Context: an optimization exercise on an open-source flow, tuned for small area, a short achievable clock period and few clock cycles. The choices shown serve that exercise and are no tape-out recipe. Where RTL was checked, it was by simulation tests only, not by an equivalence proof against the original. Not every run is shown, and edits may drop behaviour that the tests do not exercise. No functional check of the RTL was part of runs 1 to 4.

**Run 1: clock routing**

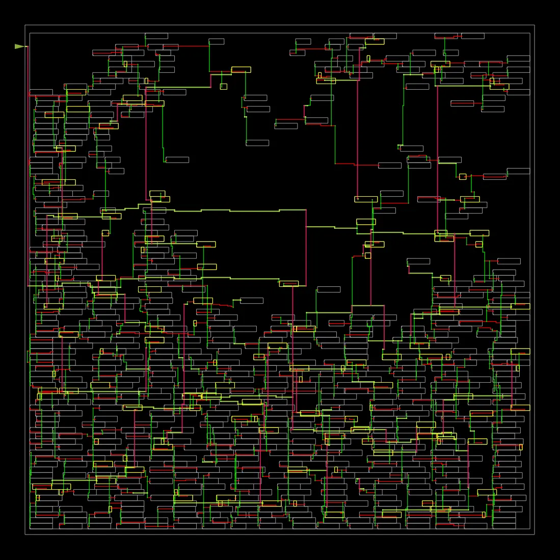
**Run 1: a small window of the routed layout**

Window x 98 to 148, y 49 to 99 um. Cells in gray, sequential cells in the stronger gray; small squares are vias.
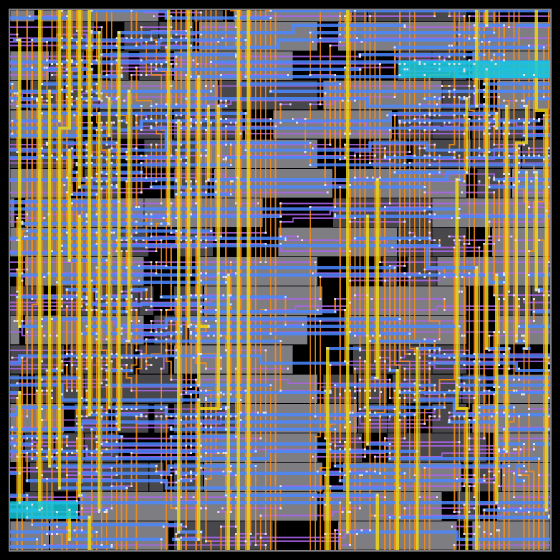
**Run 1: gate families picked out**

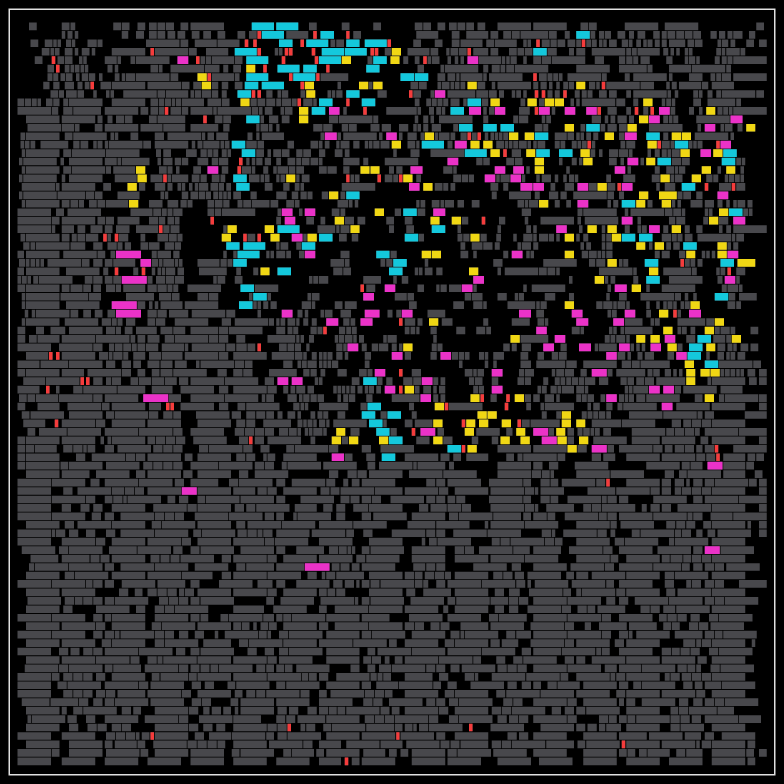
`flow/design.v`:
```
`timescale 1ns / 1ps
module ALU# (parameter WIDTH = 32)(input[WIDTH-1:0] a,
    input[WIDTH-1:0] b,
    output[WIDTH-1:0] Z,
    input[4:0] ALU_func
    );
wire [31:0] add_res, sub_res, and_res, or_res, xor_res, comp_res, shift_left_res,
            shift_right_log_res, shift_right_arith_res, add_4, sub_4;
wire slt_res,sgt_res,seq_res;
wire [31:0] nor_res;
wire [15:0] lui_res;
wire add_carry,add_4c;
wire [3:0] ALU;
wire [7:0] hamm_res;
assign ALU = ALU_func;
Adder_32 ADDER(add_res,add_carry,a,b,1'b0);
EightBitSubtractor SUB(a,b,sub_res);
AND_32 AND_inst(a,b,and_res);
OR_32 OR_inst(a,b,or_res);
XOR_32 XOR_inst(a,b,xor_res);
complementer COMP(comp_res,a);
left_shift_32bit sl(shift_left_res,a,{4'b0,b[0]});
logical_right_shift_32bit srl(shift_right_log_res,a,{4'b0,b[0]});
arithmetic_right_shift_32bit sra(shift_right_arith_res,a,{4'b0,b[0]});
Adder_32 ADDER_4(add_4,add_4c,a,32'd4,1'b0);
EightBitSubtractor Sub_4(a,32'd4,sub_4);
complementer COMP_nor(nor_res,or_res);
comparator_32 COMPARE(a,b,sgt_res,seq_res,slt_res);
HAMM_32bit h(hamm_res,a);
assign lui_res=a[31:16];
assign Z = (ALU_func == 5'b00000) ? add_res :                
       (ALU_func == 5'b00001) ? sub_res :                    
       (ALU_func == 5'b00010) ? and_res :                    
       (ALU_func == 5'b00011) ? or_res  :                    
       (ALU_func == 5'b00100) ? xor_res :                    
       (ALU_func == 5'b00101) ? nor_res :                    
       (ALU_func == 5'b00110) ? comp_res :                   
       (ALU_func == 5'b00111) ? shift_left_res  :            
       (ALU_func == 5'b01000) ? shift_right_log_res :        
       (ALU_func == 5'b01001) ? shift_right_arith_res :      
       (ALU_func == 5'b01010) ? add_4 :                      
       (ALU_func == 5'b01011) ? sub_4 :                      
       (ALU_func == 5'b01100) ? {31'b0,slt_res} :            
       (ALU_func == 5'b01101) ? {31'b0,sgt_res} :            
       (ALU_func == 5'b01110) ? {24'b0,hamm_res} :            
       (ALU_func == 5'b10001) ? {a} : 
       {ALU_func == 5'b10010} ? (b) :
       {ALU_func == 5'b10011} ? {16'b0,lui_res}    :
       {32'b0};
endmodule
`timescale 1ns / 1ps
module ALU_function(func,instr,AB_comp);
    output reg [4:0] func;
    input [31:0] instr;
    input [2:0] AB_comp;
    always @* begin 
        if(instr[31:27]==5'b00000) begin 
            if(instr[4:0]==5'b10000) begin 
                if(AB_comp[0]==1'b1)func=5'b10001;
                else func=5'b10010;
            end 
            else func=instr[4:0];
        end
        else begin 
            if(instr[31:27]<=5'b01010)func=instr[31:27]-1;
            else if(instr[31:27]<=5'b01100)func=instr[31:27]+1;
            else if(instr[31:27]==5'b01101)func=5'b10011;
            else if(instr[31:27]<=5'b10011)func=5'b00000;
            else if(instr[31:27]==5'b10100)func=5'b10001;
            else func=5'b01110;
        end
    end
endmodule
`timescale 1ns / 1ps
module AND # (parameter WIDTH = 8)(s,x,y);
    input[WIDTH-1:0] x,y;
    output [WIDTH-1:0] s;
    and(s[0],x[0],y[0]);
    and(s[1],x[1],y[1]);
    and(s[2],x[2],y[2]);
    and(s[3],x[3],y[3]);
    and(s[4],x[4],y[4]);
    and(s[5],x[5],y[5]);
    and(s[6],x[6],y[6]);
    and(s[7],x[7],y[7]);
endmodule
`timescale 1ns / 1ps
module AND_32 # (parameter WIDTH = 32) (input[WIDTH-1:0] x, 
    input[WIDTH-1:0] y,
    output[WIDTH-1:0] s
    );
    AND part1(s[7:0],x[7:0],y[7:0]);
    AND part2(s[15:8],x[15:8],y[15:8]);
    AND part3(s[23:16],x[23:16],y[23:16]);
    AND part4(s[31:24],x[31:24],y[31:24]);
endmodule
`timescale 1ns / 1ps
module Adder_32(s, cy32, x, y, cy_in);
    input [31:0] x, y;
    input cy_in;
    output [31:0] s;
    output cy32;
    wire cy_out;
    SixteenAdder lower_adder(s[15:0], cy_out, x[15:0], y[15:0], cy_in);
    SixteenAdder upper_adder(s[31:16], cy32, x[31:16], y[31:16], cy_out);
endmodule
`timescale 1ns / 1ps
module EightBitAdder(s, cy8, x, y, cy_in);
    input [7:0] x, y;
    input cy_in;
    output [7:0] s;
    output cy8;
    wire cy_out;
    FourBitAdder lower_adder(s[3:0], cy_out, x[3:0], y[3:0], cy_in);
    FourBitAdder upper_adder(s[7:4], cy8, x[7:4], y[7:4], cy_out);
endmodule
`timescale 1ns / 1ps
module EightBitSubtractor # (parameter WIDTH = 32) (
    input [WIDTH-1:0] x,   
    input [WIDTH-1:0] y,   
    output [WIDTH-1:0] s  
);
    wire [WIDTH-1:0] y_complement;  
    wire carry_out;  
    assign y_complement = ~y;
  wire tmp0;
  wire tmp1;
  assign tmp0=0;
  wire [WIDTH-1:0] partial;
    Adder_32 adder (
        .x(x),
        .y(y_complement),
      .cy_in(tmp0),  
      .s(partial),
        .cy32(carry_out)
    );
  wire [WIDTH-1:0] inp;
  assign inp=32'b1;
  Adder_32 adder1(s,carry_out,partial,inp,tmp0);
endmodule
`timescale 1ns / 1ps
module FourBitAdder(s, cy4, x, y, cy_in);
    input [3:0] x, y;
    input cy_in;
    output [3:0] s;
    output cy4;
    wire [2:0] cy_out;
    full_adder B0 (s[0],cy_out[0],x[0],y[0],cy_in);
    full_adder B1 (s[1],cy_out[1],x[1],y[1],cy_out[0]);
    full_adder B2 (s[2],cy_out[2],x[2],y[2],cy_out[1]);
    full_adder B3 (s[3],cy4,x[3],y[3],cy_out[2]);
endmodule
`timescale 1ns / 1ps
module HAMM(input[7:0] a,
    output [3:0] res
    );
    wire[3:0] s1,s2;
    assign s1[2]=0;
    assign s1[3]=0;
    assign s2[2]=0;
    assign s2[3]=0;
    full_adder FA1(s1[0],s1[1],a[7],a[6],a[5]);
    full_adder FA2(s2[0],s2[1],a[4],a[3],a[2]);
    wire[3:0] s3;
    wire cy;
    FourBitAdder F1(s3,cy,s1,s2,a[1]);
    wire[3:0] s4 = 4'b0;
    wire cy1;
    FourBitAdder F2(res,cy1,s3,s4,a[0]);
endmodule
`timescale 1ns / 1ps
module HAMM_32bit(res,in);
    input [31:0] in;
    output [7:0] res;
    wire [3:0] temp_res[3:0];
    HAMM h1(in[31:24],temp_res[0]);
    HAMM h2(in[23:16],temp_res[1]);
    HAMM h3(in[15:8],temp_res[2]);
    HAMM h4(in[7:0],temp_res[3]);
    wire cy[2:0];
    wire [7:0]partial_sum[1:0];
    EightBitAdder E0(partial_sum[0], cy[0], {4'b0,temp_res[0]}, {4'b0,temp_res[1]}, 1'b0);
    EightBitAdder E1(partial_sum[1], cy[1], {4'b0,temp_res[2]}, {4'b0,temp_res[3]}, 1'b0);
    EightBitAdder E(res,cy[2],partial_sum[0],partial_sum[1],1'b0);
endmodule
`timescale 1ns / 1ps
module IN_REG(input clk,
    input load_ir,
    input [31:0] inp_ins,
    output reg [31:0] out_ins
    );
    always @(posedge clk)
    begin
        if(load_ir) out_ins <= inp_ins;
        else out_ins <= out_ins;
    end
endmodule
`timescale 1ns / 1ps
module LMD(input clk,
    input lmd,
    input [31:0] d_in,
    output reg [31:0] d_out
    );
    always @(posedge clk)
    begin
        if(lmd) d_out <= d_in;
        else d_out <= d_out; 
    end
endmodule
`timescale 1ns / 1ps
module MUX(
    input [3:0] a,
    input [3:0] b,
    output [3:0] out,
    input sel
    );
    assign out = (sel == 1) ? a : b;
endmodule
`timescale 1ns / 1ps
module MUX1(
    input [31:0] a,
    input [31:0] b,
    output [31:0] out,
    input sel
    );
    assign out = (sel == 1) ? a : b;
endmodule
`timescale 1ns / 1ps
module MUX_2_to_1(out,sel,a);
    output out;
    input sel;
    input [1:0] a;
    wire t0,t1,tn;
    and A1(t1,a[1],sel);
    not N(tn,sel);
    and A0(t0,a[0],tn);
    or R(out,t0,t1);
endmodule
`timescale 1ns / 1ps
module MUX_4_to_1(out,sel,a);
    output out;
  	input [1:0] sel;
    input [3:0] a;
    wire [1:0] t;
    MUX_2_to_1 M0(t[0],sel[0],a[1:0]);
    MUX_2_to_1 M1(t[1],sel[0],a[3:2]);
    MUX_2_to_1 M(out,sel[1],t);
endmodule
`timescale 1ns / 1ps
module OR # (parameter WIDTH = 8)(s,x,y);
    input[WIDTH-1:0] x,y;
    output [WIDTH-1:0] s;
    or(s[0],x[0],y[0]);
    or(s[1],x[1],y[1]);
    or(s[2],x[2],y[2]);
    or(s[3],x[3],y[3]);
    or(s[4],x[4],y[4]);
    or(s[5],x[5],y[5]);
    or(s[6],x[6],y[6]);
    or(s[7],x[7],y[7]);
endmodule
`timescale 1ns / 1ps
module OR_32 #(parameter WIDTH = 32) (input[WIDTH-1:0] x, 
    input[WIDTH-1:0] y,
    output[WIDTH-1:0] s
    );
    OR part1(s[7:0],x[7:0],y[7:0]);
    OR part2(s[15:8],x[15:8],y[15:8]);
    OR part3(s[23:16],x[23:16],y[23:16]);
    OR part4(s[31:24],x[31:24],y[31:24]);
endmodule
`timescale 1ns / 1ps
module PC(input clk,
    input LoadPC,
    input [31:0] npc,
    input resetPC,
    output reg [31:0] pc
    );
    always @(posedge clk) 
    begin 
        if(resetPC) pc <= 32'b0;
        else if(LoadPC) pc <= npc;
    end 
endmodule
`timescale 1ns / 1ps
module RB(out1,out2,rs,rt,rd,in1,clk,read,enable,write,reset_all,out);
    input [3:0] rs;
    input [3:0] rt;
    input [3:0] rd;
    input clk;
    input [31:0] in1;
    input read,enable,write,reset_all;
    output reg [31:0] out1;
    output reg [31:0] out2;
    output [15:0] out;
    reg [31:0] R[15:0];
    assign out = {R[4][7:0],R[3][7:0]};
    always @(negedge clk) begin
      if(read && enable) 
      begin
            out1<=R[rs];
            out2<=R[rt];
       end        
    end
    always @(posedge clk) begin
    if(reset_all) begin
        R[0] <= 32'b0;
        R[1] <= 32'b0;
        R[2] <= 32'b0;
        R[3] <= 32'b0;
        R[4] <= 32'b0;
        R[5] <= 32'b0;
        R[6] <= 32'b0;
        R[7] <= 32'b0;
        R[8] <= 32'b0;
        R[9] <= 32'b0;
        R[14] <= 32'b0;
      end
    else if(write && enable) begin
            R[rd]<=in1;
        end
    end 
endmodule
`timescale 1ns / 1ps
module SixteenAdder(s, cy16, x, y, cy_in);
    input [15:0] x, y;
    input cy_in;
    output [15:0] s;
    output cy16;
    wire cy_out;
    EightBitAdder lower_adder(s[7:0], cy_out, x[7:0], y[7:0], cy_in);
    EightBitAdder upper_adder(s[15:8], cy16, x[15:8], y[15:8], cy_out);
endmodule
`timescale 1ns / 1ps
module XOR # (parameter WIDTH = 8)(s,x,y);
    input[WIDTH-1:0] x,y;
    output [WIDTH-1:0] s;
    xor(s[0],x[0],y[0]);
    xor(s[1],x[1],y[1]);
    xor(s[2],x[2],y[2]);
    xor(s[3],x[3],y[3]);
    xor(s[4],x[4],y[4]);
    xor(s[5],x[5],y[5]);
    xor(s[6],x[6],y[6]);
    xor(s[7],x[7],y[7]);
endmodule
`timescale 1ns / 1ps
module XOR_32#(parameter WIDTH = 32) (input[WIDTH-1:0] x, 
    input[WIDTH-1:0] y,
    output[WIDTH-1:0] s
    );
    XOR part1(s[7:0],x[7:0],y[7:0]);
    XOR part2(s[15:8],x[15:8],y[15:8]);
    XOR part3(s[23:16],x[23:16],y[23:16]);
    XOR part4(s[31:24],x[31:24],y[31:24]);
endmodule
`timescale 1ns / 1ps
module arithmetic_right_shift_32bit(out,a,b);
    input [31:0] a;
    input [4:0] b;
    output [31:0] out;
    assign out = $signed(a) >>> b;
endmodule
`timescale 1ns / 1ps
module comparator_32 (
    input [31:0] A,
    input [31:0] B,
    output reg A_gt_B,
    output reg A_eq_B,
    output reg A_lt_B
);
    always @* begin 
        if(A[31]!=B[31]) begin 
            A_eq_B=0;
            A_lt_B=A[31];
            A_gt_B=B[31];
        end
        else if(A[31]==1) begin 
            A_eq_B=(A==B);
            A_lt_B=(A>B);
            A_gt_B=(A<B);
        end
        else begin
            A_eq_B=(A==B);
            A_lt_B=(A<B);
            A_gt_B=(A>B);
        end
    end
endmodule
`timescale 1ns / 1ps
module complementer # (parameter WIDTH = 32)(output[WIDTH-1:0] y,
    input[WIDTH-1:0] x
    );
    assign y = ~x;
endmodule
`timescale 1ns / 1ps
module control_path(LoadIR,LoadPC,ResetPC,EN1,EN,R,W,Src1,Src2,func,SelComp,SelSignal,SelPC,EN2,WEA2,LoadLMD,WriteData,WritePort,isBranch,instr,AB_comp,reset_all,HALT_button,clk,halted);
    output reg LoadPC,ResetPC,EN1,LoadIR,EN,R,W,Src1,Src2;
    output [4:0] func;
    output reg SelComp;
    output reg [1:0] SelSignal;
    output reg SelPC, EN2,WEA2,LoadLMD;
    output reg WriteData,WritePort,isBranch;input [2:0] AB_comp; 
    input [31:0]instr;
    input reset_all,HALT_button,clk;
    output halted;
    wire run;
    wire [3:0] time_step, index;
    wire final_reset; 
    reg reset_SD; 
    step_decoder SD(time_step,final_reset,run,clk);
    instruction_decoder ID(index,instr);
    ALU_function F(func,instr,AB_comp);
    assign run=(((time_step==4'd3)&&(index==4'd10)&&(HALT_button==1'b0))?1'b0:1'b1);
    assign final_reset=(reset_all||reset_SD);
    assign halted=(time_step==4'd3)&&(index==4'd10);
    always @* begin
        LoadPC=1'b0;ResetPC=reset_all;EN1=1'b0;LoadIR=1'b0;EN=1'b0;R=1'b0;W=1'b0;Src1=1'b0;Src2=1'b0;SelComp=1'b0;EN2=1'b0;WEA2=1'b0;LoadLMD=1'b0;WritePort=1'b0;WriteData=1'b0;isBranch=1'b0;SelSignal=2'b00;SelPC=1'b0;reset_SD=1'b1;
        if(time_step<=4'd2)begin 
            LoadPC=1'b0;ResetPC=reset_all;EN1=1'b1;LoadIR=1'b1;
            EN=1'b0;R=1'b0;W=1'b0;Src1=1'b0;
            Src2=1'b0;SelComp=1'b0;EN2=1'b0;WEA2=1'b0;
            LoadLMD=1'b0;WritePort=1'b0;WriteData=1'b0;
            isBranch=1'b0;SelSignal=2'b00;SelPC=1'b0;
            reset_SD=1'b0;
        end
        else begin
            if(index==4'd1) begin 
                if(time_step==4'd3) begin 
                    LoadPC=1'b1;ResetPC=reset_all;EN1=1'b0;
                    LoadIR=1'b0;EN=1'b1;R=1'b0;W=1'b1;Src1=1'b1;Src2=1'b1;
                    SelComp=1'b0;EN2=1'b0;WEA2=1'b0;LoadLMD=1'b0;
                    WritePort=1'b0;WriteData=1'b0;isBranch=1'b1;SelSignal=2'b00;
                    SelPC=1'b1;reset_SD=1'b1; 
                end
                else begin
                    LoadPC=1'b0;ResetPC=reset_all;EN1=1'b0;LoadIR=1'b0;EN=1'b0;R=1'b0;W=1'b0;Src1=1'b0;Src2=1'b0;SelComp=1'b0;EN2=1'b0;WEA2=1'b0;LoadLMD=1'b0;WritePort=1'b0;WriteData=1'b0;isBranch=1'b0;SelSignal=2'b00;SelPC=1'b0;reset_SD=1'b1; 
                end
            end
            else if(index==4'd2) begin
                if(time_step==4'd3) begin 
                    LoadPC=1'b1;ResetPC=reset_all;EN1=1'b0;
                    LoadIR=1'b0;EN=1'b1;R=1'b1;
                    W=1'b1;Src1=1'b1;Src2=1'b1;SelComp=1'b0;EN2=1'b0;
                    WEA2=1'b0;LoadLMD=1'b0;WritePort=1'b0;
                    WriteData=1'b0;isBranch=1'b1;SelSignal=2'b01;
                    SelPC=1'b0;reset_SD=1'b1; 
                end
                else begin
                    LoadPC=1'b0;ResetPC=reset_all;EN1=1'b0;LoadIR=1'b0;EN=1'b0;R=1'b0;W=1'b0;Src1=1'b0;Src2=1'b0;SelComp=1'b0;EN2=1'b0;WEA2=1'b0;LoadLMD=1'b0;WritePort=1'b0;WriteData=1'b0;isBranch=1'b0;SelSignal=2'b00;SelPC=1'b0;reset_SD=1'b1; 
                end
            end
            else if(index==4'd3) begin
                if(time_step==4'd3) begin 
                    LoadPC=1'b1;ResetPC=reset_all;EN1=1'b0;LoadIR=1'b0;                    
                    EN=1'b1;R=1'b1;W=1'b1;Src1=1'b1;
                    Src2=1'b1;SelComp=1'b0;EN2=1'b0;WEA2=1'b0;LoadLMD=1'b0;WritePort=1'b0;
                    WriteData=1'b0;isBranch=1'b1;SelSignal=2'b11;
                    SelPC=1'b0;reset_SD=1'b1; 
                end
                else begin
                    LoadPC=1'b0;ResetPC=reset_all;EN1=1'b0;LoadIR=1'b0;EN=1'b0;R=1'b0;W=1'b0;Src1=1'b0;Src2=1'b0;SelComp=1'b0;EN2=1'b0;WEA2=1'b0;LoadLMD=1'b0;WritePort=1'b0;WriteData=1'b0;isBranch=1'b0;SelSignal=2'b00;SelPC=1'b0;reset_SD=1'b1; 
                end
            end
            else if(index==4'd4) begin
                if(time_step==4'd3) begin 
                    LoadPC=1'b1;ResetPC=reset_all;EN1=1'b0;LoadIR=1'b0;                    
                    EN=1'b1;R=1'b1;W=1'b1;Src1=1'b1;
                    Src2=1'b1;SelComp=1'b0;EN2=1'b0;
                    WEA2=1'b0;LoadLMD=1'b0;WritePort=1'b0;
                    WriteData=1'b0;isBranch=1'b1;
                    SelSignal=2'b10;SelPC=1'b0;
                    reset_SD=1'b1; 
                end
                else begin
                    LoadPC=1'b0;ResetPC=reset_all;EN1=1'b0;LoadIR=1'b0;EN=1'b0;R=1'b0;W=1'b0;Src1=1'b0;Src2=1'b0;SelComp=1'b0;EN2=1'b0;WEA2=1'b0;LoadLMD=1'b0;WritePort=1'b0;WriteData=1'b0;isBranch=1'b0;SelSignal=2'b00;SelPC=1'b0;reset_SD=1'b1; 
                end
            end
            else if(index==4'd5) begin
                if(time_step<=4'd5) begin 
                    LoadPC=1'b0;ResetPC=reset_all;EN1=1'b0;
                    LoadIR=1'b0;EN=1'b1;R=1'b1;W=1'b0;Src1=1'b0;
                    Src2=1'b1;SelComp=1'b0;EN2=1'b1;WEA2=1'b0;
                    LoadLMD=1'b1;WritePort=1'b0;WriteData=1'b0;isBranch=1'b1;
                    SelSignal=2'b10;SelPC=1'b0;reset_SD=1'b0; 
                end
                else if(time_step==4'd6) begin 
                    LoadPC=1'b1;ResetPC=reset_all;EN1=1'b0;
                    LoadIR=1'b0;EN=1'b1;R=1'b0;W=1'b1;Src1=1'b0;
                    Src2=1'b1;SelComp=1'b0;EN2=1'b0;
                    WEA2=1'b0;LoadLMD=1'b0;WritePort=1'b1;
                    WriteData=1'b1;isBranch=1'b0;SelSignal=2'b00;
                    SelPC=1'b0;reset_SD=1'b1; 
                end
                else begin
                    LoadPC=1'b0;ResetPC=reset_all;EN1=1'b0;LoadIR=1'b0;EN=1'b0;R=1'b0;W=1'b0;Src1=1'b0;Src2=1'b0;SelComp=1'b0;EN2=1'b0;WEA2=1'b0;LoadLMD=1'b0;WritePort=1'b0;WriteData=1'b0;isBranch=1'b0;SelSignal=2'b00;SelPC=1'b0;reset_SD=1'b1; 
                end
            end
            if(index==4'd6) begin 
                if(time_step==4'd3) begin 
                    LoadPC=1'b1;ResetPC=reset_all;EN1=1'b0;LoadIR=1'b0;
                    EN=1'b1;R=1'b1;W=1'b0;
                    Src1=1'b0;Src2=1'b1;SelComp=1'b0;EN2=1'b1;
                    WEA2=1'b1;LoadLMD=1'b0;WritePort=1'b0;
                    WriteData=1'b0;isBranch=1'b0;SelSignal=2'b00;
                    SelPC=1'b0;reset_SD=1'b0; 
                end
                else if(time_step==4'd4) begin 
                    LoadPC=1'b0;ResetPC=reset_all;EN1=1'b0;
                    LoadIR=1'b0;EN=1'b1;R=1'b1;W=1'b0;
                    Src1=1'b0;Src2=1'b1;SelComp=1'b0;EN2=1'b1;
                    WEA2=1'b1;LoadLMD=1'b0;WritePort=1'b0;
                    WriteData=1'b0;isBranch=1'b0;SelSignal=2'b00;
                    SelPC=1'b0;reset_SD=1'b1; 
                end
                else begin
                    LoadPC=1'b0;ResetPC=reset_all;EN1=1'b0;LoadIR=1'b0;EN=1'b0;R=1'b0;W=1'b0;Src1=1'b0;Src2=1'b0;SelComp=1'b0;EN2=1'b0;WEA2=1'b0;LoadLMD=1'b0;WritePort=1'b0;WriteData=1'b0;isBranch=1'b0;SelSignal=2'b00;SelPC=1'b0;reset_SD=1'b1; 
                end
            end
            if(index==4'd7) begin 
                if(time_step==4'd3) begin 
                    LoadPC=1'b1;ResetPC=reset_all;EN1=1'b0;
                    LoadIR=1'b0;EN=1'b1;R=1'b1;W=1'b1;
                    Src1=1'b0;Src2=1'b0;SelComp=1'b1;EN2=1'b0;WEA2=1'b0;
                    LoadLMD=1'b0;WritePort=1'b0;
                    WriteData=1'b0;isBranch=1'b0;SelSignal=2'b00;
                    SelPC=1'b0;reset_SD=1'b1; 
                end
                else begin
                    LoadPC=1'b0;ResetPC=reset_all;EN1=1'b0;LoadIR=1'b0;EN=1'b0;R=1'b0;W=1'b0;Src1=1'b0;Src2=1'b0;SelComp=1'b0;EN2=1'b0;WEA2=1'b0;LoadLMD=1'b0;WritePort=1'b0;WriteData=1'b0;isBranch=1'b0;SelSignal=2'b00;SelPC=1'b0;reset_SD=1'b1; 
                end
            end
            if(index==4'd8) begin 
                if(time_step==4'd3) begin 
                    LoadPC=1'b1;ResetPC=reset_all;EN1=1'b0;LoadIR=1'b0;
                    EN=1'b1;R=1'b1;W=1'b1;Src1=1'b0;
                    Src2=1'b0;SelComp=1'b1;EN2=1'b0;WEA2=1'b0;
                    LoadLMD=1'b0; WritePort=1'b0;WriteData=1'b0;isBranch=1'b0;
                    SelSignal=2'b00;SelPC=1'b0;reset_SD=1'b1; 
                end
                else begin
                    LoadPC=1'b0;ResetPC=reset_all;EN1=1'b0;LoadIR=1'b0;EN=1'b0;R=1'b0;W=1'b0;Src1=1'b0;Src2=1'b0;SelComp=1'b0;EN2=1'b0;WEA2=1'b0;LoadLMD=1'b0;WritePort=1'b0;WriteData=1'b0;isBranch=1'b0;SelSignal=2'b00;SelPC=1'b0;reset_SD=1'b1; 
                end
            end
            if(index==4'd9) begin 
                if(time_step==4'd3) begin 
                    LoadPC=1'b1;ResetPC=reset_all;EN1=1'b0;
                    LoadIR=1'b0;EN=1'b1;R=1'b1;
                    W=1'b1;Src1=1'b0;Src2=1'b1;SelComp=1'b1;
                    EN2=1'b0;WEA2=1'b0;LoadLMD=1'b0;WritePort=1'b1;
                    WriteData=1'b0;isBranch=1'b0;
                    SelSignal=2'b00;SelPC=1'b0;reset_SD=1'b1; 
                end
                else begin
                    LoadPC=1'b0;ResetPC=reset_all;EN1=1'b0;LoadIR=1'b0;EN=1'b0;R=1'b0;W=1'b0;Src1=1'b0;Src2=1'b0;SelComp=1'b0;EN2=1'b0;WEA2=1'b0;LoadLMD=1'b0;WritePort=1'b0;WriteData=1'b0;isBranch=1'b0;SelSignal=2'b00;SelPC=1'b0;reset_SD=1'b1; 
                end
            end
            if(index==4'd10) begin 
                if(HALT_button) begin reset_SD=1'b1;LoadPC=1'b1;ResetPC=reset_all;EN1=1'b0;LoadIR=1'b0;EN=1'b0;R=1'b0;W=1'b0;Src1=1'b0;Src2=1'b0;SelComp=1'b0;EN2=1'b0;WEA2=1'b0;LoadLMD=1'b0;WritePort=1'b0;WriteData=1'b0;isBranch=1'b0;SelSignal=2'b00;SelPC=1'b0; end
                else begin reset_SD=1'b0;LoadPC=1'b0;ResetPC=reset_all;EN1=1'b0;LoadIR=1'b0;EN=1'b0;R=1'b0;W=1'b0;Src1=1'b0;Src2=1'b0;SelComp=1'b0;EN2=1'b0;WEA2=1'b0;LoadLMD=1'b0;WritePort=1'b0;WriteData=1'b0;isBranch=1'b0;SelSignal=2'b00;SelPC=1'b0; end
            end
            if(index==4'd11) begin 
                if(time_step==4'd3) begin 
                    LoadPC=1'b0;ResetPC=reset_all;EN1=1'b0;LoadIR=1'b0;
                    EN=1'b0;R=1'b0;W=1'b0;Src1=1'b0;
                    Src2=1'b0;SelComp=1'b0;EN2=1'b0;
                    WEA2=1'b0;LoadLMD=1'b0;WritePort=1'b0;WriteData=1'b0;
                    isBranch=1'b0;SelSignal=2'b00;SelPC=1'b0;reset_SD=1'b1; 
                end
                else begin
                    LoadPC=1'b0;ResetPC=reset_all;EN1=1'b0;LoadIR=1'b0;EN=1'b0;R=1'b0;W=1'b0;Src1=1'b0;Src2=1'b0;SelComp=1'b0;EN2=1'b0;WEA2=1'b0;LoadLMD=1'b0;WritePort=1'b0;WriteData=1'b0;isBranch=1'b0;SelSignal=2'b00;SelPC=1'b0;reset_SD=1'b1; 
                end
            end
            if(index==4'd12) begin 
                if(time_step==4'd3) begin 
                    LoadPC=1'b1;ResetPC=reset_all;EN1=1'b0;
                    LoadIR=1'b0;EN=1'b1;R=1'b1;W=1'b0;
                    Src1=1'b0;Src2=1'b0;SelComp=1'b0;EN2=1'b0;
                    WEA2=1'b0;LoadLMD=1'b0;WritePort=1'b0;
                    WriteData=1'b0;isBranch=1'b0;SelSignal=2'b00;SelPC=1'b1;
                    reset_SD=1'b1; 
                end
                else begin
                    LoadPC=1'b0;ResetPC=reset_all;EN1=1'b0;LoadIR=1'b0;EN=1'b0;R=1'b0;W=1'b0;Src1=1'b0;Src2=1'b0;SelComp=1'b0;EN2=1'b0;WEA2=1'b0;LoadLMD=1'b0;WritePort=1'b0;WriteData=1'b0;isBranch=1'b0;SelSignal=2'b00;SelPC=1'b0;reset_SD=1'b1; 
                end
            end
        end
    end
endmodule
`timescale 1ns / 1ps
module data_path(
    input clk,en,read,write,
    input writeport,writedata,src1,src2,
    input ld_lmd,en_data_mem,wri_data_mem,
    input en_ins_mem,
    input [4:0] alu_func,
    input selcomp,
    input [1:0] selsig,
    input selPC,ld_pc,resetPC,reset_all, load_ir,
    input isbranch,
    output [31:0] out_ins,
    output [2:0] comp_res,
    output [15:0] out,
    output imem_en,
    output [10:0] imem_addr,
    input  [31:0] imem_rdata,
    output dmem_en,
    output dmem_we,
    output [10:0] dmem_addr,
    output [31:0] dmem_wdata,
    input  [31:0] dmem_rdata
    );
    wire [31:0] a,b;
    wire [3:0] rs,rt,rd;
    wire [3:0] m1_out;
    wire [31:0] m4_out,m2_out,m3_out,m7_out;
    wire [31:0] npc;
    wire [31:0] Z;
    wire [18:0] imm;
    wire [31:0] se_out, d_out, mux4_in, comp_in1, blue_out;
    wire [3:0]  yell_out;
    wire [31:0] instruction, pc;
    wire cout;    
    assign rs = instruction[26:23];
    assign rt = instruction[22:19];
    assign rd = instruction[18:15];
    assign imm = instruction[18:0];
    Adder_32 A1(npc,cout,pc,32'd1,1'b0);
    MUX M1(rt,rd,m1_out,writeport);
    MUX YELL_MUX(4'd15,m1_out,yell_out,isbranch);
    MUX1 M2(npc,a,m2_out,src1);
    RB rb(a,b,rs,rt,yell_out,blue_out,clk,read,en,write,reset_all,out);
    sign_ext SE(imm,se_out);
    ALU alu(m2_out,m3_out,Z,alu_func);
    MUX1 M3(se_out,b,m3_out,src2); 
    assign dmem_en = en_data_mem;
    assign dmem_we = wri_data_mem;
    assign dmem_addr = Z[10:0];
    assign dmem_wdata = b;
    assign d_out = dmem_rdata;
    LMD lmd(clk,ld_lmd,d_out,mux4_in);
    MUX1 M4(mux4_in,Z,m4_out,writedata);
    MUX1 BLUE_MUX(npc,m4_out,blue_out,isbranch);
    MUX1 M5(b,32'b0,comp_in1,selcomp);
    comparator_32 COMP(a,comp_in1,comp_res[2],comp_res[1],comp_res[0]);
    wire [3:0] temp = {comp_res[2],comp_res[1],comp_res[0],selPC};
    MUX_4_to_1 M6(m7_sel,selsig,temp);                
    MUX1 M7(Z,npc,m7_out,m7_sel);
    PC pc1(clk,ld_pc,m7_out,resetPC,pc);
    assign imem_en = en_ins_mem;
    assign imem_addr = pc[10:0];
    assign instruction = imem_rdata;
    IN_REG in_reg(clk,load_ir,instruction,out_ins); 
endmodule
`timescale 1ns / 1ps
module full_adder(S, Cy, A, B, C);
  input A, B, C;
  output S, Cy;
  wire S1, C1, C2;
  half_adder HA1 (S1, C1, A, B);
  half_adder HA2 (S, C2, S1, C);
  or g3 (Cy, C1, C2);
endmodule
`timescale 1ns / 1ps
module half_adder(S,Cy,A,B);
	input A,B;
	output S,Cy;
	xor g1 (S, A, B);
	and g2 (Cy, A, B); 
endmodule
`timescale 1ns / 1ps
module instruction_decoder(index,instr);
    output reg [3:0] index;
    input [31:0] instr;
    always @* begin 
        if(instr[31:27]==5'b00000) begin 
            if(instr[4:0]==5'b10000)index=4'd7;
            else index=4'd8;
        end
        else begin 
            if((instr[31:27]<=5'b01101)|| (instr[31:27]==5'b10101))index=4'd9;
            else if(instr[31:27]==5'b10110)index=4'd10;
            else if(instr[31:27]==5'b10111)index=4'd11;
            else if(instr[31:27]==5'b10100)index=4'd12;
            else if(instr[31:27]>=5'b10000)index=instr[31:27]-15;
            else if(instr[31:27]==5'b01110)index=4'd5;
            else index=4'd6;
        end
    end
endmodule
`timescale 1ns / 1ps
module left_shift_32bit(out,a,b);
    input [31:0] a;
    input [4:0] b;
    output [31:0] out;
    assign out = a << b;
endmodule
`timescale 1ns / 1ps
module logical_right_shift_32bit(out,a,b);
    input [31:0] a;
    input [4:0] b;
    output [31:0] out;
    assign out = a >> b;
endmodule
`timescale 1ns / 1ps
module sign_ext(input [18:0] imm,
    output [31:0] out
    );
    assign out = {{13{imm[18]}},imm};
endmodule
`timescale 1ns / 1ps
module step_decoder(out,reset,run,clk);
input reset,clk,run;
output reg [3:0]out;
always @(posedge clk) begin
   if(reset)out<=4'd0;
   else if(run) out<=out+1;
   else out<=out;
end
endmodule
`timescale 1ns / 1ps
module mips32_core(
    input clk,
    input reset_all,
    input HALT,
    output [15:0] out,
    output halted,
    output imem_en,
    output [10:0] imem_addr,
    input  [31:0] imem_rdata,
    output dmem_en,
    output dmem_we,
    output [10:0] dmem_addr,
    output [31:0] dmem_wdata,
    input  [31:0] dmem_rdata
    );
    reg [31:0] R [0:15];
    reg [31:0] pc;       
    reg        irv;      
    reg        mv;       
    reg [10:0] fa;       
    reg        fen;      
    reg        hlt;      
    reg        l1v;      
    reg [3:0]  l1r;      
    reg        l2v;      
    reg [3:0]  l2r;      
    reg        den, dwe;
    reg        rq;       
    reg [10:0] dad;
    reg [31:0] dwd;
    assign out = {R[4][7:0], R[3][7:0]};
    assign halted = hlt;
    assign imem_en = fen;
    assign imem_addr = fa;
    assign dmem_en = den;
    assign dmem_we = dwe;
    assign dmem_addr = dad;
    assign dmem_wdata = dwd;
    reg [4:0]  op;
    reg [18:0] imm19;
    reg [15:0] rso, rto;
    reg [3:0]  xa;
    wire c_r   = q_r;
    wire c_ld  = (op == 5'd14);
    wire c_st  = (op == 5'd15);
    wire c_br  = q_br;
    wire c_ret = (op == 5'd20);
    wire c_hlt = (op == 5'd22);
    wire c_bal = (op == 5'd16);
    wire c_bmi = (op == 5'd17);
    wire c_bpl = (op == 5'd18);
    wire c_bz  = (op == 5'd19);
    function [4:0] fnof(input [4:0] o, input [4:0] f);
        case (o)
            5'd0:  fnof = f;
            5'd1:  fnof = 5'd0;
            5'd2:  fnof = 5'd1;
            5'd3:  fnof = 5'd2;
            5'd4:  fnof = 5'd3;
            5'd5:  fnof = 5'd4;
            5'd6:  fnof = 5'd5;
            5'd7:  fnof = 5'd6;
            5'd8:  fnof = 5'd7;
            5'd9:  fnof = 5'd8;
            5'd10: fnof = 5'd9;
            5'd11: fnof = 5'd12;
            5'd12: fnof = 5'd13;
            5'd13: fnof = 5'd19;
            5'd21: fnof = 5'd14;
            default: fnof = 5'd31;
        endcase
    endfunction
    wire [4:0] fn = fnof(op, imm19[4:0]);
    wire [4:0] nfn = fnof(imem_rdata[31:27], imem_rdata[4:0]);
    reg q_r, q_br, q_inv, q_four;
    wire c_wr = c_wr0;
    reg c_inv, c_four, c_sum, c_shl, c_shr, c_sra, c_lt, c_gt, c_ham, c_lui, c_cmov;
    reg [3:0] c_tt;      
    always @* begin
        c_inv = 1'b0; c_four = 1'b0; c_sum = 1'b0; c_shl = 1'b0; c_shr = 1'b0; c_sra = 1'b0;
        c_lt = 1'b0; c_gt = 1'b0; c_ham = 1'b0; c_lui = 1'b0; c_cmov = 1'b0; c_tt = 4'b0000;
        case (fn)
            5'd0:  c_sum = 1'b1;
            5'd1:  begin c_sum = 1'b1; c_inv = 1'b1; end
            5'd2:  c_tt = 4'b1000;
            5'd3:  c_tt = 4'b1110;
            5'd4:  c_tt = 4'b0110;
            5'd5:  c_tt = 4'b0001;
            5'd6:  c_tt = 4'b0011;
            5'd7:  c_shl = 1'b1;
            5'd8:  c_shr = 1'b1;
            5'd9:  begin c_shr = 1'b1; c_sra = 1'b1; end
            5'd10: begin c_sum = 1'b1; c_four = 1'b1; end
            5'd11: begin c_sum = 1'b1; c_four = 1'b1; c_inv = 1'b1; end
            5'd12: begin c_lt = 1'b1; c_inv = 1'b1; end
            5'd13: begin c_gt = 1'b1; c_inv = 1'b1; end
            5'd14: c_ham = 1'b1;
            5'd16: begin c_cmov = 1'b1; c_inv = 1'b1; end
            5'd17: c_tt = 4'b1100;
            5'd18: c_tt = 4'b1010;
            5'd19: c_lui = 1'b1;
            default: ;
        endcase
    end
    wire c_wr0 = c_br | c_r | (fn != 5'd31);
    wire busy = (l2v && c_wr0) || hlt;
    wire hz   = (l1v && (rso[l1r] || ((c_r || c_st) && rto[l1r]) || c_hlt)) ||
                (l2v && (rso[l2r] || ((c_r || c_st) && rto[l2r])));
    wire ex   = irv && !busy && !hz;
    reg  [31:0] A, B;
    integer q;
    always @* begin
        A = 32'd0; B = 32'd0;
        for (q = 0; q < 16; q = q + 1) begin
            A = A | (R[q] & {32{rso[q]}});
            B = B | (R[q] & {32{rto[q]}});
        end
    end
    wire [31:0] imm = {{13{imm19[18]}}, imm19};
    wire [31:0] B2  = c_r ? B : imm;
    wire [31:0] ax = c_br ? pc : A;
    wire [31:0] bx = q_four ? 32'd4 : B2;
    wire [32:0] sum = {1'b0, ax} + {1'b0, q_inv ? ~bx : bx} + {32'd0, q_inv | c_br};
    wire cout = sum[32];
    wire eq  = (A == B2);
    wire ugt = cout & ~eq;           
    wire ult = ~cout;                
    wire sd  = A[31] ^ B2[31];
    wire lt  = sd ? A[31]  : (A[31] ? ugt : ult);
    wire gt  = sd ? B2[31] : (A[31] ? ult : ugt);
    function [2:0] pc4(input [3:0] x);
        case (x)
            4'h0: pc4 = 3'd0; 4'h1, 4'h2, 4'h4, 4'h8: pc4 = 3'd1;
            4'h7, 4'hb, 4'hd, 4'he: pc4 = 3'd3; 4'hf: pc4 = 3'd4;
            default: pc4 = 3'd2;
        endcase
    endfunction
    wire [3:0] h3 [0:3];
    wire [4:0] h4 [0:1];
    genvar gh;
    generate
        for (gh = 0; gh < 4; gh = gh + 1) begin : hl3
            assign h3[gh] = {1'b0, pc4(A[8*gh+3:8*gh])} + {1'b0, pc4(A[8*gh+7:8*gh+4])};
        end
        for (gh = 0; gh < 2; gh = gh + 1) begin : hl4
            assign h4[gh] = {1'b0, h3[2*gh]} + {1'b0, h3[2*gh+1]};
        end
    endgenerate
    wire [5:0] ham = {1'b0, h4[0]} + {1'b0, h4[1]};
    wire sh   = B2[0];
    wire s_a  = (c_shl | c_shr) & ~sh;
    wire s_sl = c_shl & sh;
    wire s_sr = c_shr & sh;
    wire msb  = c_sra & A[31];
    reg [31:0] res;
    integer j;
    always @* begin
        for (j = 0; j < 32; j = j + 1)
            res[j] = (A[j] ? (B2[j] ? c_tt[3] : c_tt[2]) : (B2[j] ? c_tt[1] : c_tt[0])) |
                     (c_sum & sum[j]) | (s_a & A[j]) |
                     (c_cmov & (lt ? A[j] : B2[j])) |
                     (s_sl & ((j == 0) ? 1'b0 : A[(j + 31) % 32])) |
                     (s_sr & ((j == 31) ? msb : A[(j + 1) % 32])) |
                     (c_lui & ((j < 16) ? A[(j + 16) % 32] : 1'b0)) |
                     (c_ham & ((j < 6) ? ham[j % 6] : 1'b0)) |
                     ((j == 0) & ((c_lt & lt) | (c_gt & gt)));
    end
    wire [31:0] pc1 = pc + 32'd1;
    wire az = (A == 32'd0);
    wire taken = c_bal | (c_bmi & A[31]) | (c_bpl & ~A[31] & ~az) | (c_bz & az);
    wire redirect = ex && (taken || c_ret);
    wire [31:0] target = c_ret ? A : sum[31:0];
    wire        xw  = ex && c_wr;
    wire        wen = l2v || xw;
    wire [3:0]  wa  = l2v ? l2r : xa;
    wire s_ld  = l2v & ~rq;
    wire s_br  = ~l2v & c_br & ~rq;
    wire s_alu = ~l2v & ~c_br & ~rq;
    wire [31:0] wd  = ({32{s_ld}} & dmem_rdata) | ({32{s_br}} & pc1) | ({32{s_alu}} & res);
    wire jump = ex && (taken || c_ret);
    wire pj = jump & ~rq;
    wire px = ex & ~jump & ~rq;
    wire fr = redirect & ~rq;
    wire fl = ~redirect & lost & ~rq;
    wire fi = ~redirect & ~lost & fen & ~rq;
    wire adv  = !irv || ex;           
    wire lost = fen && mv && !adv;    
    wire hlt_n = hlt ? !HALT : (ex && c_hlt);
    wire l2v_n = l1v && !(xw && (xa == l1r));    
    wire mv_n  = !redirect && !lost && (fen || (mv && !adv));
    wire irv_n = !redirect && (adv ? mv : irv);
    wire [4:0] nop_ = imem_rdata[31:27];
    wire nwr = adv ? ((nop_ <= 5'd13) || (nop_[4:2] == 3'b100) || (nop_ == 5'd21)) : c_wr0;
    wire busy_n = (l2v_n && nwr) || hlt_n;
    always @(posedge clk) begin
        if (rq || jump || ex)
            pc <= ({32{pj}} & target) | ({32{px}} & pc1);
        if (rq || redirect || lost || fen)
            fa <= ({11{fr}} & target[10:0]) | ({11{fl}} & (fa - 11'd1)) | ({11{fi}} & (fa + 11'd1));
        rq <= reset_all;
        if (reset_all || rq) begin
            irv <= 1'b0; mv <= 1'b0; fen <= 1'b1;
            hlt <= 1'b0; l1v <= 1'b0; l2v <= 1'b0; den <= 1'b0;
        end else begin
            mv <= mv_n;
            irv <= irv_n;
            fen <= !(busy_n && irv_n && mv_n);
            hlt <= hlt_n;
            l1v <= ex && c_ld;
            l2v <= l2v_n;
            den <= ex && (c_ld || c_st);
        end
        if (adv) begin
            op <= imem_rdata[31:27];
            q_r <= (imem_rdata[31:27] == 5'd0);
            q_br <= (imem_rdata[31:29] == 3'b100);
            q_inv <= (nfn == 5'd1) || (nfn == 5'd11) || (nfn == 5'd12) || (nfn == 5'd13) || (nfn == 5'd16);
            q_four <= (nfn == 5'd10) || (nfn == 5'd11);
            imm19 <= imem_rdata[18:0];
            rso <= 16'd1 << imem_rdata[26:23];
            rto <= 16'd1 << imem_rdata[22:19];
            xa <= (imem_rdata[31:27] == 5'd0) ? imem_rdata[18:15] : ((imem_rdata[31:29] == 3'b100) ? 4'd15 : imem_rdata[22:19]);
        end
        l1r <= xa;
        l2r <= l1r;
        dwe <= c_st;
        dad <= sum[10:0];
        dwd <= B;
    end
    genvar g;
    generate for (g = 0; g < 16; g = g + 1) begin : rf
        if (g <= 9 || g == 14) begin : z
            always @(posedge clk)
                if (rq || (wen && wa == g)) R[g] <= wd;
        end else begin : n
            always @(posedge clk)
                if (wen && wa == g) R[g] <= wd;
        end
    end endgenerate
endmodule
```
`flow/flow/run.sh`:
```
#!/bin/bash
# The standard layout, with two changes after synthesis (which runs
# unchanged): the port buffers are buf_4 cells rather than the default
# delay-buffer cells, and the resizer may not use the clkdlybuf4s* /
# dlymetal6s* delay cells when it buffers nets.
set -o pipefail
bash standard.sh synth > synth.log 2>&1 || exit 1
export BUFFER_PORTS_ARGS="-buffer_cell sky130_fd_sc_hd__buf_4"
export DONT_USE_CELLS="sky130_fd_sc_hd__clkdlybuf4s15_1 sky130_fd_sc_hd__clkdlybuf4s15_2 sky130_fd_sc_hd__clkdlybuf4s18_1 sky130_fd_sc_hd__clkdlybuf4s18_2 sky130_fd_sc_hd__clkdlybuf4s25_1 sky130_fd_sc_hd__clkdlybuf4s25_2 sky130_fd_sc_hd__clkdlybuf4s50_1 sky130_fd_sc_hd__clkdlybuf4s50_2 sky130_fd_sc_hd__dlymetal6s2s_1 sky130_fd_sc_hd__dlymetal6s4s_1 sky130_fd_sc_hd__dlymetal6s6s_1"
bash standard.sh finish > layout.log 2>&1
```
`flow/standard.sh`:
```
#!/bin/bash
# synth_recipe.tcl (not shown) runs the flow's synth.tcl, then flattens the netlist and writes it again
# the make line also repeats each setting of config.mk as NAME=value (left out here)
make -C /OpenROAD-flow-scripts/flow DESIGN_CONFIG=/design/flow/config.mk WORK_HOME=/design/flow/orfs CLKGATE_MAP_FILE= SYNTH_SCRIPT=/design/flow/synth_recipe.tcl "${@:-finish}"
```
`flow/config.mk`:
```
export PLATFORM = sky130hd
export DESIGN_NAME = mips32_core
export DESIGN_NICKNAME = mips32_core
export VERILOG_FILES = /design/flow/design.v
export SDC_FILE = /design/flow/constraint.sdc
export NUM_CORES = 4
export LEC_CHECK = 0
export CAP_MARGIN = 20
export CORE_MARGIN = 2
export CORE_UTILIZATION = 65
export SLEW_MARGIN = 55
```
`flow/constraint.sdc`:
```
create_clock -name core_clock -period 34.0 [get_ports {clk}]
set_input_delay 6.8000 -clock core_clock [delete_from_list [all_inputs] [get_ports {clk}]]
set_output_delay 6.8000 -clock core_clock [all_outputs]
set_load 0.01 [all_outputs]
```
==> run_results.csv, run 1 <==
group,metric,value,unit
run_status,status,"timing/DRC/antenna clean",
floorplanning,fp.dieArea,0.0605,mm2
detailed_routing,dr.pass1.iters,16,
critical_path,critical_path.cell_chain,"buf_4 > nand2_1 > o21ai_0 > a221oi_1 > o21ai_0 > o32ai_1 > o221a_1 > nand3_2",
yosys,synth_edf_count,619,
timing,tns,0,ps
critical_path,crit_type,"in2reg",
critical_path,cpPeakStageDelay,480,ps
cts,clockBufferDepth,3,
floorplanning,start_util,65.9,%
yosys,syn_area,0.0381,mm2
global_routing,grt_first_pass_wirelength,231000,um
cts,cts_tree,"yes",
timing,slew_viol_final,0,
floorplanning,row_count,88,
detailed_routing,drt_wl_total,164000,um
floorplanning,die_h,246,um
cts,ctsHoldBuffers,0,
yosys,async_flop_share,0,%
critical_path,worst-path-max-fanout,16,
placement,dp_hpwl,101000,um
floorplanning,die_w,246,um
hold_path,worstHoldStart,"l1r[3]$_DFF_P_",
critical_path,r2r_start,"rso[14]$_SDFFCE_PN0P_",
layout,area_growth,12.3,%
cts,cts_resized,0,
yosys,ys_warn_count,2,
yosys,synth_compound_area_share,22.1,%
critical_path,arrival,8580,ps
global_routing,grt_pass1_vias,33800,
detailed_routing,drt_iter0_drc,7396,
critical_path,worst_path_most_repeated_cell,"o21ai_0",
placement,gp_congestion,1.09,
critical_path,critPathSlowestCell,"o32ai_1",
layout,design_area,0.0428,mm2
floorplanning,core,0.0578,mm2
layout,layout.nets,3574,
yosys,ys_seq_elements,679,
critical_path,worstSetupStartpointType,"primary input",
yosys,yosysUniqueCellTypes,107,
yosys,synth.mux.area_fraction,3.03,%
yosys,synth-simple-area-share,11.1,%
timing,finalHoldViolCount,0,
timing,relSlewSlack,44.4,%
detailed_routing,ant_nets,0,
detailed_routing,vias,35100,
cts,cts_setup_buffers,0,
yosys,synth_top_family_by_area,"compound AO/OA/AOI/OAI gates",
critical_path,cp.required,34250,ps
yosys,synthFlopType,"edfxtp_1",
hold_path,hold_path_class,"reg2reg",
yosys,synth_xor_area_share,3.31,%
layout,drive_above_1_share,15.9,%
flow_run,cap_violations,0,
timing,min_period,8330,ps
yosys,synth-adder-area-share,3.40,%
timing,worstMarginPinSlew,828,ps
cts,cts_root_buf,"clkbuf_16",
detailed_routing,drcViolationCount,0,
timing,max_freq,120,MHz
yosys,post_synth.cell_area_avg,11.5,um2
detailed_routing,post_drt_via_cell_ratio,8.28,
yosys,synthCells,3311,
critical_path,end_kind,"flop",
global_routing,antenna_found_initial,9,
timing,setup_viol,0,
timing,rsz0062_at_grt,"false",
critical_path,critPathLaunch,"dmem_rdata[0]",
yosys,syn_nets,3470,
placement,placed_cell_area,0.0401,mm2
global_routing,track_usage,53.4,%
yosys,ys_seq_area_share,52.0,%
placement,numPortBuffers,140,
cts,cts_max_level,3,
detailed_routing,wl_per_cell,38.7,um
cts,cts.clk_slew.worst_paths,60,ps
global_routing,overflow,0,
layout,utilization,74.0,%
floorplanning,io_pins,141,
timing,fin_crit_sh,24.5,%
global_routing,grt_max_degree,67,
layout,nFillCells,3729,
About 'clock routing':
CTS Sinks: 679
Worst Skew: 29.7 ps
FF+latch count: 679
Num CTS Buffers: 71
worst-skew pair later-pin latency: 650 ps

About 'a small window of the routed layout':
| color | layer |
|---|---|
| cyan | met5 |
| orange | met2 |
| purple | met1 |
| blue | met3 |
| yellow | met4 |
netlist names of flops here include: R (38)
most frequent: edfxtp_1 (38), a221oi_1 (21), a22o_1 (19)
cells with their middle in the window: 118
sequential cells in the window: 38

About 'gate families picked out':
| color | family | cells |
|---|---|---|
| red | inverters | 106 |
| magenta | multiplexers | 104 |
| yellow | XOR/XNOR gates | 144 |
| cyan | adder and majority cells | 92 |
final cell count without fillers: 4,240
most common cell after layout, fill and taps aside: edfxtp_1
multi-input gate share of total cell area: 39.1%

## run 1: routing by layer
metal	routed length, um	vias to the layer above	track usage [%]
met5	138	-	0.327
met4	16900	12	40.6
met3	30800	1352	24.6
met2	64600	4125	72.9
met1	51500	16300	65.6
li1	-	13300	-
## run 1: cell families (layout without fill, tap and decap cells)
logic type / after synthesis / in the layout
compound gates: 1087 / 1087
xor+xnor: 144 / 144
fa+ha+maj: 92 / 92
buf+inv: 382 / 543
flops: 679 / 679
mux: 104 / 104
other cells: 0 / 3
simple gates: 823 / 823
## run 1: registers in the layout, summed over array words and instances (netlist names), 4 cells and up
register	cells
l2r	4
R	512
imm19	19
op	5
pc	32
fa	11
rso	16
dad	11
dwd	32
l1r	4
rto	16
xa	4
## run 1: layout make-up
class	count	area [um2]	area share, %
sequential	679	19800	46.3
clock buffer	99	1990	4.66
inverter	106	398	0.930
antenna	3	7.51	0.0176
multi-input combinational	2250	16700	39.1
clock inverter	31	402	0.939
tap	765	957	2.24
timing repair buffer	307	2500	5.84
## run 1: cell usage in the layout (no fill, tap or decap), types with 16 or more instances in the layout
master     Yosys  layout
nor3_1        70      68
nor2b_1       22      21
and4_1        39      37
nor2_1       241     229
o211ai_1      18      18
nand2b_1      32      32
buf_6         35      19
edfxtp_1     619     619
a221oi_1     237     237
inv_1        102     101
nand4_1       41      41
or3_1         25      25
nand3_1       76      75
clkbuf_16      0      73
ha_1          73      73
a211oi_1      27      26
o21ai_1       15      17
clkbuf_1     107      19
o22ai_1       21      21
nand2_1      179     179
a22oi_1       71      71
dfxtp_1       60      60
xor2_1        55      54
a22o_1       230     230
xnor2_1       89      88
fa_1          19      19
a21o_1        25      25
mux2i_1       72      72
buf_4         38     265
nor2_4         9      16
o221ai_1      18      18
and3_1        25      25
o21ai_0       81      78
a21oi_1      169     163
## run 1: stage by stage
step	instances	hold slack, ps	worst slack (ps)
2_1_floorplan	3311	346	25590
3_5_place_dp	4093	392	24900
4_1_cts	4223	400	25530
3_3_place_gp	4079	380	24970
6_report	4240	400	25670
5_1_grt	4238	409	25630
## run 1: worst max-delay path: cells and delay by family
family,cells,cell delay [ps]
buffers and inverters,1,110
AND/OR/NAND/NOR,2,390
AO/OA/AOI/OAI,5,1260
## run 1: cell usage after synthesis, types with 38 or more instances
cell      count  area, um2
dfxtp_1      60       1200
nand4_1      41        257
a22o_1      230       2010
nand2_1     179        672
clkbuf_1    107        402
xor2_1       55        482
xnor2_1      89        780
a221oi_1    237       2080
a22oi_1      71        533
nand3_1      76        380
buf_4        38        285
inv_1       102        383
ha_1         73        913
o21ai_0      81        405
edfxtp_1    619      18600
and4_1       39        342
mux2i_1      72        721
nor2_1      241        905
a21oi_1     169        846
nor3_1       70        350
buf_2        89        445
## run 1: final timing paths
path                             to  slack (ps)  depth (start not counted)
hold / removal       l2r[3]$_DFF_P_         400                          0
setup reg to reg  R[7][4]$_DFFE_PP_       26020                         25
hold reg to reg      l2r[3]$_DFF_P_         400                          0
setup / recovery  R[1][0]$_DFFE_PP_       25670                          8
==> run 2: changes to the inputs <==
--- a/flow/config.mk
+++ b/flow/config.mk
@@ -8,4 +8,4 @@
 export CAP_MARGIN = 20
 export CORE_MARGIN = 2
 export CORE_UTILIZATION = 65
-export SLEW_MARGIN = 55
+export SLEW_MARGIN = 70
**Run 2: clock routing**

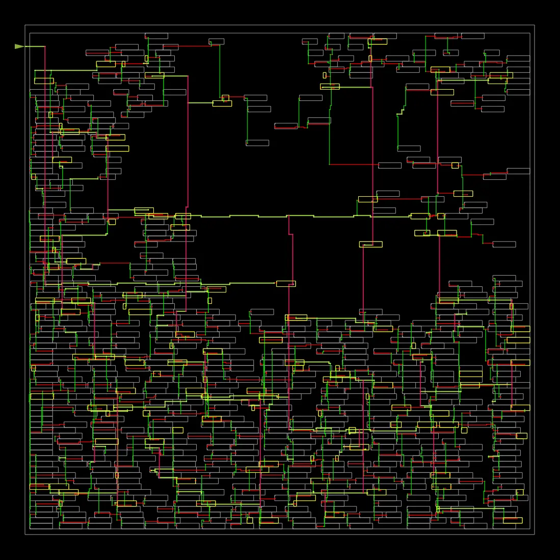
# clk buffers: 91
worst-skew pair later-pin latency: 640 ps
Worst Skew: 28.1 ps

**Run 2: a small window of the routed layout**

Window x 98 to 148, y 49 to 99 um. Cells in gray, sequential cells in the stronger gray; small squares are vias.
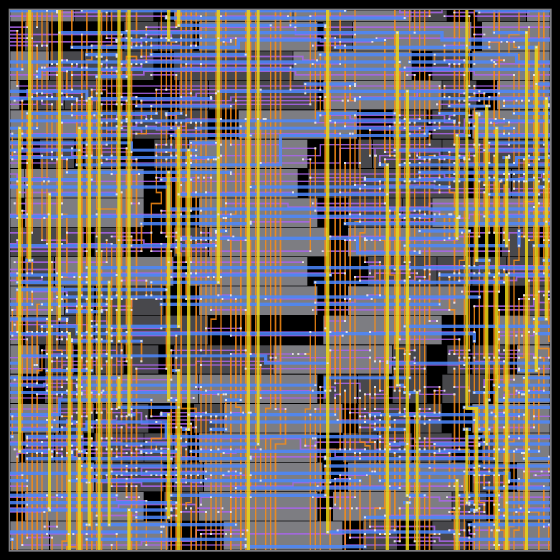
| color | layer |
|---|---|
| orange | met2 |
| purple | met1 |
| blue | met3 |
| yellow | met4 |
most frequent: edfxtp_1 (37), a221oi_1 (25), a22o_1 (20)
sequential cells in the window: 37
cells with their middle in the window: 125
netlist names of flops here include: R (37)

==> run 2 against run 1 <==
Net effect:
- still clean on timing, DRC and antenna
- hold slack gained 6.9 ps
- flip-flop and latch count is the same
- clock-buffer cell count shrank 8
- critical path depth shrank 7
- non-clock buffer count grew 53
==> run_results.csv, run 2 <==
group,metric,value,unit
cts,cts_root_buf,"clkbuf_16",
timing,relSlewSlack,65.1,%
critical_path,path_buf_inv,1,
critical_path,cp.required,27200,ps
detailed_routing,vias,35100,
global_routing,use_met3,23.7,%
layout,layout_common_cells,"edfxtp_1, buf_4, a221oi_1",
critical_path,cpPeakStageDelay,590,ps
timing,slew_viol_final,0,
yosys,synth_xor_area_share,3.31,%
floorplanning,die_w,246,um
global_routing,overflow,0,
layout,drive_above_1_share,18.8,%
global_routing,grt.busiest_layer,"met2",
timing,min_period,8240,ps
critical_path,critical_path.cell_chain,"buf_4",
critical_path,worst-path-max-fanout,7,
yosys,synthCells,3311,
timing,finalHoldViolCount,0,
yosys,synth-simple-area-share,11.1,%
cts,clockBufferDepth,3,
yosys,synth-adder-area-share,3.40,%
critical_path,critPathSlowestCell,"dfxtp_1",
placement,place_inst,4146,
critical_path,rrSetupSlack,26510,ps
yosys,synth_compound_area_share,22.1,%
yosys,yosysTopAreaCell,"edfxtp_1",
detailed_routing,drt_iter0_drc,7634,
global_routing,gr-usage-met1,65.3,%
timing,rsz0062_at_grt,"false",
critical_path,worstSetupStartpointType,"flop",
global_routing,grt.met2_usage,72.3,%
cts,cts_setup_buffers,0,
critical_path,cpLargestDelayFamily,"flip-flops",
timing,tns,0,ps
global_routing,grt_first_pass_wirelength,231000,um
yosys,yosysMostFrequentCell,"edfxtp_1",
timing,max_freq,121,MHz
layout,layout.nets,3626,
hold_path,whs_endpoint,"l2r[3]$_DFF_P_",
yosys,ys_top_cells_by_area,"edfxtp_1, a221oi_1, a22o_1",
floorplanning,core,0.0578,mm2
hold_path,hold_path_class,"reg2reg",
flow_run,cap_violations,0,
global_routing,grt_max_degree,54,
yosys,post_synth.cell_area_avg,11.5,um2
floorplanning,io_pins,141,
placement,gp_congestion,1.09,
critical_path,worstReg2RegEnd,"R[10][4]$_DFFE_PP_",
detailed_routing,drcViolationCount,0,
cts,cts.clk_slew.worst_paths,60,ps
run_status,status,"timing/DRC/antenna clean",
hold_path,holdPathStages,0,
layout,top_regs,"R (512), dwd (32), pc (32)",
critical_path,r2r_start,"rso[14]$_SDFFCE_PN0P_",
layout,top_register,"R",
yosys,yosys-top-cells-count,"edfxtp_1, nor2_1, a221oi_1",
yosys,ys_seq_elements,679,
yosys,synth_top_family_by_area,"compound AO/OA/AOI/OAI gates",
placement,numPortBuffers,140,
cts,cts_sinks,679,
floorplanning,row_count,88,
critical_path,r2r_cells,26,
yosys,synthFlopType,"edfxtp_1",
layout,largest_register_ffs,512,
detailed_routing,post_drt_via_cell_ratio,8.17,
layout,area_growth,15.5,%
yosys,ys_warn_count,2,
global_routing,antenna_found_initial,7,
detailed_routing,wl_per_cell,38.1,um
yosys,async_flop_share,0,%
floorplanning,start_util,65.9,%
detailed_routing,drt_wl_total,164000,um
placement,dp_hpwl,103000,um
yosys,synth_top_area_share,48.8,%
timing,worstMarginPinSlew,518,ps
detailed_routing,dr.pass1.iters,10,
hold_path,worstHoldStart,"l1r[3]$_DFF_P_",
cts,cts_resized,0,
critical_path,crit_type,"reg2out",
yosys,syn_nets,3470,
cts,cts_max_level,3,
critical_path,arrival,1440,ps
timing,setup_viol,0,
floorplanning,fp.dieArea,0.0605,mm2
global_routing,track_usage,53.3,%
timing,fin_crit_sh,24.2,%
global_routing,grt_pass1_vias,33800,
detailed_routing,ant_nets,0,
critical_path,critPathLaunch,"fen$_SDFF_PP1_",
critical_path,end_kind,"primary output",
run 2: cell types whose count changed in the layout (fill, tap and decap cells not counted), moves of 6 or more:
| cell | before | now |
|---|---|---|
| a2111oi_0 | 14 | 7 |
| a21oi_1 | 163 | 153 |
| a21oi_4 | 2 | 8 |
| buf_1 | 0 | 8 |
| buf_2 | 5 | 24 |
| buf_4 | 265 | 255 |
| buf_8 | 0 | 31 |
| xnor2_1 | 88 | 81 |
| xnor2_2 | 1 | 7 |
| xor2_1 | 54 | 47 |
run 2: kinds of logic after synthesis:
logic type	count (synthesis)
adders and majority gates	92
xor gates and xnor gates	144
DFF	679
muxes	104
AOI/OAI and AO/OA	1087
and+or+nand+nor	823
buffers and inverters	382
run 2: through the flow:
stage / worst slack, ps / hold slack (ps) / cell area [um2] / utilization, %
floorplan: 25590 / 346 / 38100 / -
global placement: 24970 / 380 / 39700 / 68.6
detailed placement: 25250 / 385 / 41100 / 71.1
CTS: 25780 / 403 / 43600 / 75.4
global route: 25750 / 418 / 44000 / 76.0
finish: 25760 / 407 / 44000 / 76.1
run 2: how the worst max path moves through the flow:
stage / to / depth (start not counted)
final: imem_en / 1
after global routing: imem_en / 1
after CTS: imem_en / 1
after detailed placement: R[15][0]$_DFFE_PP_ / 8
after global placement: R[14][0]$_DFFE_PP_ / 8
after floorplan: q_inv$_DFFE_PP_ / 9
run 2: routing by layer:
| metal | wire length (um) | vias to the layer above |
|---|---|---|
| li1 | - | 13500 |
| met1 | 50500 | 16200 |
| met2 | 64300 | 4144 |
| met3 | 31400 | 1327 |
| met4 | 17300 | 2 |
| met5 | 13 | - |
run 2: worst register-to-register path: cells and delay by family (launching register included):
family | cells | cell delay (ps)
fa+ha+maj | 7 | 2810
compound gates | 8 | 1520
simple gates | 3 | 740
flops | 1 | 400
xor+xnor | 1 | 240
buf+inv | 7 | 1490
run 2: final cells by class:
class	instances	area, um2
diodes	5	12.5
clock buffers	91	1900
flip-flops and latches	679	19800
well taps	765	957
repair buffers	360	3120
multi-input cells	2250	17200
inverters	106	399
clock inverters	38	553
fillers	3589	13800
==> run 3: changes to the inputs <==
--- a/flow/design.v
+++ b/flow/design.v
@@ -843,9 +843,27 @@
     wire [31:0] bx = q_four ? 32'd4 : B2;
     wire [32:0] sum = {1'b0, ax} + {1'b0, q_inv ? ~bx : bx} + {32'd0, q_inv | c_br};
     wire cout = sum[32];
-    wire eq  = (A == B2);
-    wire ugt = cout & ~eq;           
-    wire ult = ~cout;                
+    function [2:0] ucmp(input [31:0] a, input [31:0] b);
+        reg [31:0] g, l, e;
+        reg [31:0] g2, l2, e2;
+        integer i, n;
+        begin
+            g = a & ~b; l = ~a & b; e = ~(a ^ b);
+            for (n = 16; n >= 1; n = n / 2) begin
+                g2 = 32'd0; l2 = 32'd0; e2 = 32'd0;
+                for (i = 0; i < n; i = i + 1) begin
+                    g2[i] = g[2*i+1] | (e[2*i+1] & g[2*i]);
+                    l2[i] = l[2*i+1] | (e[2*i+1] & l[2*i]);
+                    e2[i] = e[2*i+1] & e[2*i];
+                end
+                g = g2; l = l2; e = e2;
+            end
+            ucmp = {g[0], l[0], e[0]};
+        end
+    endfunction
+    wire [2:0] uc = ucmp(A, B2);
+    wire ugt = uc[2];                
+    wire ult = uc[1];                
     wire sd  = A[31] ^ B2[31];
     wire lt  = sd ? A[31]  : (A[31] ? ugt : ult);
     wire gt  = sd ? B2[31] : (A[31] ? ult : ugt);
@@ -935,7 +953,7 @@
             op <= imem_rdata[31:27];
             q_r <= (imem_rdata[31:27] == 5'd0);
             q_br <= (imem_rdata[31:29] == 3'b100);
-            q_inv <= (nfn == 5'd1) || (nfn == 5'd11) || (nfn == 5'd12) || (nfn == 5'd13) || (nfn == 5'd16);
+            q_inv <= (nfn == 5'd1) || (nfn == 5'd11);
             q_four <= (nfn == 5'd10) || (nfn == 5'd11);
             imm19 <= imem_rdata[18:0];
             rso <= 16'd1 << imem_rdata[26:23];
**Run 3: gate families picked out**

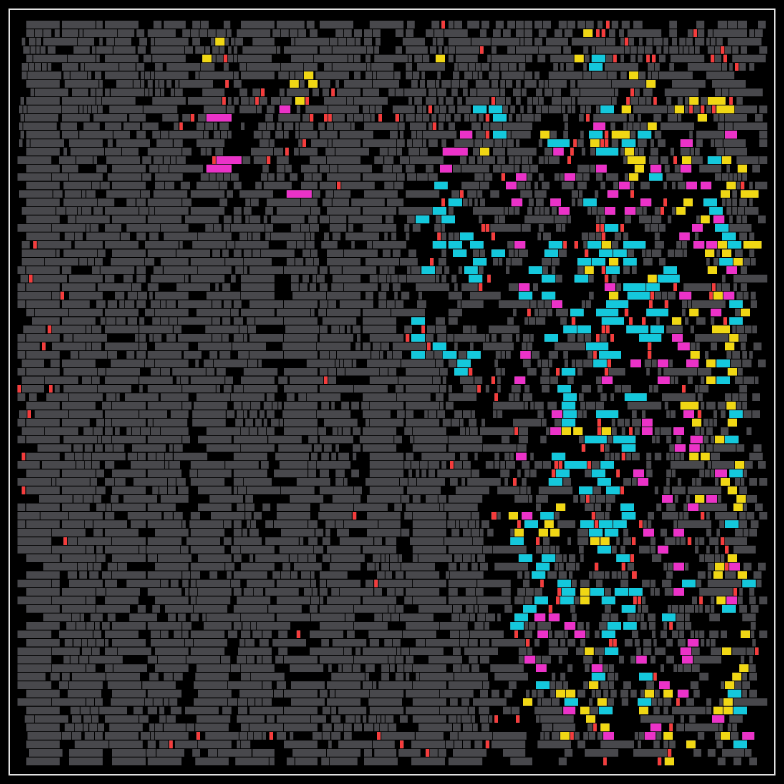
| color | family | cells |
|---|---|---|
| yellow | XOR/XNOR gates | 113 |
| cyan | adder and majority cells | 152 |
| red | inverters | 185 |
| magenta | multiplexers | 94 |
multi-input gate share of total cell area: 39.1%
final cell count without fillers: 4,359

**Run 3: a small window of the routed layout**

Window x 98 to 148, y 49 to 99 um. Cells in gray, sequential cells in the stronger gray; small squares are vias.
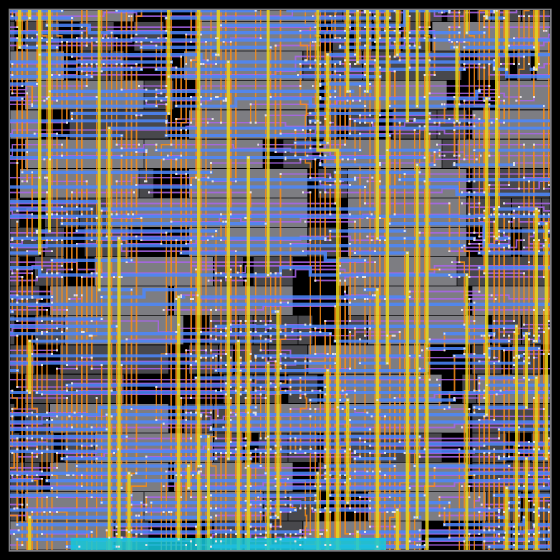
| color | layer |
|---|---|
| purple | met1 |
| blue | met3 |
| cyan | met5 |
| orange | met2 |
| yellow | met4 |
sequential cells in the window: 43
most frequent: edfxtp_1 (42), a22oi_1 (39), nand2_1 (8)
cells with their middle in the window: 130
netlist names of flops here include: R (42), dwd (1)

==> run 3 against run 2 <==
Net effect:
- still clean on timing, DRC and antenna
- via count shrank 2.6%
- wire length shrank 5.5%
- cell area down 1.3%
- register-to-register slack gained 720 ps
- area after synthesis is 0.48% lower
- clock-buffer cell count is 4 higher
- first-iteration DRC count shrank 14%
- die area fell by 0.47%
- critical path type unchanged
==> run_results.csv, run 3 <==
group,metric,value,unit
yosys,synth_top_area_share,49.1,%
timing,worstMarginPinSlew,514,ps
detailed_routing,vias,34200,
cts,clockBufferDepth,3,
yosys,ys_warn_count,2,
floorplanning,row_count,88,
detailed_routing,ant_nets,0,
timing,fin_ws,25830,ps
placement,numPortBuffers,140,
detailed_routing,drcViolationCount,0,
critical_path,cpLargestDelayFamily,"flip-flops",
cts,cts_resized,0,
timing,rsz0062_at_grt,"false",
cts,cts_max_level,3,
yosys,ys_seq_area_share,52.2,%
yosys,async_flop_share,0,%
yosys,syn_nets,3634,
placement,dp_hpwl,95200,um
yosys,yosysTopAreaCell,"edfxtp_1",
cts,cts_sinks,679,
critical_path,rrSetupSlack,27230,ps
global_routing,track_usage,50.2,%
timing,finalHoldViolCount,0,
timing,relSlewSlack,65.7,%
timing,min_period,8170,ps
critical_path,cp.required,27200,ps
placement,dp_slack,25530,ps
layout,top_register,"R",
layout,area_growth,14.5,%
yosys,syn_area,0.0379,mm2
global_routing,overflow,0,
critical_path,cpPeakStageDelay,530,ps
timing,setup_viol,0,
yosys,synth_edf_count,619,
detailed_routing,drt_iter0_drc,6535,
yosys,ys_top_cells_by_area,"edfxtp_1, a22oi_1, ha_1",
critical_path,cp.depth,1,
critical_path,end_kind,"primary output",
global_routing,grt_first_pass_wirelength,219000,um
yosys,yosysUniqueCellTypes,87,
critical_path,critPathSlowestCell,"edfxtp_1",
yosys,post_synth.cell_area_avg,11.1,um2
critical_path,arrival,1370,ps
cts,ctsHoldBuffers,0,
floorplanning,start_util,65.7,%
cts,cts_setup_buffers,0,
timing,max_freq,122,MHz
cts,cts_root_buf,"clkbuf_16",
layout,top_regs,"R (512), dwd (32), pc (32)",
layout,nFillCells,3763,
layout,final_common_cell,"edfxtp_1",
timing,fin_crit_sh,24.0,%
detailed_routing,post_drt_via_cell_ratio,7.84,
yosys,yosys-top-cells-count,"edfxtp_1, a22oi_1, nor2_1",
critical_path,worst-path-max-fanout,3,
critical_path,r2r_cells,21,
cts,cts_made_buffers,71,
critical_path,critical_path.cell_chain,"buf_4",
floorplanning,core,0.0577,mm2
run_status,status,"timing/DRC/antenna clean",
detailed_routing,wl_per_cell,35.4,um
detailed_routing,dr.pass1.iters,12,
yosys,yosysMostFrequentCell,"edfxtp_1",
cts,cts.clk_slew.worst_paths,60,ps
critical_path,crit_type,"reg2out",
floorplanning,fp.dieArea,0.0602,mm2
critical_path,r2r_start,"rso[13]$_SDFFCE_PN0P_",
placement,place_inst,4220,
floorplanning,io_pins,141,
cts,cts_tree,"yes",
layout,layout.nets,3754,
critical_path,worstSetupStartpointType,"flop",
layout,layout_common_cells,"edfxtp_1, a22oi_1, nor2_1",
timing,clock_skew,33.0,ps
timing,slew_viol_final,0,
cts,clk_latency,640,ps
layout,drive_above_1_share,16.3,%
detailed_routing,drt_wl_total,154000,um
floorplanning,die_w,245,um
critical_path,critPathLaunch,"R[3][7]$_DFFE_PP_",
floorplanning,die_h,245,um
yosys,synthCells,3415,
critical_path,critPathCapture,"out[7]",
timing,tns,0,ps
global_routing,grt_pass1_vias,33200,
layout,largest_register_ffs,512,
yosys,synthFlopType,"edfxtp_1",
critical_path,path_buf_inv,1,
flow_run,cap_violations,0,
global_routing,antenna_found_initial,5,
hold_path,hold_path_class,"reg2reg",
yosys,ys_seq_elements,679,
placement,gp_congestion,1.06,
global_routing,grt_max_degree,38,
critical_path,worstReg2RegEnd,"R[12][3]$_DFFE_PP_",
## run 3: worst min-delay path by stage
stage | from | end | depth (start not counted)
6_report | l1r[0]$_DFF_P_ | l2r[0]$_DFF_P_ | 0
5_1_grt | l1r[0]$_DFF_P_ | l2r[0]$_DFF_P_ | 0
4_1_cts | l1r[0]$_DFF_P_ | l2r[0]$_DFF_P_ | 0
3_5_place_dp | l1r[0]$_DFF_P_ | l2r[0]$_DFF_P_ | 0
3_3_place_gp | l1r[0]$_DFF_P_ | l2r[0]$_DFF_P_ | 0
2_1_floorplan | l1r[1]$_DFF_P_ | l2r[1]$_DFF_P_ | 0
## run 3: cell families (layout without fill, tap and decap cells)
kind of cell	Yosys count	after routing	share of synthesized area, %
buf+inv	447	625	5.05
xor+xnor	113	113	2.61
mux	94	94	2.67
other cells	0	1	0
compound gates	1118	1118	21.5
simple gates	812	812	10.6
fa+ha+maj	152	152	5.40
flops	679	679	52.2
## run 3: through the flow
| step | hold slack, ps | util, % | instance area (um2) |
|---|---|---|---|
| floorplan | 329 | - | 37900 |
| global placement | 387 | 68.7 | 39600 |
| detailed placement | 390 | 70.8 | 40900 |
| CTS | 403 | 74.8 | 43200 |
| global route | 409 | 75.2 | 43400 |
| finish | 403 | 75.2 | 43400 |
## run 3: final cells by class
type	instances	area [um2]	area share (%)
multi-input combinational	2289	17000	39.1
antenna	1	2.50	0.00577
clock inverter	36	388	0.894
timing repair buffer	309	2670	6.15
clock buffer	95	1900	4.37
inverter	185	697	1.61
sequential	679	19800	45.6
tap	765	957	2.21
## run 3: layer usage
metal  share of wire, %  up-vias  global-route usage (%)
met5              0.027        -                       0
met3                 18     1102                    18.2
met1                 32    15900                    64.1
met2                 41     3602                    71.8
met4                9.2        4                    33.9
li1                   -    13500                       -
**Run 3: wires at chosen ports, followed through buffers**

Bar = 50 um.
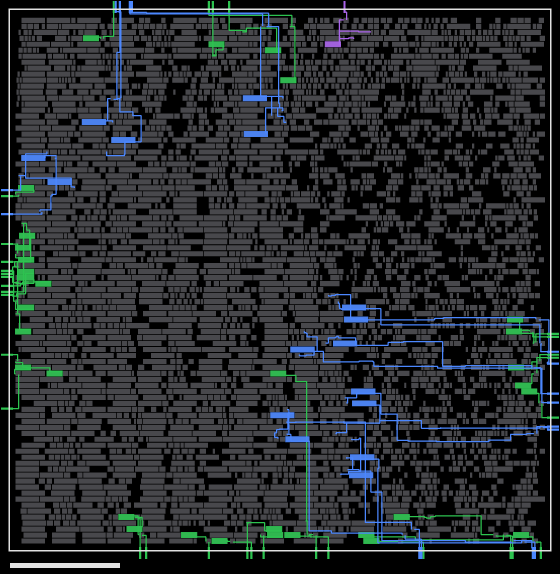

==> run 4: changes to the inputs <==
==> flow/flow/run.sh (replaced) <==
#!/bin/bash
# The standard layout, with two changes after synthesis (which runs
# unchanged): the port buffers are buf_2 cells rather than the default
# delay-buffer cells, and the resizer may not use the clkdlybuf4s* /
# dlymetal6s* delay cells when it buffers nets.
set -o pipefail
bash standard.sh synth > synth.log 2>&1 || exit 1
export BUFFER_PORTS_ARGS="-buffer_cell sky130_fd_sc_hd__buf_2"
export DONT_USE_CELLS="sky130_fd_sc_hd__clkdlybuf4s15_1 sky130_fd_sc_hd__clkdlybuf4s15_2 sky130_fd_sc_hd__clkdlybuf4s18_1 sky130_fd_sc_hd__clkdlybuf4s18_2 sky130_fd_sc_hd__clkdlybuf4s25_1 sky130_fd_sc_hd__clkdlybuf4s25_2 sky130_fd_sc_hd__clkdlybuf4s50_1 sky130_fd_sc_hd__clkdlybuf4s50_2 sky130_fd_sc_hd__dlymetal6s2s_1 sky130_fd_sc_hd__dlymetal6s4s_1 sky130_fd_sc_hd__dlymetal6s6s_1"
bash standard.sh finish > layout.log 2>&1
--- a/flow/config.mk
+++ b/flow/config.mk
@@ -7,5 +7,5 @@
 export LEC_CHECK = 0
 export CAP_MARGIN = 20
 export CORE_MARGIN = 2
-export CORE_UTILIZATION = 65
+export CORE_UTILIZATION = 70
 export SLEW_MARGIN = 70
**Run 4: wires at chosen ports, followed through buffers**

Bar = 50 um.
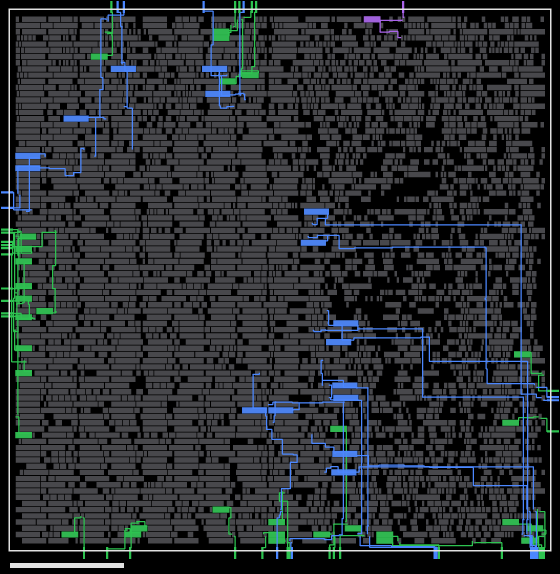
| color | port | bits | direction | edge | end cells | buffers | wire |
|---|---|---|---|---|---|---|---|
| blue | out | 16 | output | 8 south, 4 north, 2 west, 2 east | 16 | 16 | 1,950 um |
| purple | imem_en | 1 | output | north | 1 | 1 | 30.7 um |
| green | dmem_wdata | 32 | output | 15 south, 10 west, 5 north, 2 east | 32 | 32 | 995 um |
IO Port Bufs: 140
num ports: 141

**Run 4: clock routing**

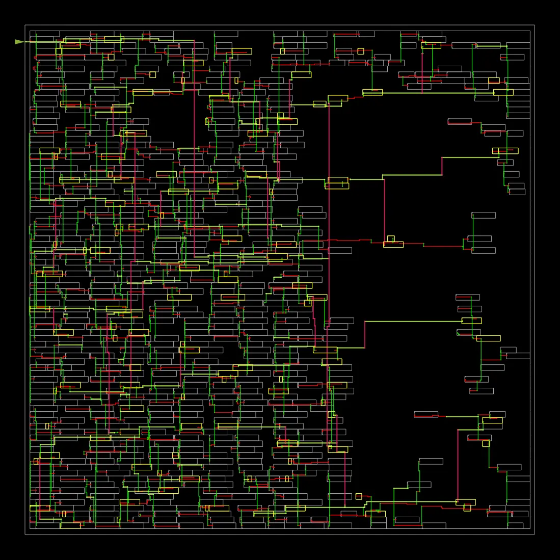
worst-skew pair later-pin latency: 650 ps
Worst Skew: 35.5 ps
Num CTS Buffers: 70

==> run 4 against run 3 <==
Net effect:
- the layout now fails its checks (antenna rules)
- cell count shrank 1.7%
- clock skew rose by 2.5 ps
- setup slack worse by 59 ps
- via count grew 1.7%
- first-iteration DRC count grew 16%
- hold slack gained 6.5 ps
- flip-flop and latch count stayed put
- non-clock buffer count is 10 lower
- die area shrank 7.0%
- synthesized cell count unchanged
- critical path type unchanged
==> run_results.csv, run 4 <==
group,metric,value,unit
floorplanning,fp.dieArea,0.0560,mm2
hold_path,hold_path_class,"reg2reg",
timing,fin_crit_sh,24.2,%
cts,cts_tree,"yes",
detailed_routing,drt_wl_total,154000,um
cts,cts.clk_slew.worst_paths,70,ps
critical_path,path_buf_inv,1,
critical_path,critPathSlowestCell,"edfxtp_1",
critical_path,cpPeakStageDelay,590,ps
layout,largest_register_ffs,512,
timing,relSlewSlack,60.9,%
layout,design_area,0.0429,mm2
placement,gp_congestion,1.02,
critical_path,cp.required,27200,ps
timing,finalHoldViolCount,0,
placement,dp_hpwl,90800,um
critical_path,worst-path-max-fanout,3,
cts,ctsHoldBuffers,0,
layout,layout_common_cells,"edfxtp_1, a22oi_1, nor2_1",
layout,final_common_cell,"edfxtp_1",
yosys,ys_warn_count,2,
detailed_routing,wl_per_cell,35.8,um
yosys,async_flop_share,0,%
detailed_routing,ant_nets,1,
yosys,yosys-top-cells-count,"edfxtp_1, a22oi_1, nor2_1",
yosys,syn_area,0.0379,mm2
global_routing,antenna_found_initial,5,
timing,slew_viol_final,0,
yosys,synth_edf_count,619,
layout,layout.nets,3743,
critical_path,crit_type,"reg2out",
critical_path,end_kind,"primary output",
detailed_routing,drt_iter0_drc,7574,
cts,cts_max_level,3,
yosys,syn_nets,3634,
floorplanning,die_w,237,um
floorplanning,core,0.0537,mm2
placement,placed_cell_area,0.0403,mm2
layout,top_register,"R",
yosys,ys_top_cells_by_area,"edfxtp_1, a22oi_1, ha_1",
global_routing,grt_pass1_vias,33800,
cts,cts_sinks,679,
critical_path,arrival,1430,ps
floorplanning,row_count,85,
flow_run,cap_violations,0,
yosys,ys_seq_area_share,52.2,%
global_routing,track_usage,53.4,%
detailed_routing,vias,34800,
floorplanning,start_util,70.5,%
yosys,ys_seq_elements,679,
timing,tns,0,ps
layout,area_growth,13.3,%
critical_path,cpLargestDelayFamily,"flip-flops",
floorplanning,die_h,237,um
timing,min_period,8230,ps
global_routing,grt_first_pass_wirelength,218000,um
layout,drive_above_1_share,16.3,%
yosys,post_synth.cell_area_avg,11.1,um2
yosys,synthFlopType,"edfxtp_1",
placement,dp_slack,25640,ps
timing,fin_ws,25770,ps
yosys,yosysMostFrequentCell,"edfxtp_1",
run_status,violations,"antenna rules",
yosys,yosysUniqueCellTypes,87,
cts,clockBufferDepth,3,
layout,utilization,79.9,%
cts,cts_resized,0,
cts,cts_setup_buffers,0,
detailed_routing,drcViolationCount,0,
run_status,status,"failed layout checks",
timing,worstMarginPinSlew,587,ps
layout,top_regs,"R (512), dwd (32), pc (32)",
cts,cts_root_buf,"clkbuf_16",
yosys,yosysTopAreaCell,"edfxtp_1",
yosys,synth_top_area_share,49.1,%
critical_path,worstSetupStartpointType,"flop",
timing,setup_viol,0,
detailed_routing,dr.pass1.iters,11,
timing,max_freq,122,MHz
yosys,synthCells,3415,
global_routing,grt_max_degree,61,
detailed_routing,post_drt_via_cell_ratio,8.11,
global_routing,overflow,0,
layout,nFillCells,3085,
timing,rsz0062_at_grt,"false",
critical_path,critical_path.cell_chain,"buf_2",
run 4: final cells by class:
class | count | area (um2) | area share, %
clock inverter | 45 | 452 | 1.05
multi-input combinational | 2289 | 17000 | 39.5
timing repair buffer | 299 | 2300 | 5.36
inverter | 185 | 697 | 1.62
tap | 696 | 871 | 2.03
sequential | 679 | 19800 | 46.1
antenna | 11 | 27.5 | 0.0641
clock buffer | 82 | 1820 | 4.23
run 4: cells by family (layout without fill, tap and decap cells):
family	count (synthesis)	in the layout	share of synthesized area, %
AOI/OAI and AO/OA	1118	1118	21.5
and+or+nand+nor	812	812	10.6
DFF	679	679	52.2
buffers and inverters	447	611	5.05
adders and majority gates	152	152	5.40
xor gates and xnor gates	113	113	2.61
muxes	94	94	2.67
other	0	11	0
run 4: final timing paths:
check,slack (ps),depth (start not counted),to,start
setup reg to reg,27140,21,R[13][3]$_DFFE_PP_,rso[7]$_SDFFCE_PP0P_
hold / removal,410,0,l2r[0]$_DFF_P_,l1r[0]$_DFF_P_
hold reg to reg,410,0,l2r[0]$_DFF_P_,l1r[0]$_DFF_P_
setup / recovery,25770,1,out[1],R[3][1]$_DFFE_PP_
run 4: metrics by stage:
| step | instances | hold slack [ps] |
|---|---|---|
| CTS | 4267 | 407 |
| global route | 4278 | 416 |
| floorplan | 3415 | 329 |
| global placement | 4103 | 391 |
| finish | 4286 | 409 |
| detailed placement | 4140 | 403 |
run 4: per-layer routing:
layer	track usage, %	vias up	share of wire, %
li1	-	13500	-
met1	65.5	16100	31
met2	76.1	3967	41
met3	21.8	1197	19
met4	39.2	2	9.2
met5	0.952	-	0.0085
==> run 5: changes to the inputs <==
--- a/flow/design.v
+++ b/flow/design.v
@@ -761,6 +761,7 @@
     reg [18:0] imm19;
     reg [15:0] rso, rto;
     reg [3:0]  xa;
+    reg        q_r, q_br, q_inv, q_four;     
     wire c_r   = q_r;
     wire c_ld  = (op == 5'd14);
     wire c_st  = (op == 5'd15);
@@ -793,8 +794,7 @@
     endfunction
     wire [4:0] fn = fnof(op, imm19[4:0]);
     wire [4:0] nfn = fnof(imem_rdata[31:27], imem_rdata[4:0]);
-    reg q_r, q_br, q_inv, q_four;
-    wire c_wr = c_wr0;
+    wire c_wr = c_br | c_r | (fn != 5'd31);
     reg c_inv, c_four, c_sum, c_shl, c_shr, c_sra, c_lt, c_gt, c_ham, c_lui, c_cmov;
     reg [3:0] c_tt;      
     always @* begin
@@ -823,8 +823,7 @@
             default: ;
         endcase
     end
-    wire c_wr0 = c_br | c_r | (fn != 5'd31);
-    wire busy = (l2v && c_wr0) || hlt;
+    wire busy = (l2v && c_wr) || hlt;
     wire hz   = (l1v && (rso[l1r] || ((c_r || c_st) && rto[l1r]) || c_hlt)) ||
                 (l2v && (rso[l2r] || ((c_r || c_st) && rto[l2r])));
     wire ex   = irv && !busy && !hz;
@@ -916,20 +915,20 @@
     wire s_br  = ~l2v & c_br & ~rq;
     wire s_alu = ~l2v & ~c_br & ~rq;
     wire [31:0] wd  = ({32{s_ld}} & dmem_rdata) | ({32{s_br}} & pc1) | ({32{s_alu}} & res);
+    wire adv  = !irv || ex;           
+    wire lost = fen && mv && !adv;    
     wire jump = ex && (taken || c_ret);
     wire pj = jump & ~rq;
     wire px = ex & ~jump & ~rq;
     wire fr = redirect & ~rq;
     wire fl = ~redirect & lost & ~rq;
     wire fi = ~redirect & ~lost & fen & ~rq;
-    wire adv  = !irv || ex;           
-    wire lost = fen && mv && !adv;    
     wire hlt_n = hlt ? !HALT : (ex && c_hlt);
     wire l2v_n = l1v && !(xw && (xa == l1r));    
     wire mv_n  = !redirect && !lost && (fen || (mv && !adv));
     wire irv_n = !redirect && (adv ? mv : irv);
     wire [4:0] nop_ = imem_rdata[31:27];
-    wire nwr = adv ? ((nop_ <= 5'd13) || (nop_[4:2] == 3'b100) || (nop_ == 5'd21)) : c_wr0;
+    wire nwr = adv ? ((nop_ <= 5'd13) || (nop_[4:2] == 3'b100) || (nop_ == 5'd21)) : c_wr;
     wire busy_n = (l2v_n && nwr) || hlt_n;
     always @(posedge clk) begin
         if (rq || jump || ex)
--- a/flow/config.mk
+++ b/flow/config.mk
@@ -7,5 +7,5 @@
 export LEC_CHECK = 0
 export CAP_MARGIN = 20
 export CORE_MARGIN = 2
-export CORE_UTILIZATION = 70
+export CORE_UTILIZATION = 65
 export SLEW_MARGIN = 70
**Run 5: gate families picked out**

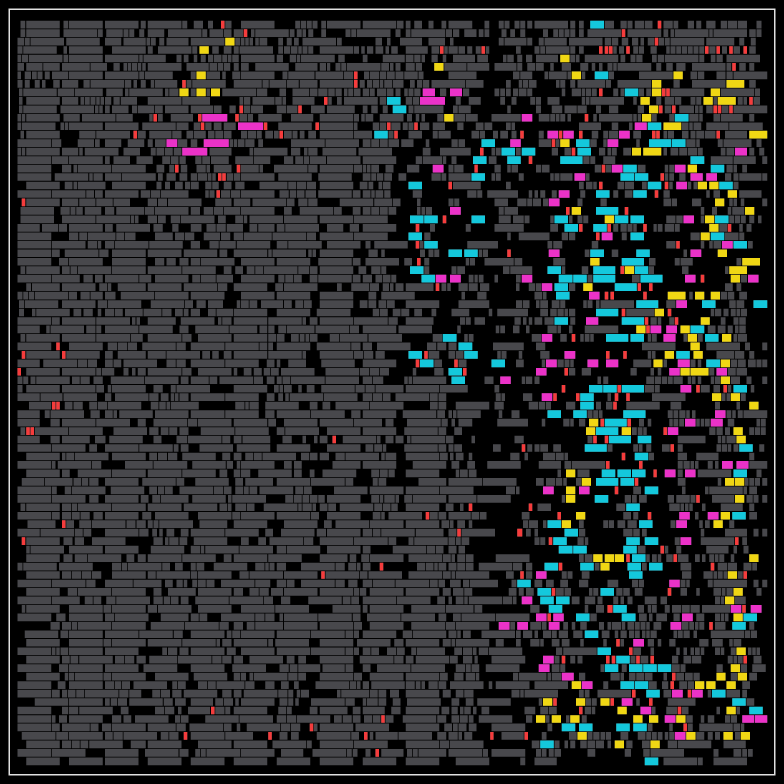
| color | family | cells |
|---|---|---|
| magenta | multiplexers | 94 |
| yellow | XOR/XNOR gates | 113 |
| cyan | adder and majority cells | 152 |
| red | inverters | 185 |
final cell count without fillers: 4,346
multi-input gate share of total cell area: 39.6%

**Run 5: register map, names as in the netlist**

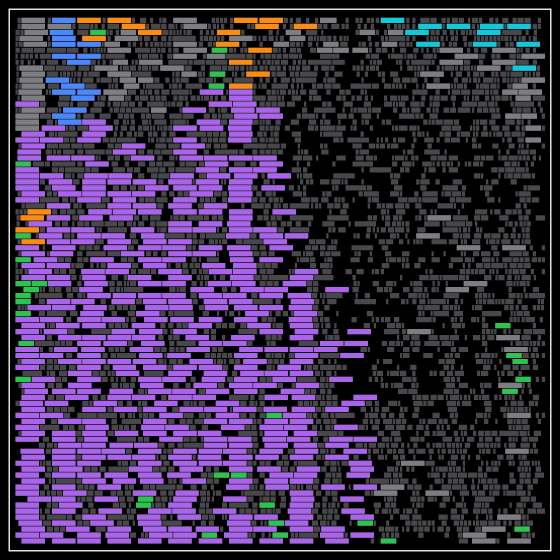
| color | signal | placed flops |
|---|---|---|
| purple | R | 512 |
| green | dwd | 32 |
| blue | rto | 16 |
| cyan | fa | 11 |
| orange | imm19 | 19 |
not colored: 89

==> run 5 against run 4 <==
Net effect:
- the run now finishes clean
- via count down 0.94%
- hold slack improved by 1.8 ps
- synthesized cell count unchanged
- area after synthesis is the same
- critical path depth did not move
- register-to-register slack barely moved
- critical path type unchanged
- critical endpoint is now out[6]
- highest routed layer unchanged
==> run_results.csv, run 5 <==
group,metric,value,unit
run_status,status,"timing/DRC/antenna clean",
layout,layout_common_cells,"edfxtp_1, a22oi_1, nor2_1",
critical_path,critical_path.cell_chain,"buf_2",
cts,cts_max_level,3,
yosys,syn_area,0.0379,mm2
timing,clock_skew,26.9,ps
cts,ctsHoldBuffers,0,
floorplanning,core,0.0577,mm2
detailed_routing,drcViolationCount,0,
critical_path,end_kind,"primary output",
cts,clk_latency,630,ps
critical_path,worst-path-max-fanout,3,
critical_path,critPathCapture,"out[6]",
yosys,ys_warn_count,2,
detailed_routing,wl_per_cell,36.1,um
floorplanning,io_pins,141,
critical_path,path_buf_inv,1,
critical_path,worstReg2RegEnd,"R[5][3]$_DFFE_PP_",
yosys,post_synth.cell_area_avg,11.1,um2
critical_path,critPathLaunch,"R[3][6]$_DFFE_PP_",
layout,final_common_cell,"edfxtp_1",
yosys,synth_edf_count,619,
cts,cts_sinks,679,
floorplanning,start_util,65.7,%
placement,gp_congestion,1.01,
yosys,ys_top_cells_by_area,"edfxtp_1, a22oi_1, ha_1",
cts,cts_resized,0,
yosys,yosysMostFrequentCell,"edfxtp_1",
critical_path,crit_type,"reg2out",
placement,dp_hpwl,96100,um
yosys,async_flop_share,0,%
global_routing,overflow,0,
cts,cts.clk_slew.worst_paths,60,ps
flow_run,cap_violations,0,
timing,fin_crit_sh,24.0,%
cts,cts_setup_buffers,0,
yosys,syn_nets,3634,
yosys,ys_seq_elements,679,
global_routing,grt_max_degree,44,
critical_path,arrival,1370,ps
cts,cts_root_buf,"clkbuf_16",
timing,finalHoldViolCount,0,
yosys,synthCells,3415,
yosys,synthFlopType,"edfxtp_1",
detailed_routing,vias,34400,
critical_path,r2r_cells,21,
layout,area_growth,13.4,%
hold_path,hold_path_class,"reg2reg",
placement,place_inst,4213,
cts,cts_made_buffers,68,
timing,tns,0,ps
yosys,yosys-top-cells-count,"edfxtp_1, a22oi_1, nor2_1",
yosys,yosysUniqueCellTypes,87,
critical_path,cp.required,27200,ps
detailed_routing,ant_nets,0,
floorplanning,die_w,245,um
timing,worstMarginPinSlew,510,ps
layout,top_regs,"R (512), dwd (32), pc (32)",
critical_path,critPathSlowestCell,"edfxtp_1",
floorplanning,die_h,245,um
detailed_routing,dr.pass1.iters,13,
yosys,yosysTopAreaCell,"edfxtp_1",
yosys,synth_top_area_share,49.1,%
cts,clockBufferDepth,3,
critical_path,cp.depth,1,
placement,numPortBuffers,140,
global_routing,antenna_found_initial,6,
hold_path,worstHoldStart,"l1r[0]$_DFF_P_",
detailed_routing,drt_iter0_drc,6635,
timing,min_period,8170,ps
global_routing,grt_first_pass_wirelength,223000,um
detailed_routing,post_drt_via_cell_ratio,7.93,
layout,utilization,74.5,%
global_routing,track_usage,51.3,%
critical_path,worstSetupStartpointType,"flop",
timing,rsz0062_at_grt,"false",
cts,cts_tree,"yes",
critical_path,cpLargestDelayFamily,"flip-flops",
detailed_routing,drt_wl_total,157000,um
timing,max_freq,122,MHz
timing,relSlewSlack,65.8,%
timing,setup_viol,0,
layout,layout.nets,3742,
global_routing,grt_pass1_vias,33400,
timing,slew_viol_final,0,
layout,largest_register_ffs,512,
critical_path,r2r_start,"rso[13]$_SDFFCE_PN0P_",
layout,top_register,"R",
yosys,ys_seq_area_share,52.2,%
floorplanning,row_count,88,
floorplanning,fp.dieArea,0.0602,mm2
critical_path,cpPeakStageDelay,530,ps
critical_path,rrSetupSlack,27150,ps
layout,drive_above_1_share,16.1,%
Testbench counts for the RTL of run 5, summed over its fixed seeds: cycles 56,485.
-- run 5: cell counts after synthesis --
Identical to the previous run, type by type.
-- run 5: logic make-up after synthesis --
group,synth area share [%]
AOI/OAI and AO/OA,21.5
xor gates and xnor gates,2.61
adders and majority gates,5.40
buffers and inverters,5.05
DFF,52.2
muxes,2.67
and+or+nand+nor,10.6
-- run 5: worst min-delay path by stage --
stage                                end  slack (ps)  cells after the start
after floorplan           l2r[1]$_DFF_P_         330                      0
after global placement    l2r[0]$_DFF_P_         390                      0
after detailed placement  l2r[0]$_DFF_P_         390                      0
after CTS                 l2r[0]$_DFF_P_         410                      0
after global routing      l2r[3]$_DFF_P_         430                      0
final                     l2r[0]$_DFF_P_         410                      0
-- run 5: stage by stage --
step | setup slack [ps] | cell area [um2] | hold WS, ps
floorplan | 25640 | 37900 | 329
global placement | 25370 | 39200 | 391
detailed placement | 25610 | 40500 | 391
CTS | 25850 | 42800 | 409
global route | 25840 | 43000 | 432
finish | 25830 | 43000 | 411
-- run 5: routing by layer --
layer	up-vias	wire (um)	track usage (%)
met5	-	45	0
met2	3790	65300	73.8
met1	16100	50300	63.5
li1	13500	-	-
met3	1080	27600	19.7
met4	6	13900	36.3
-- run 5: area by class of cell --
class	count	area, um2
Clock buffer	87	1820
Fill cell	3704	14700
Multi-Input combinational cell	2289	17000
Timing Repair Buffer	300	2220
Clock inverter	38	438
Inverter	185	697
Antenna cell	3	7.51
Tap cell	765	957
Sequential cell	679	19800
-- run 5: worst reg2reg max path, stage by stage, from the launching register on --
cell,delay (ps)
edfxtp_1,410
buf_8,270
a22oi_1,310
nand2_1,100
or3_2,730
clkinv_2,290
xnor2_1,200
o21ai_0,120
nor2_1,220
fa_1,520
fa_1,570
fa_1,400
inv_1,90
fa_1,420
ha_1,240
fa_1,500
inv_1,70
o22ai_1,80
a2111o_1,360
a21oi_1,220
o211ai_1,190
buf_4,260
**Run 5: wires at chosen ports, followed through buffers**

Bar = 50 um.
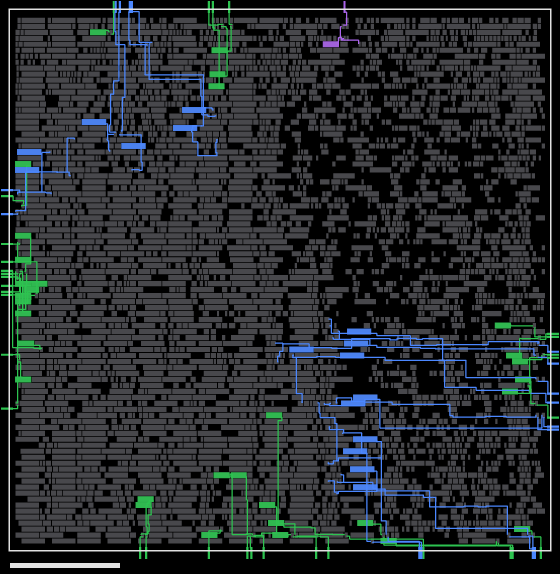

==> run 6: changes to the inputs <==
--- a/flow/config.mk
+++ b/flow/config.mk
@@ -8,4 +8,6 @@
 export CAP_MARGIN = 20
 export CORE_MARGIN = 2
 export CORE_UTILIZATION = 65
+export CTS_CLUSTER_DIAMETER = 50
+export CTS_CLUSTER_SIZE = 25
 export SLEW_MARGIN = 70
**Run 6: wires at chosen ports, followed through buffers**

Bar = 50 um.
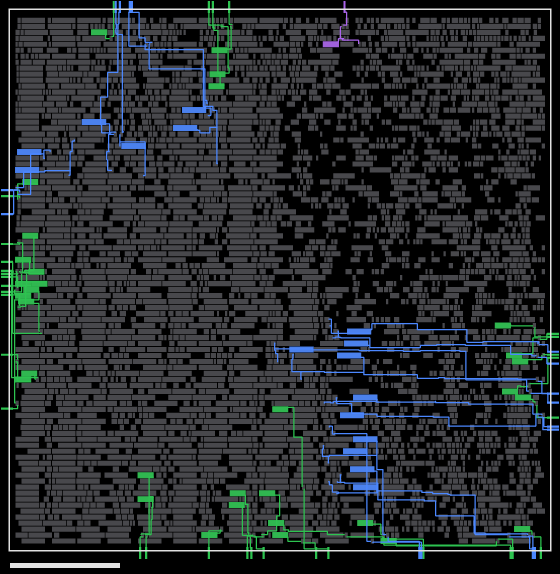
| color | port | bits | direction | edge | end cells | buffers | wire |
|---|---|---|---|---|---|---|---|
| green | dmem_wdata | 32 | output | 12 south, 11 west, 5 east, 4 north | 32 | 32 | 1,100 um |
| blue | out | 16 | output | 6 east, 4 north, 4 south, 2 west | 16 | 16 | 1,750 um |
| purple | imem_en | 1 | output | north | 1 | 1 | 28.7 um |

**Run 6: register map, names as in the netlist**

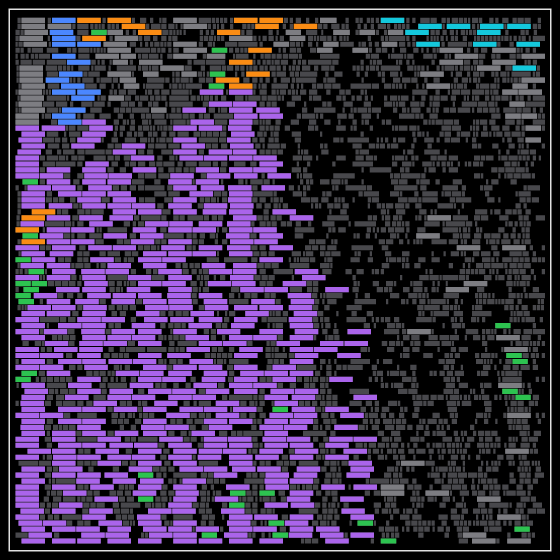
| color | signal | placed flops |
|---|---|---|
| purple | R | 512 |
| cyan | fa | 11 |
| orange | imm19 | 19 |
| blue | rto | 16 |
| green | dwd | 32 |
Reg area: 0.0198 mm2
Final Util: 74.3%
Seq area share: 46.2%

==> run 6 against run 5 <==
Net effect:
- global-route usage shrank 0.49 points
- area after synthesis unchanged
- clock-buffer cell count decreased by 25
- non-clock buffer count grew 1
- critical path depth is the same
- cell count fell by 0.41%
- first-iteration DRC count shrank 1.2%
- wire length fell by 0.70%
==> run_results.csv, run 6 <==
group,metric,value,unit
timing,fin_crit_sh,24.2,%
global_routing,track_usage,50.8,%
flow_run,cap_violations,0,
detailed_routing,drcViolationCount,0,
yosys,ys_seq_area_share,52.2,%
floorplanning,io_pins,141,
detailed_routing,wl_per_cell,36.0,um
yosys,yosysTopAreaCell,"edfxtp_1",
detailed_routing,vias,34200,
yosys,post_synth.cell_area_avg,11.1,um2
floorplanning,row_count,88,
timing,setup_viol,0,
cts,clk_latency,690,ps
global_routing,use_met3,20.1,%
critical_path,critPathSlowestCell,"edfxtp_1",
cts,cts_made_buffers,57,
placement,numPortBuffers,140,
placement,gp_congestion,1.01,
global_routing,grt.busiest_layer,"met2",
yosys,async_flop_share,0,%
floorplanning,die_h,245,um
run_status,status,"timing/DRC/antenna clean",
layout,layout_common_cells,"edfxtp_1, a22oi_1, nor2_1",
yosys,syn_nets,3634,
critical_path,end_kind,"primary output",
critical_path,critical_path.cell_chain,"buf_2",
layout,layout.nets,3732,
timing,clock_skew,100,ps
detailed_routing,drt_iter0_drc,6557,
timing,slew_viol_final,0,
cts,cts_tree,"yes",
layout,top_register,"R",
timing,tns,0,ps
timing,max_freq,122,MHz
yosys,synth_top_area_share,49.1,%
hold_path,hold_path_class,"reg2reg",
detailed_routing,dr.pass1.iters,10,
cts,cts.clk_slew.worst_paths,90,ps
cts,clockBufferDepth,3,
critical_path,arrival,1420,ps
placement,dp_hpwl,96100,um
floorplanning,fp.dieArea,0.0602,mm2
floorplanning,start_util,65.7,%
cts,cts_sinks,679,
timing,rsz0062_at_grt,"false",
placement,dp_slack,25610,ps
global_routing,overflow,0,
critical_path,cp.required,27200,ps
critical_path,cpPeakStageDelay,530,ps
cts,cts_resized,0,
floorplanning,die_w,245,um
global_routing,antenna_found_initial,5,
critical_path,crit_type,"reg2out",
cts,cts_max_level,2,
critical_path,path_buf_inv,1,
yosys,yosysUniqueCellTypes,87,
global_routing,grt_pass1_vias,33300,
critical_path,worst-path-max-fanout,3,
yosys,synth_edf_count,619,
critical_path,rrSetupSlack,27140,ps
detailed_routing,post_drt_via_cell_ratio,7.91,
yosys,ys_seq_elements,679,
timing,min_period,8220,ps
critical_path,cpLargestDelayFamily,"flip-flops",
timing,fin_ws,25780,ps
layout,largest_register_ffs,512,
layout,design_area,0.0429,mm2
cts,cts_root_buf,"clkbuf_16",
yosys,yosysMostFrequentCell,"edfxtp_1",
layout,area_growth,13.2,%
yosys,synthCells,3415,
critical_path,worstSetupStartpointType,"flop",
global_routing,grt_first_pass_wirelength,221000,um
cts,ctsHoldBuffers,0,
layout,top_regs,"R (512), dwd (32), pc (32)",
layout,final_common_cell,"edfxtp_1",
floorplanning,core,0.0577,mm2
placement,placed_cell_area,0.0405,mm2
yosys,ys_top_cells_by_area,"edfxtp_1, a22oi_1, ha_1",
global_routing,grt.met2_usage,73.9,%
global_routing,grt_max_degree,44,
yosys,yosys-top-cells-count,"edfxtp_1, a22oi_1, nor2_1",
layout,drive_above_1_share,16.2,%
timing,worstMarginPinSlew,527,ps
cts,cts_setup_buffers,0,
timing,relSlewSlack,64.8,%
timing,finalHoldViolCount,0,
detailed_routing,ant_nets,0,
yosys,synthFlopType,"edfxtp_1",
yosys,syn_area,0.0379,mm2
yosys,ys_warn_count,2,
global_routing,gr-usage-met1,63.0,%
detailed_routing,drt_wl_total,156000,um
## run 6: logic make-up (layout without fill, tap and decap cells)
logic type,count (synthesis),count (layout),synth area share (%)
xor+xnor,113,113,2.61
simple gates,812,812,10.6
compound gates,1118,1118,21.5
other cells,0,1,0
buf+inv,447,594,5.05
flops,679,679,52.2
fa+ha+maj,152,152,5.40
mux,94,94,2.67
## run 6: path summary, 6_finish.rpt
check / startpoint / end / cells after the start
min: l1r[0]$_DFF_P_ / l2r[0]$_DFF_P_ / 0
max: R[3][6]$_DFFE_PP_ / out[6] / 1
min reg2reg: l1r[0]$_DFF_P_ / l2r[0]$_DFF_P_ / 0
max reg2reg: rso[1]$_SDFFCE_PP0P_ / R[0][3]$_DFFE_PP_ / 21
## run 6: final cells by class
| class | instances | area [um2] |
|---|---|---|
| Tap cell | 765 | 957 |
| Timing Repair Buffer | 301 | 2220 |
| Inverter | 185 | 697 |
| Fill cell | 3741 | 14800 |
| Antenna cell | 1 | 2.50 |
| Multi-Input combinational cell | 2289 | 17000 |
| Sequential cell | 679 | 19800 |
| Clock buffer | 62 | 1450 |
| Clock inverter | 46 | 731 |
## run 6: layer usage
layer	vias to the layer above	routed length (um)
met3	1010	27400
met1	16000	50200
li1	13500	-
met4	6	12800
met5	-	70
met2	3725	65500
## run 6: through the flow
step / instances / util, % / hold WS, ps
floorplan: 3415 / - / 329
detailed placement: 4213 / 70.2 / 391
CTS: 4321 / 74.0 / 413
global placement: 4164 / 68.0 / 391
global route: 4328 / 74.3 / 433
finish: 4328 / 74.3 / 421
**Run 6: clock routing**

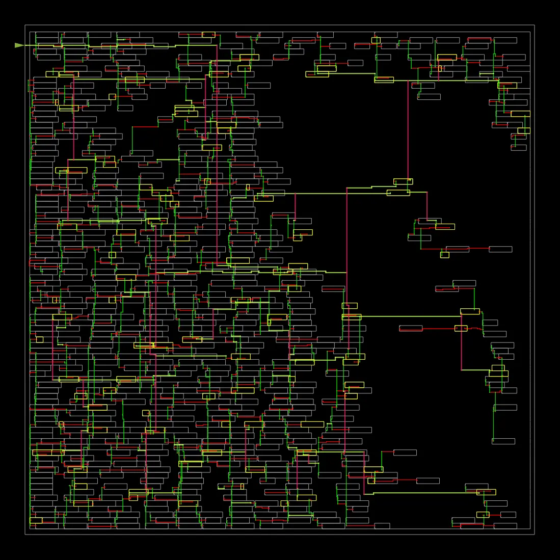

==> run 7: changes to the inputs <==
==> flow/flow/run.sh (replaced) <==
#!/bin/bash
# The standard layout, with two changes after synthesis (which runs
# unchanged): the port buffers are buf_4 cells rather than the default
# delay-buffer cells, and the resizer may not use the clkdlybuf4s* /
# dlymetal6s* delay cells when it buffers nets.
set -o pipefail
bash standard.sh synth > synth.log 2>&1 || exit 1
export BUFFER_PORTS_ARGS="-buffer_cell sky130_fd_sc_hd__buf_4"
export DONT_USE_CELLS="sky130_fd_sc_hd__clkdlybuf4s15_1 sky130_fd_sc_hd__clkdlybuf4s15_2 sky130_fd_sc_hd__clkdlybuf4s18_1 sky130_fd_sc_hd__clkdlybuf4s18_2 sky130_fd_sc_hd__clkdlybuf4s25_1 sky130_fd_sc_hd__clkdlybuf4s25_2 sky130_fd_sc_hd__clkdlybuf4s50_1 sky130_fd_sc_hd__clkdlybuf4s50_2 sky130_fd_sc_hd__dlymetal6s2s_1 sky130_fd_sc_hd__dlymetal6s4s_1 sky130_fd_sc_hd__dlymetal6s6s_1"
bash standard.sh finish > layout.log 2>&1
--- a/flow/config.mk
+++ b/flow/config.mk
@@ -8,6 +8,4 @@
 export CAP_MARGIN = 20
 export CORE_MARGIN = 2
 export CORE_UTILIZATION = 65
-export CTS_CLUSTER_DIAMETER = 50
-export CTS_CLUSTER_SIZE = 25
 export SLEW_MARGIN = 70
**Run 7: clock routing**

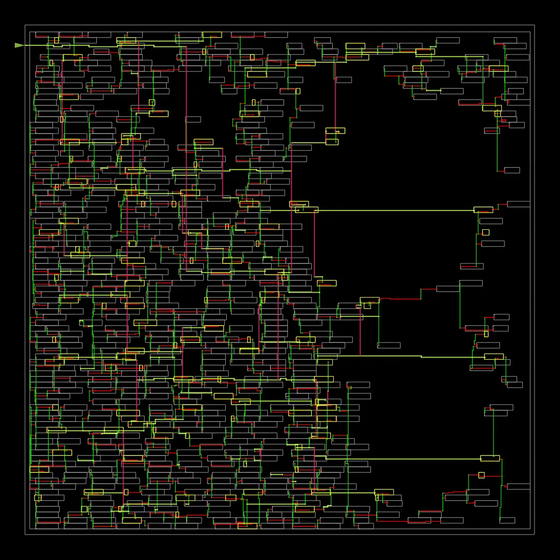
Num CTS Buffers: 71
# clk buffers: 95
Worst Skew: 33.0 ps
worst-skew pair later-pin latency: 640 ps

==> run 7 against run 6 <==
Net effect:
- area after synthesis did not move
- register-to-register slack improved by 90 ps
- core utilization rose by 0.90 points
- clock skew fell by 67 ps
- hold slack got worse by 19 ps
- cell area rose by 1.2%
- non-clock buffer count rose by 8
- clock-buffer cell count rose by 33
- critical endpoint is now out[7]
==> run_results.csv, run 7 <==
group,metric,value,unit
run_status,status,"timing/DRC/antenna clean",
layout,layout_common_cells,"edfxtp_1, a22oi_1, nor2_1",
yosys,syn_area,0.0379,mm2
detailed_routing,drcViolationCount,0,
layout,top_register,"R",
detailed_routing,ant_nets,0,
detailed_routing,drt_iter0_drc,6535,
layout,final_common_cell,"edfxtp_1",
detailed_routing,post_drt_via_cell_ratio,7.84,
critical_path,cp.required,27200,ps
critical_path,cpPeakStageDelay,530,ps
yosys,async_flop_share,0,%
floorplanning,row_count,88,
timing,fin_crit_sh,24.0,%
yosys,yosys-top-cells-count,"edfxtp_1, a22oi_1, nor2_1",
cts,cts_max_level,3,
floorplanning,die_h,245,um
floorplanning,fp.dieArea,0.0602,mm2
yosys,yosysUniqueCellTypes,87,
cts,ctsHoldBuffers,0,
yosys,ys_seq_elements,679,
placement,dp_hpwl,95200,um
detailed_routing,drt_wl_total,154000,um
floorplanning,io_pins,141,
critical_path,cpLargestDelayFamily,"flip-flops",
cts,cts_setup_buffers,0,
yosys,synthFlopType,"edfxtp_1",
critical_path,worst-path-max-fanout,3,
timing,min_period,8170,ps
floorplanning,core,0.0577,mm2
cts,cts.clk_slew.worst_paths,60,ps
cts,cts_sinks,679,
cts,cts_resized,0,
yosys,syn_nets,3634,
layout,largest_register_ffs,512,
floorplanning,die_w,245,um
layout,area_growth,14.5,%
detailed_routing,dr.pass1.iters,12,
layout,top_regs,"R (512), dwd (32), pc (32)",
cts,cts_tree,"yes",
yosys,yosysTopAreaCell,"edfxtp_1",
global_routing,track_usage,50.2,%
critical_path,path_buf_inv,1,
global_routing,grt_max_degree,38,
timing,max_freq,122,MHz
yosys,yosysMostFrequentCell,"edfxtp_1",
hold_path,hold_path_class,"reg2reg",
yosys,ys_seq_area_share,52.2,%
timing,tns,0,ps
layout,nFillCells,3763,
global_routing,antenna_found_initial,5,
layout,drive_above_1_share,16.3,%
placement,gp_congestion,1.06,
yosys,synthCells,3415,
placement,placed_cell_area,0.0409,mm2
critical_path,critical_path.cell_chain,"buf_4",
global_routing,grt_pass1_vias,33200,
yosys,synth_edf_count,619,
timing,finalHoldViolCount,0,
placement,numPortBuffers,140,
cts,clockBufferDepth,3,
yosys,synth_top_area_share,49.1,%
cts,cts_root_buf,"clkbuf_16",
detailed_routing,vias,34200,
critical_path,end_kind,"primary output",
layout,design_area,0.0434,mm2
yosys,ys_warn_count,2,
timing,slew_viol_final,0,
global_routing,overflow,0,
critical_path,worstSetupStartpointType,"flop",
timing,worstMarginPinSlew,514,ps
critical_path,arrival,1370,ps
global_routing,grt_first_pass_wirelength,219000,um
timing,setup_viol,0,
timing,relSlewSlack,65.7,%
critical_path,critPathSlowestCell,"edfxtp_1",
**Run 7: register map, names as in the netlist**

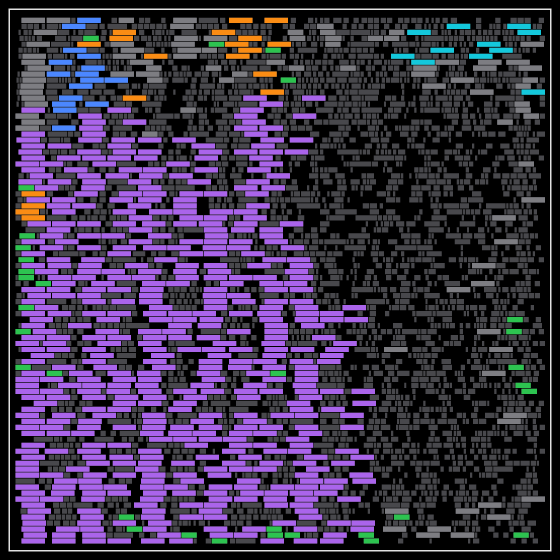
| color | signal | placed flops |
|---|---|---|
| green | dwd | 32 |
| purple | R | 512 |
| blue | rto | 16 |
| orange | imm19 | 19 |
| cyan | fa | 11 |

run 7: changes by cell type in the layout (fill, tap and decap cells not counted), sizes merged:
cell,delta
clkbuf,+31
inv,-13
clkinvlp,+5
clkdlybuf4s18,-1
clkinv,-2
buf,+10
clkdlybuf4s50,+1
run 7: cell families (layout without fill, tap and decap cells):
family | count (synthesis) | in the layout | synth area share, %
mux | 94 | 94 | 2.67
compound gates | 1118 | 1118 | 21.5
flops | 679 | 679 | 52.2
other cells | 0 | 1 | 0
simple gates | 812 | 812 | 10.6
xor+xnor | 113 | 113 | 2.61
buf+inv | 447 | 625 | 5.05
fa+ha+maj | 152 | 152 | 5.40
run 7: layout make-up:
type / count / area [um2] / area share [%]
flip-flops and latches: 679 / 19800 / 45.6
clock buffers: 95 / 1900 / 4.37
inverters: 185 / 697 / 1.61
multi-input cells: 2289 / 17000 / 39.1
diodes: 1 / 2.50 / 0.00577
well taps: 765 / 957 / 2.21
repair buffers: 309 / 2670 / 6.15
clock inverters: 36 / 388 / 0.894
run 7: metrics by stage:
| stage | hold WS [ps] | setup slack [ps] | util (%) | cells |
|---|---|---|---|---|
| floorplan | 329 | 25640 | - | 3415 |
| global placement | 387 | 25420 | 68.7 | 4172 |
| detailed placement | 390 | 25530 | 70.8 | 4220 |
| CTS | 403 | 25850 | 74.8 | 4351 |
| global route | 409 | 25840 | 75.2 | 4359 |
| finish | 403 | 25830 | 75.2 | 4359 |
run 7: routing by layer:
metal	GRT usage, %	part of all wire [%]	vias to the layer above
met4	33.9	9.2	4
li1	-	-	13500
met5	0	0.027	-
met2	71.8	41	3602
met3	18.2	18	1102
met1	64.1	32	15900
run 7: final timing paths:
check / slack, ps / endpoint / startpoint / cells after the start
setup / recovery: 25830 / out[7] / R[3][7]$_DFFE_PP_ / 1
hold / removal: 400 / l2r[0]$_DFF_P_ / l1r[0]$_DFF_P_ / 0
setup reg to reg: 27230 / R[12][3]$_DFFE_PP_ / rso[13]$_SDFFCE_PN0P_ / 21
hold reg to reg: 400 / l2r[0]$_DFF_P_ / l1r[0]$_DFF_P_ / 0
==> run 8: changes to the inputs <==
--- a/flow/config.mk
+++ b/flow/config.mk
@@ -8,4 +8,6 @@
 export CAP_MARGIN = 20
 export CORE_MARGIN = 2
 export CORE_UTILIZATION = 65
+export CTS_CLUSTER_DIAMETER = 60
+export CTS_CLUSTER_SIZE = 30
 export SLEW_MARGIN = 70
**Run 8: gate families picked out**

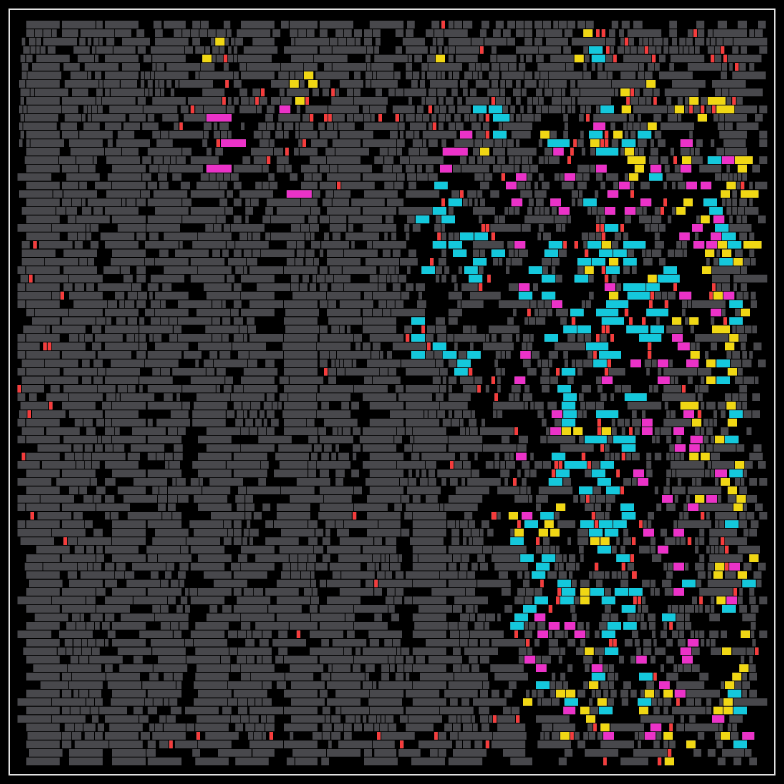
| color | family | cells |
|---|---|---|
| red | inverters | 185 |
| cyan | adder and majority cells | 152 |
| magenta | multiplexers | 94 |
| yellow | XOR/XNOR gates | 113 |
multi-input gate share of total cell area: 39.6%
final cell count without fillers: 4,315

==> run 8 against run 7 <==
Net effect:
- still clean
- flip-flop and latch count did not move
- hold slack improved by 2.9 ps
- global-route usage is 0.55 points lower
- cell count fell by 1.0%
- fmax decreased by 0.65%
- first-iteration DRC count shrank 1.8%
- critical path depth unchanged
- highest routed layer unchanged
==> run_results.csv, run 8 <==
group,metric,value,unit
run_status,status,"timing/DRC/antenna clean",
timing,min_period,8220,ps
cts,ctsHoldBuffers,0,
cts,clk_latency,670,ps
floorplanning,core,0.0577,mm2
yosys,synthCells,3415,
yosys,yosys-top-cells-count,"edfxtp_1, a22oi_1, nor2_1",
floorplanning,io_pins,141,
floorplanning,row_count,88,
global_routing,grt_max_degree,38,
layout,final_common_cell,"edfxtp_1",
detailed_routing,drt_wl_total,153000,um
yosys,ys_warn_count,2,
global_routing,grt_pass1_vias,32700,
layout,nFillCells,3865,
placement,numPortBuffers,140,
critical_path,cpLargestDelayFamily,"flip-flops",
yosys,synth-simple-area-share,10.6,%
placement,dp_slack,25530,ps
timing,fin_ws,25780,ps
yosys,synth-adder-area-share,5.40,%
critical_path,cp.required,27200,ps
critical_path,worst-path-max-fanout,3,
detailed_routing,vias,33700,
yosys,synth_top_family_by_area,"compound AO/OA/AOI/OAI gates",
yosys,synth_top_area_share,49.1,%
cts,cts_made_buffers,45,
critical_path,arrival,1420,ps
timing,clock_skew,46.6,ps
yosys,yosysUniqueCellTypes,87,
cts,clockBufferDepth,3,
yosys,ys_seq_area_share,52.2,%
placement,gp_congestion,1.06,
floorplanning,die_h,245,um
detailed_routing,dr.pass1.iters,9,
critical_path,critical_path.cell_chain,"buf_4",
critical_path,worstSetupStartpointType,"flop",
detailed_routing,drcViolationCount,0,
yosys,yosysTopAreaCell,"edfxtp_1",
yosys,syn_nets,3634,
cts,cts_setup_buffers,0,
layout,area_growth,13.1,%
yosys,synth_compound_area_share,21.5,%
global_routing,track_usage,49.7,%
yosys,ys_seq_elements,679,
layout,top_regs,"R (512), dwd (32), pc (32)",
yosys,synthFlopType,"edfxtp_1",
layout,layout_common_cells,"edfxtp_1, a22oi_1, nor2_1",
layout,drive_above_1_share,15.8,%
timing,worstMarginPinSlew,513,ps
cts,cts_sinks,679,
hold_path,hold_path_class,"reg2reg",
yosys,syn_area,0.0379,mm2
timing,setup_viol,0,
timing,relSlewSlack,65.8,%
cts,cts.clk_slew.worst_paths,110,ps
yosys,synth_xor_area_share,2.61,%
timing,slew_viol_final,0,
yosys,async_flop_share,0,%
critical_path,end_kind,"primary output",
detailed_routing,drt_iter0_drc,6419,
timing,finalHoldViolCount,0,
critical_path,cpPeakStageDelay,550,ps
cts,cts_root_buf,"clkbuf_16",
floorplanning,fp.dieArea,0.0602,mm2
timing,max_freq,122,MHz
layout,largest_register_ffs,512,
critical_path,path_buf_inv,1,
timing,fin_crit_sh,24.2,%
critical_path,critPathSlowestCell,"edfxtp_1",
global_routing,antenna_found_initial,5,
timing,hold_ws,406,ps
yosys,synth_edf_count,619,
placement,dp_hpwl,95200,um
cts,cts_max_level,2,
layout,utilization,74.2,%
floorplanning,die_w,245,um
detailed_routing,ant_nets,0,
timing,tns,0,ps
**Run 8: a small window of the routed layout**

Window x 98 to 148, y 49 to 99 um. Cells in gray, sequential cells in the stronger gray; small squares are vias.
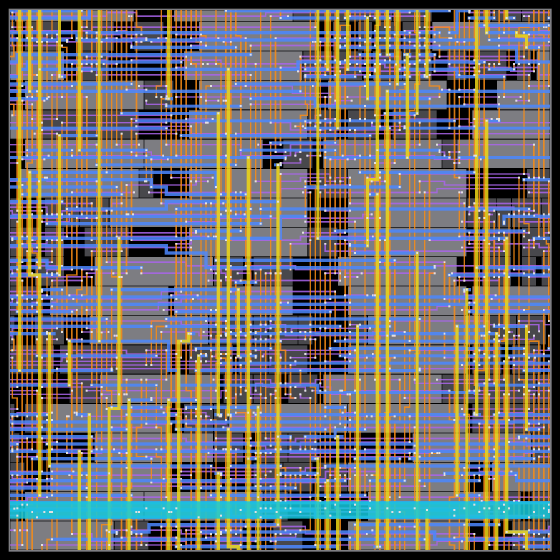
| color | layer |
|---|---|
| cyan | met5 |
| blue | met3 |
| purple | met1 |
| yellow | met4 |
| orange | met2 |
most frequent: edfxtp_1 (42), a22oi_1 (41), nand2_1 (10)
netlist names of flops here include: R (42), dwd (1)
sequential cells in the window: 43
cells with their middle in the window: 127

-- run 8: cell counts after synthesis --
Identical to the previous run, type by type.
-- run 8: path summary, 6_finish.rpt --
path / slack, ps / cells after the start / startpoint / end
setup / recovery: 25780 / 1 / R[3][6]$_DFFE_PP_ / out[6]
hold / removal: 410 / 0 / l1r[0]$_DFF_P_ / l2r[0]$_DFF_P_
setup reg to reg: 27290 / 20 / rso[0]$_SDFFCE_PP0P_ / R[4][4]$_DFFE_PP_
hold reg to reg: 410 / 0 / l1r[0]$_DFF_P_ / l2r[0]$_DFF_P_
-- run 8: stage by stage --
step                area, um2  cells
floorplan               37900   3415
global placement        39600   4172
detailed placement      40900   4220
CTS                     42600   4304
global route            42800   4314
finish                  42800   4315
-- run 8: area by class of cell --
class / instances / area [um2] / area share (%)
sequential: 679 / 19800 / 46.2
multi-input combinational: 2289 / 17000 / 39.6
timing repair buffer: 311 / 2680 / 6.27
clock buffer: 48 / 1150 / 2.68
tap: 765 / 957 / 2.23
inverter: 185 / 697 / 1.63
clock inverter: 36 / 579 / 1.35
antenna: 2 / 5.00 / 0.0117
-- run 8: logic make-up after synthesis --
group,count (synthesis)
flops,679
buf+inv,447
fa+ha+maj,152
mux,94
simple gates,812
xor+xnor,113
compound gates,1118
-- run 8: metal layers --
layer | up-vias | part of all wire, % | track usage [%] | wire [um]
met1 | 15700 | 32 | 63.2 | 49300
met4 | 2 | 9.1 | 34.6 | 13900
met3 | 1008 | 17 | 17.3 | 26400
met5 | - | 0.098 | 0 | 149
met2 | 3498 | 41 | 71.2 | 62900
li1 | 13500 | - | - | -

## Gallery

Gate families picked out.
image #1
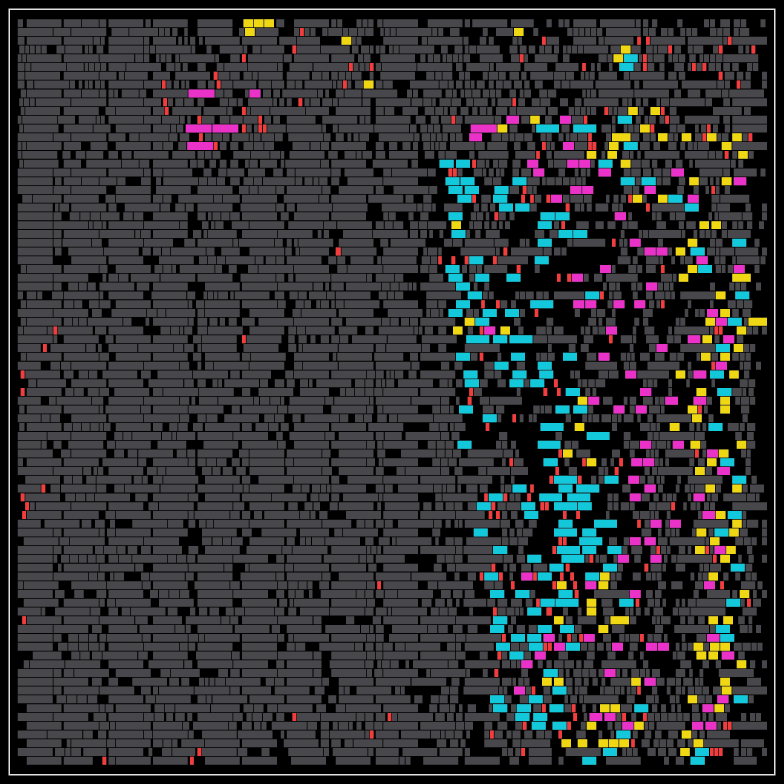
image #2
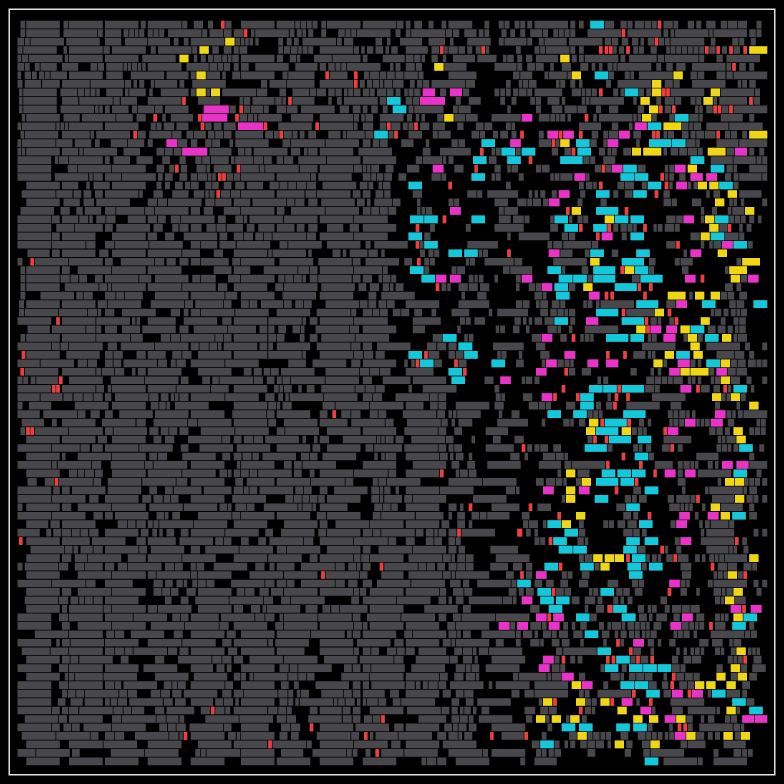
image #3
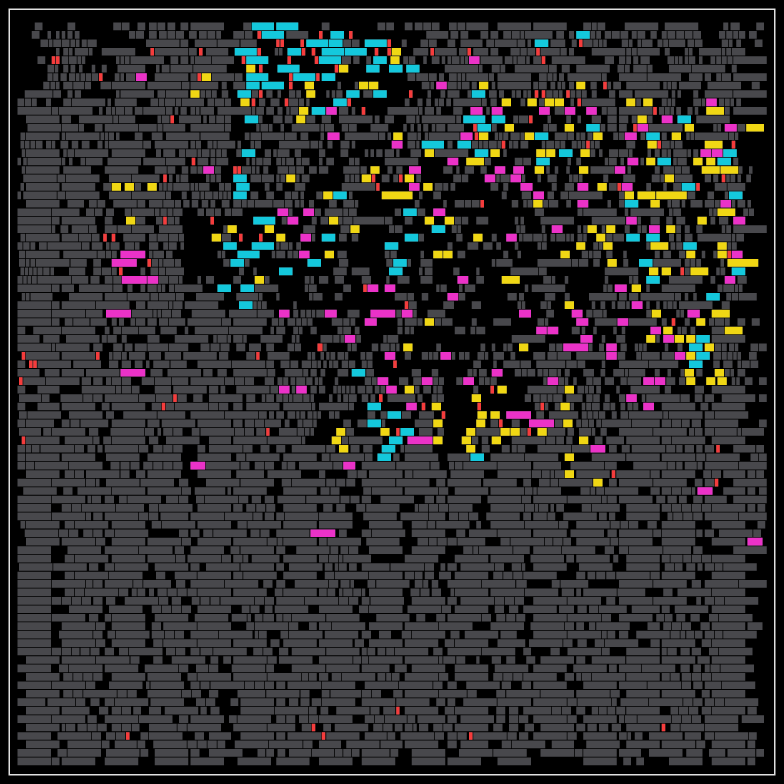
Image #3 comes from run 2.
Image #1 comes from run 4.
Image #2 comes from run 6.

Key to image #1:
| color | family | cells |
|---|---|---|
| magenta | multiplexers | 94 |
| red | inverters | 185 |
| cyan | adder and majority cells | 152 |
| yellow | XOR/XNOR gates | 113 |

-- port drivers added, routing unchanged --
Ports are ideal in the flow. The routed layouts listed here were re-timed in OpenROAD. Step 1 (the two cells are an assumption about what drives the block):
set clk [get_ports {clk}]
set_driving_cell -lib_cell sky130_fd_sc_hd__clkbuf_16 $clk
set_driving_cell -lib_cell sky130_fd_sc_hd__buf_2 [delete_from_list [all_inputs] $clk]
Step 2 adds t to the input delays and takes it off the output delays; t is the mean of the earliest and latest rising clock arrival at the registers after step 1. Input paths then give back, and output paths get back, about the clock's delay inside the block. a / b / c = ideal / step 1 / step 2; a / b = the first two.
run | shift t [ns] | setup WS [ns] | slew at the worst register clock pin (ns) | worst data-port slew with drivers (ns)
run 1 | 0.705 | 25.673 / 25.719 / 25.014 | 0.07 / 0.07 | 0.06
run 2 | 0.695 | 25.764 / 25.696 / 25.124 | 0.07 / 0.07 | 0.06
run 3 | 0.691 | 25.829 / 25.765 / 25.500 | 0.07 / 0.07 | 0.08
run 4 | 0.693 | 25.770 / 25.708 / 25.579 | 0.08 / 0.08 | 0.08
run 5 | 0.688 | 25.828 / 25.761 / 25.578 | 0.07 / 0.07 | 0.07
run 6 | 0.709 | 25.782 / 25.716 / 25.543 | 0.10 / 0.10 | 0.09
run 7 | 0.691 | 25.829 / 25.765 / 25.500 | 0.07 / 0.07 | 0.08
run 8 | 0.711 | 25.776 / 25.710 / 25.530 | 0.11 / 0.11 | 0.08
The setup slack of run 1, which loses most, moves by +0.046 ns with the drivers and by -0.659 ns with both steps.
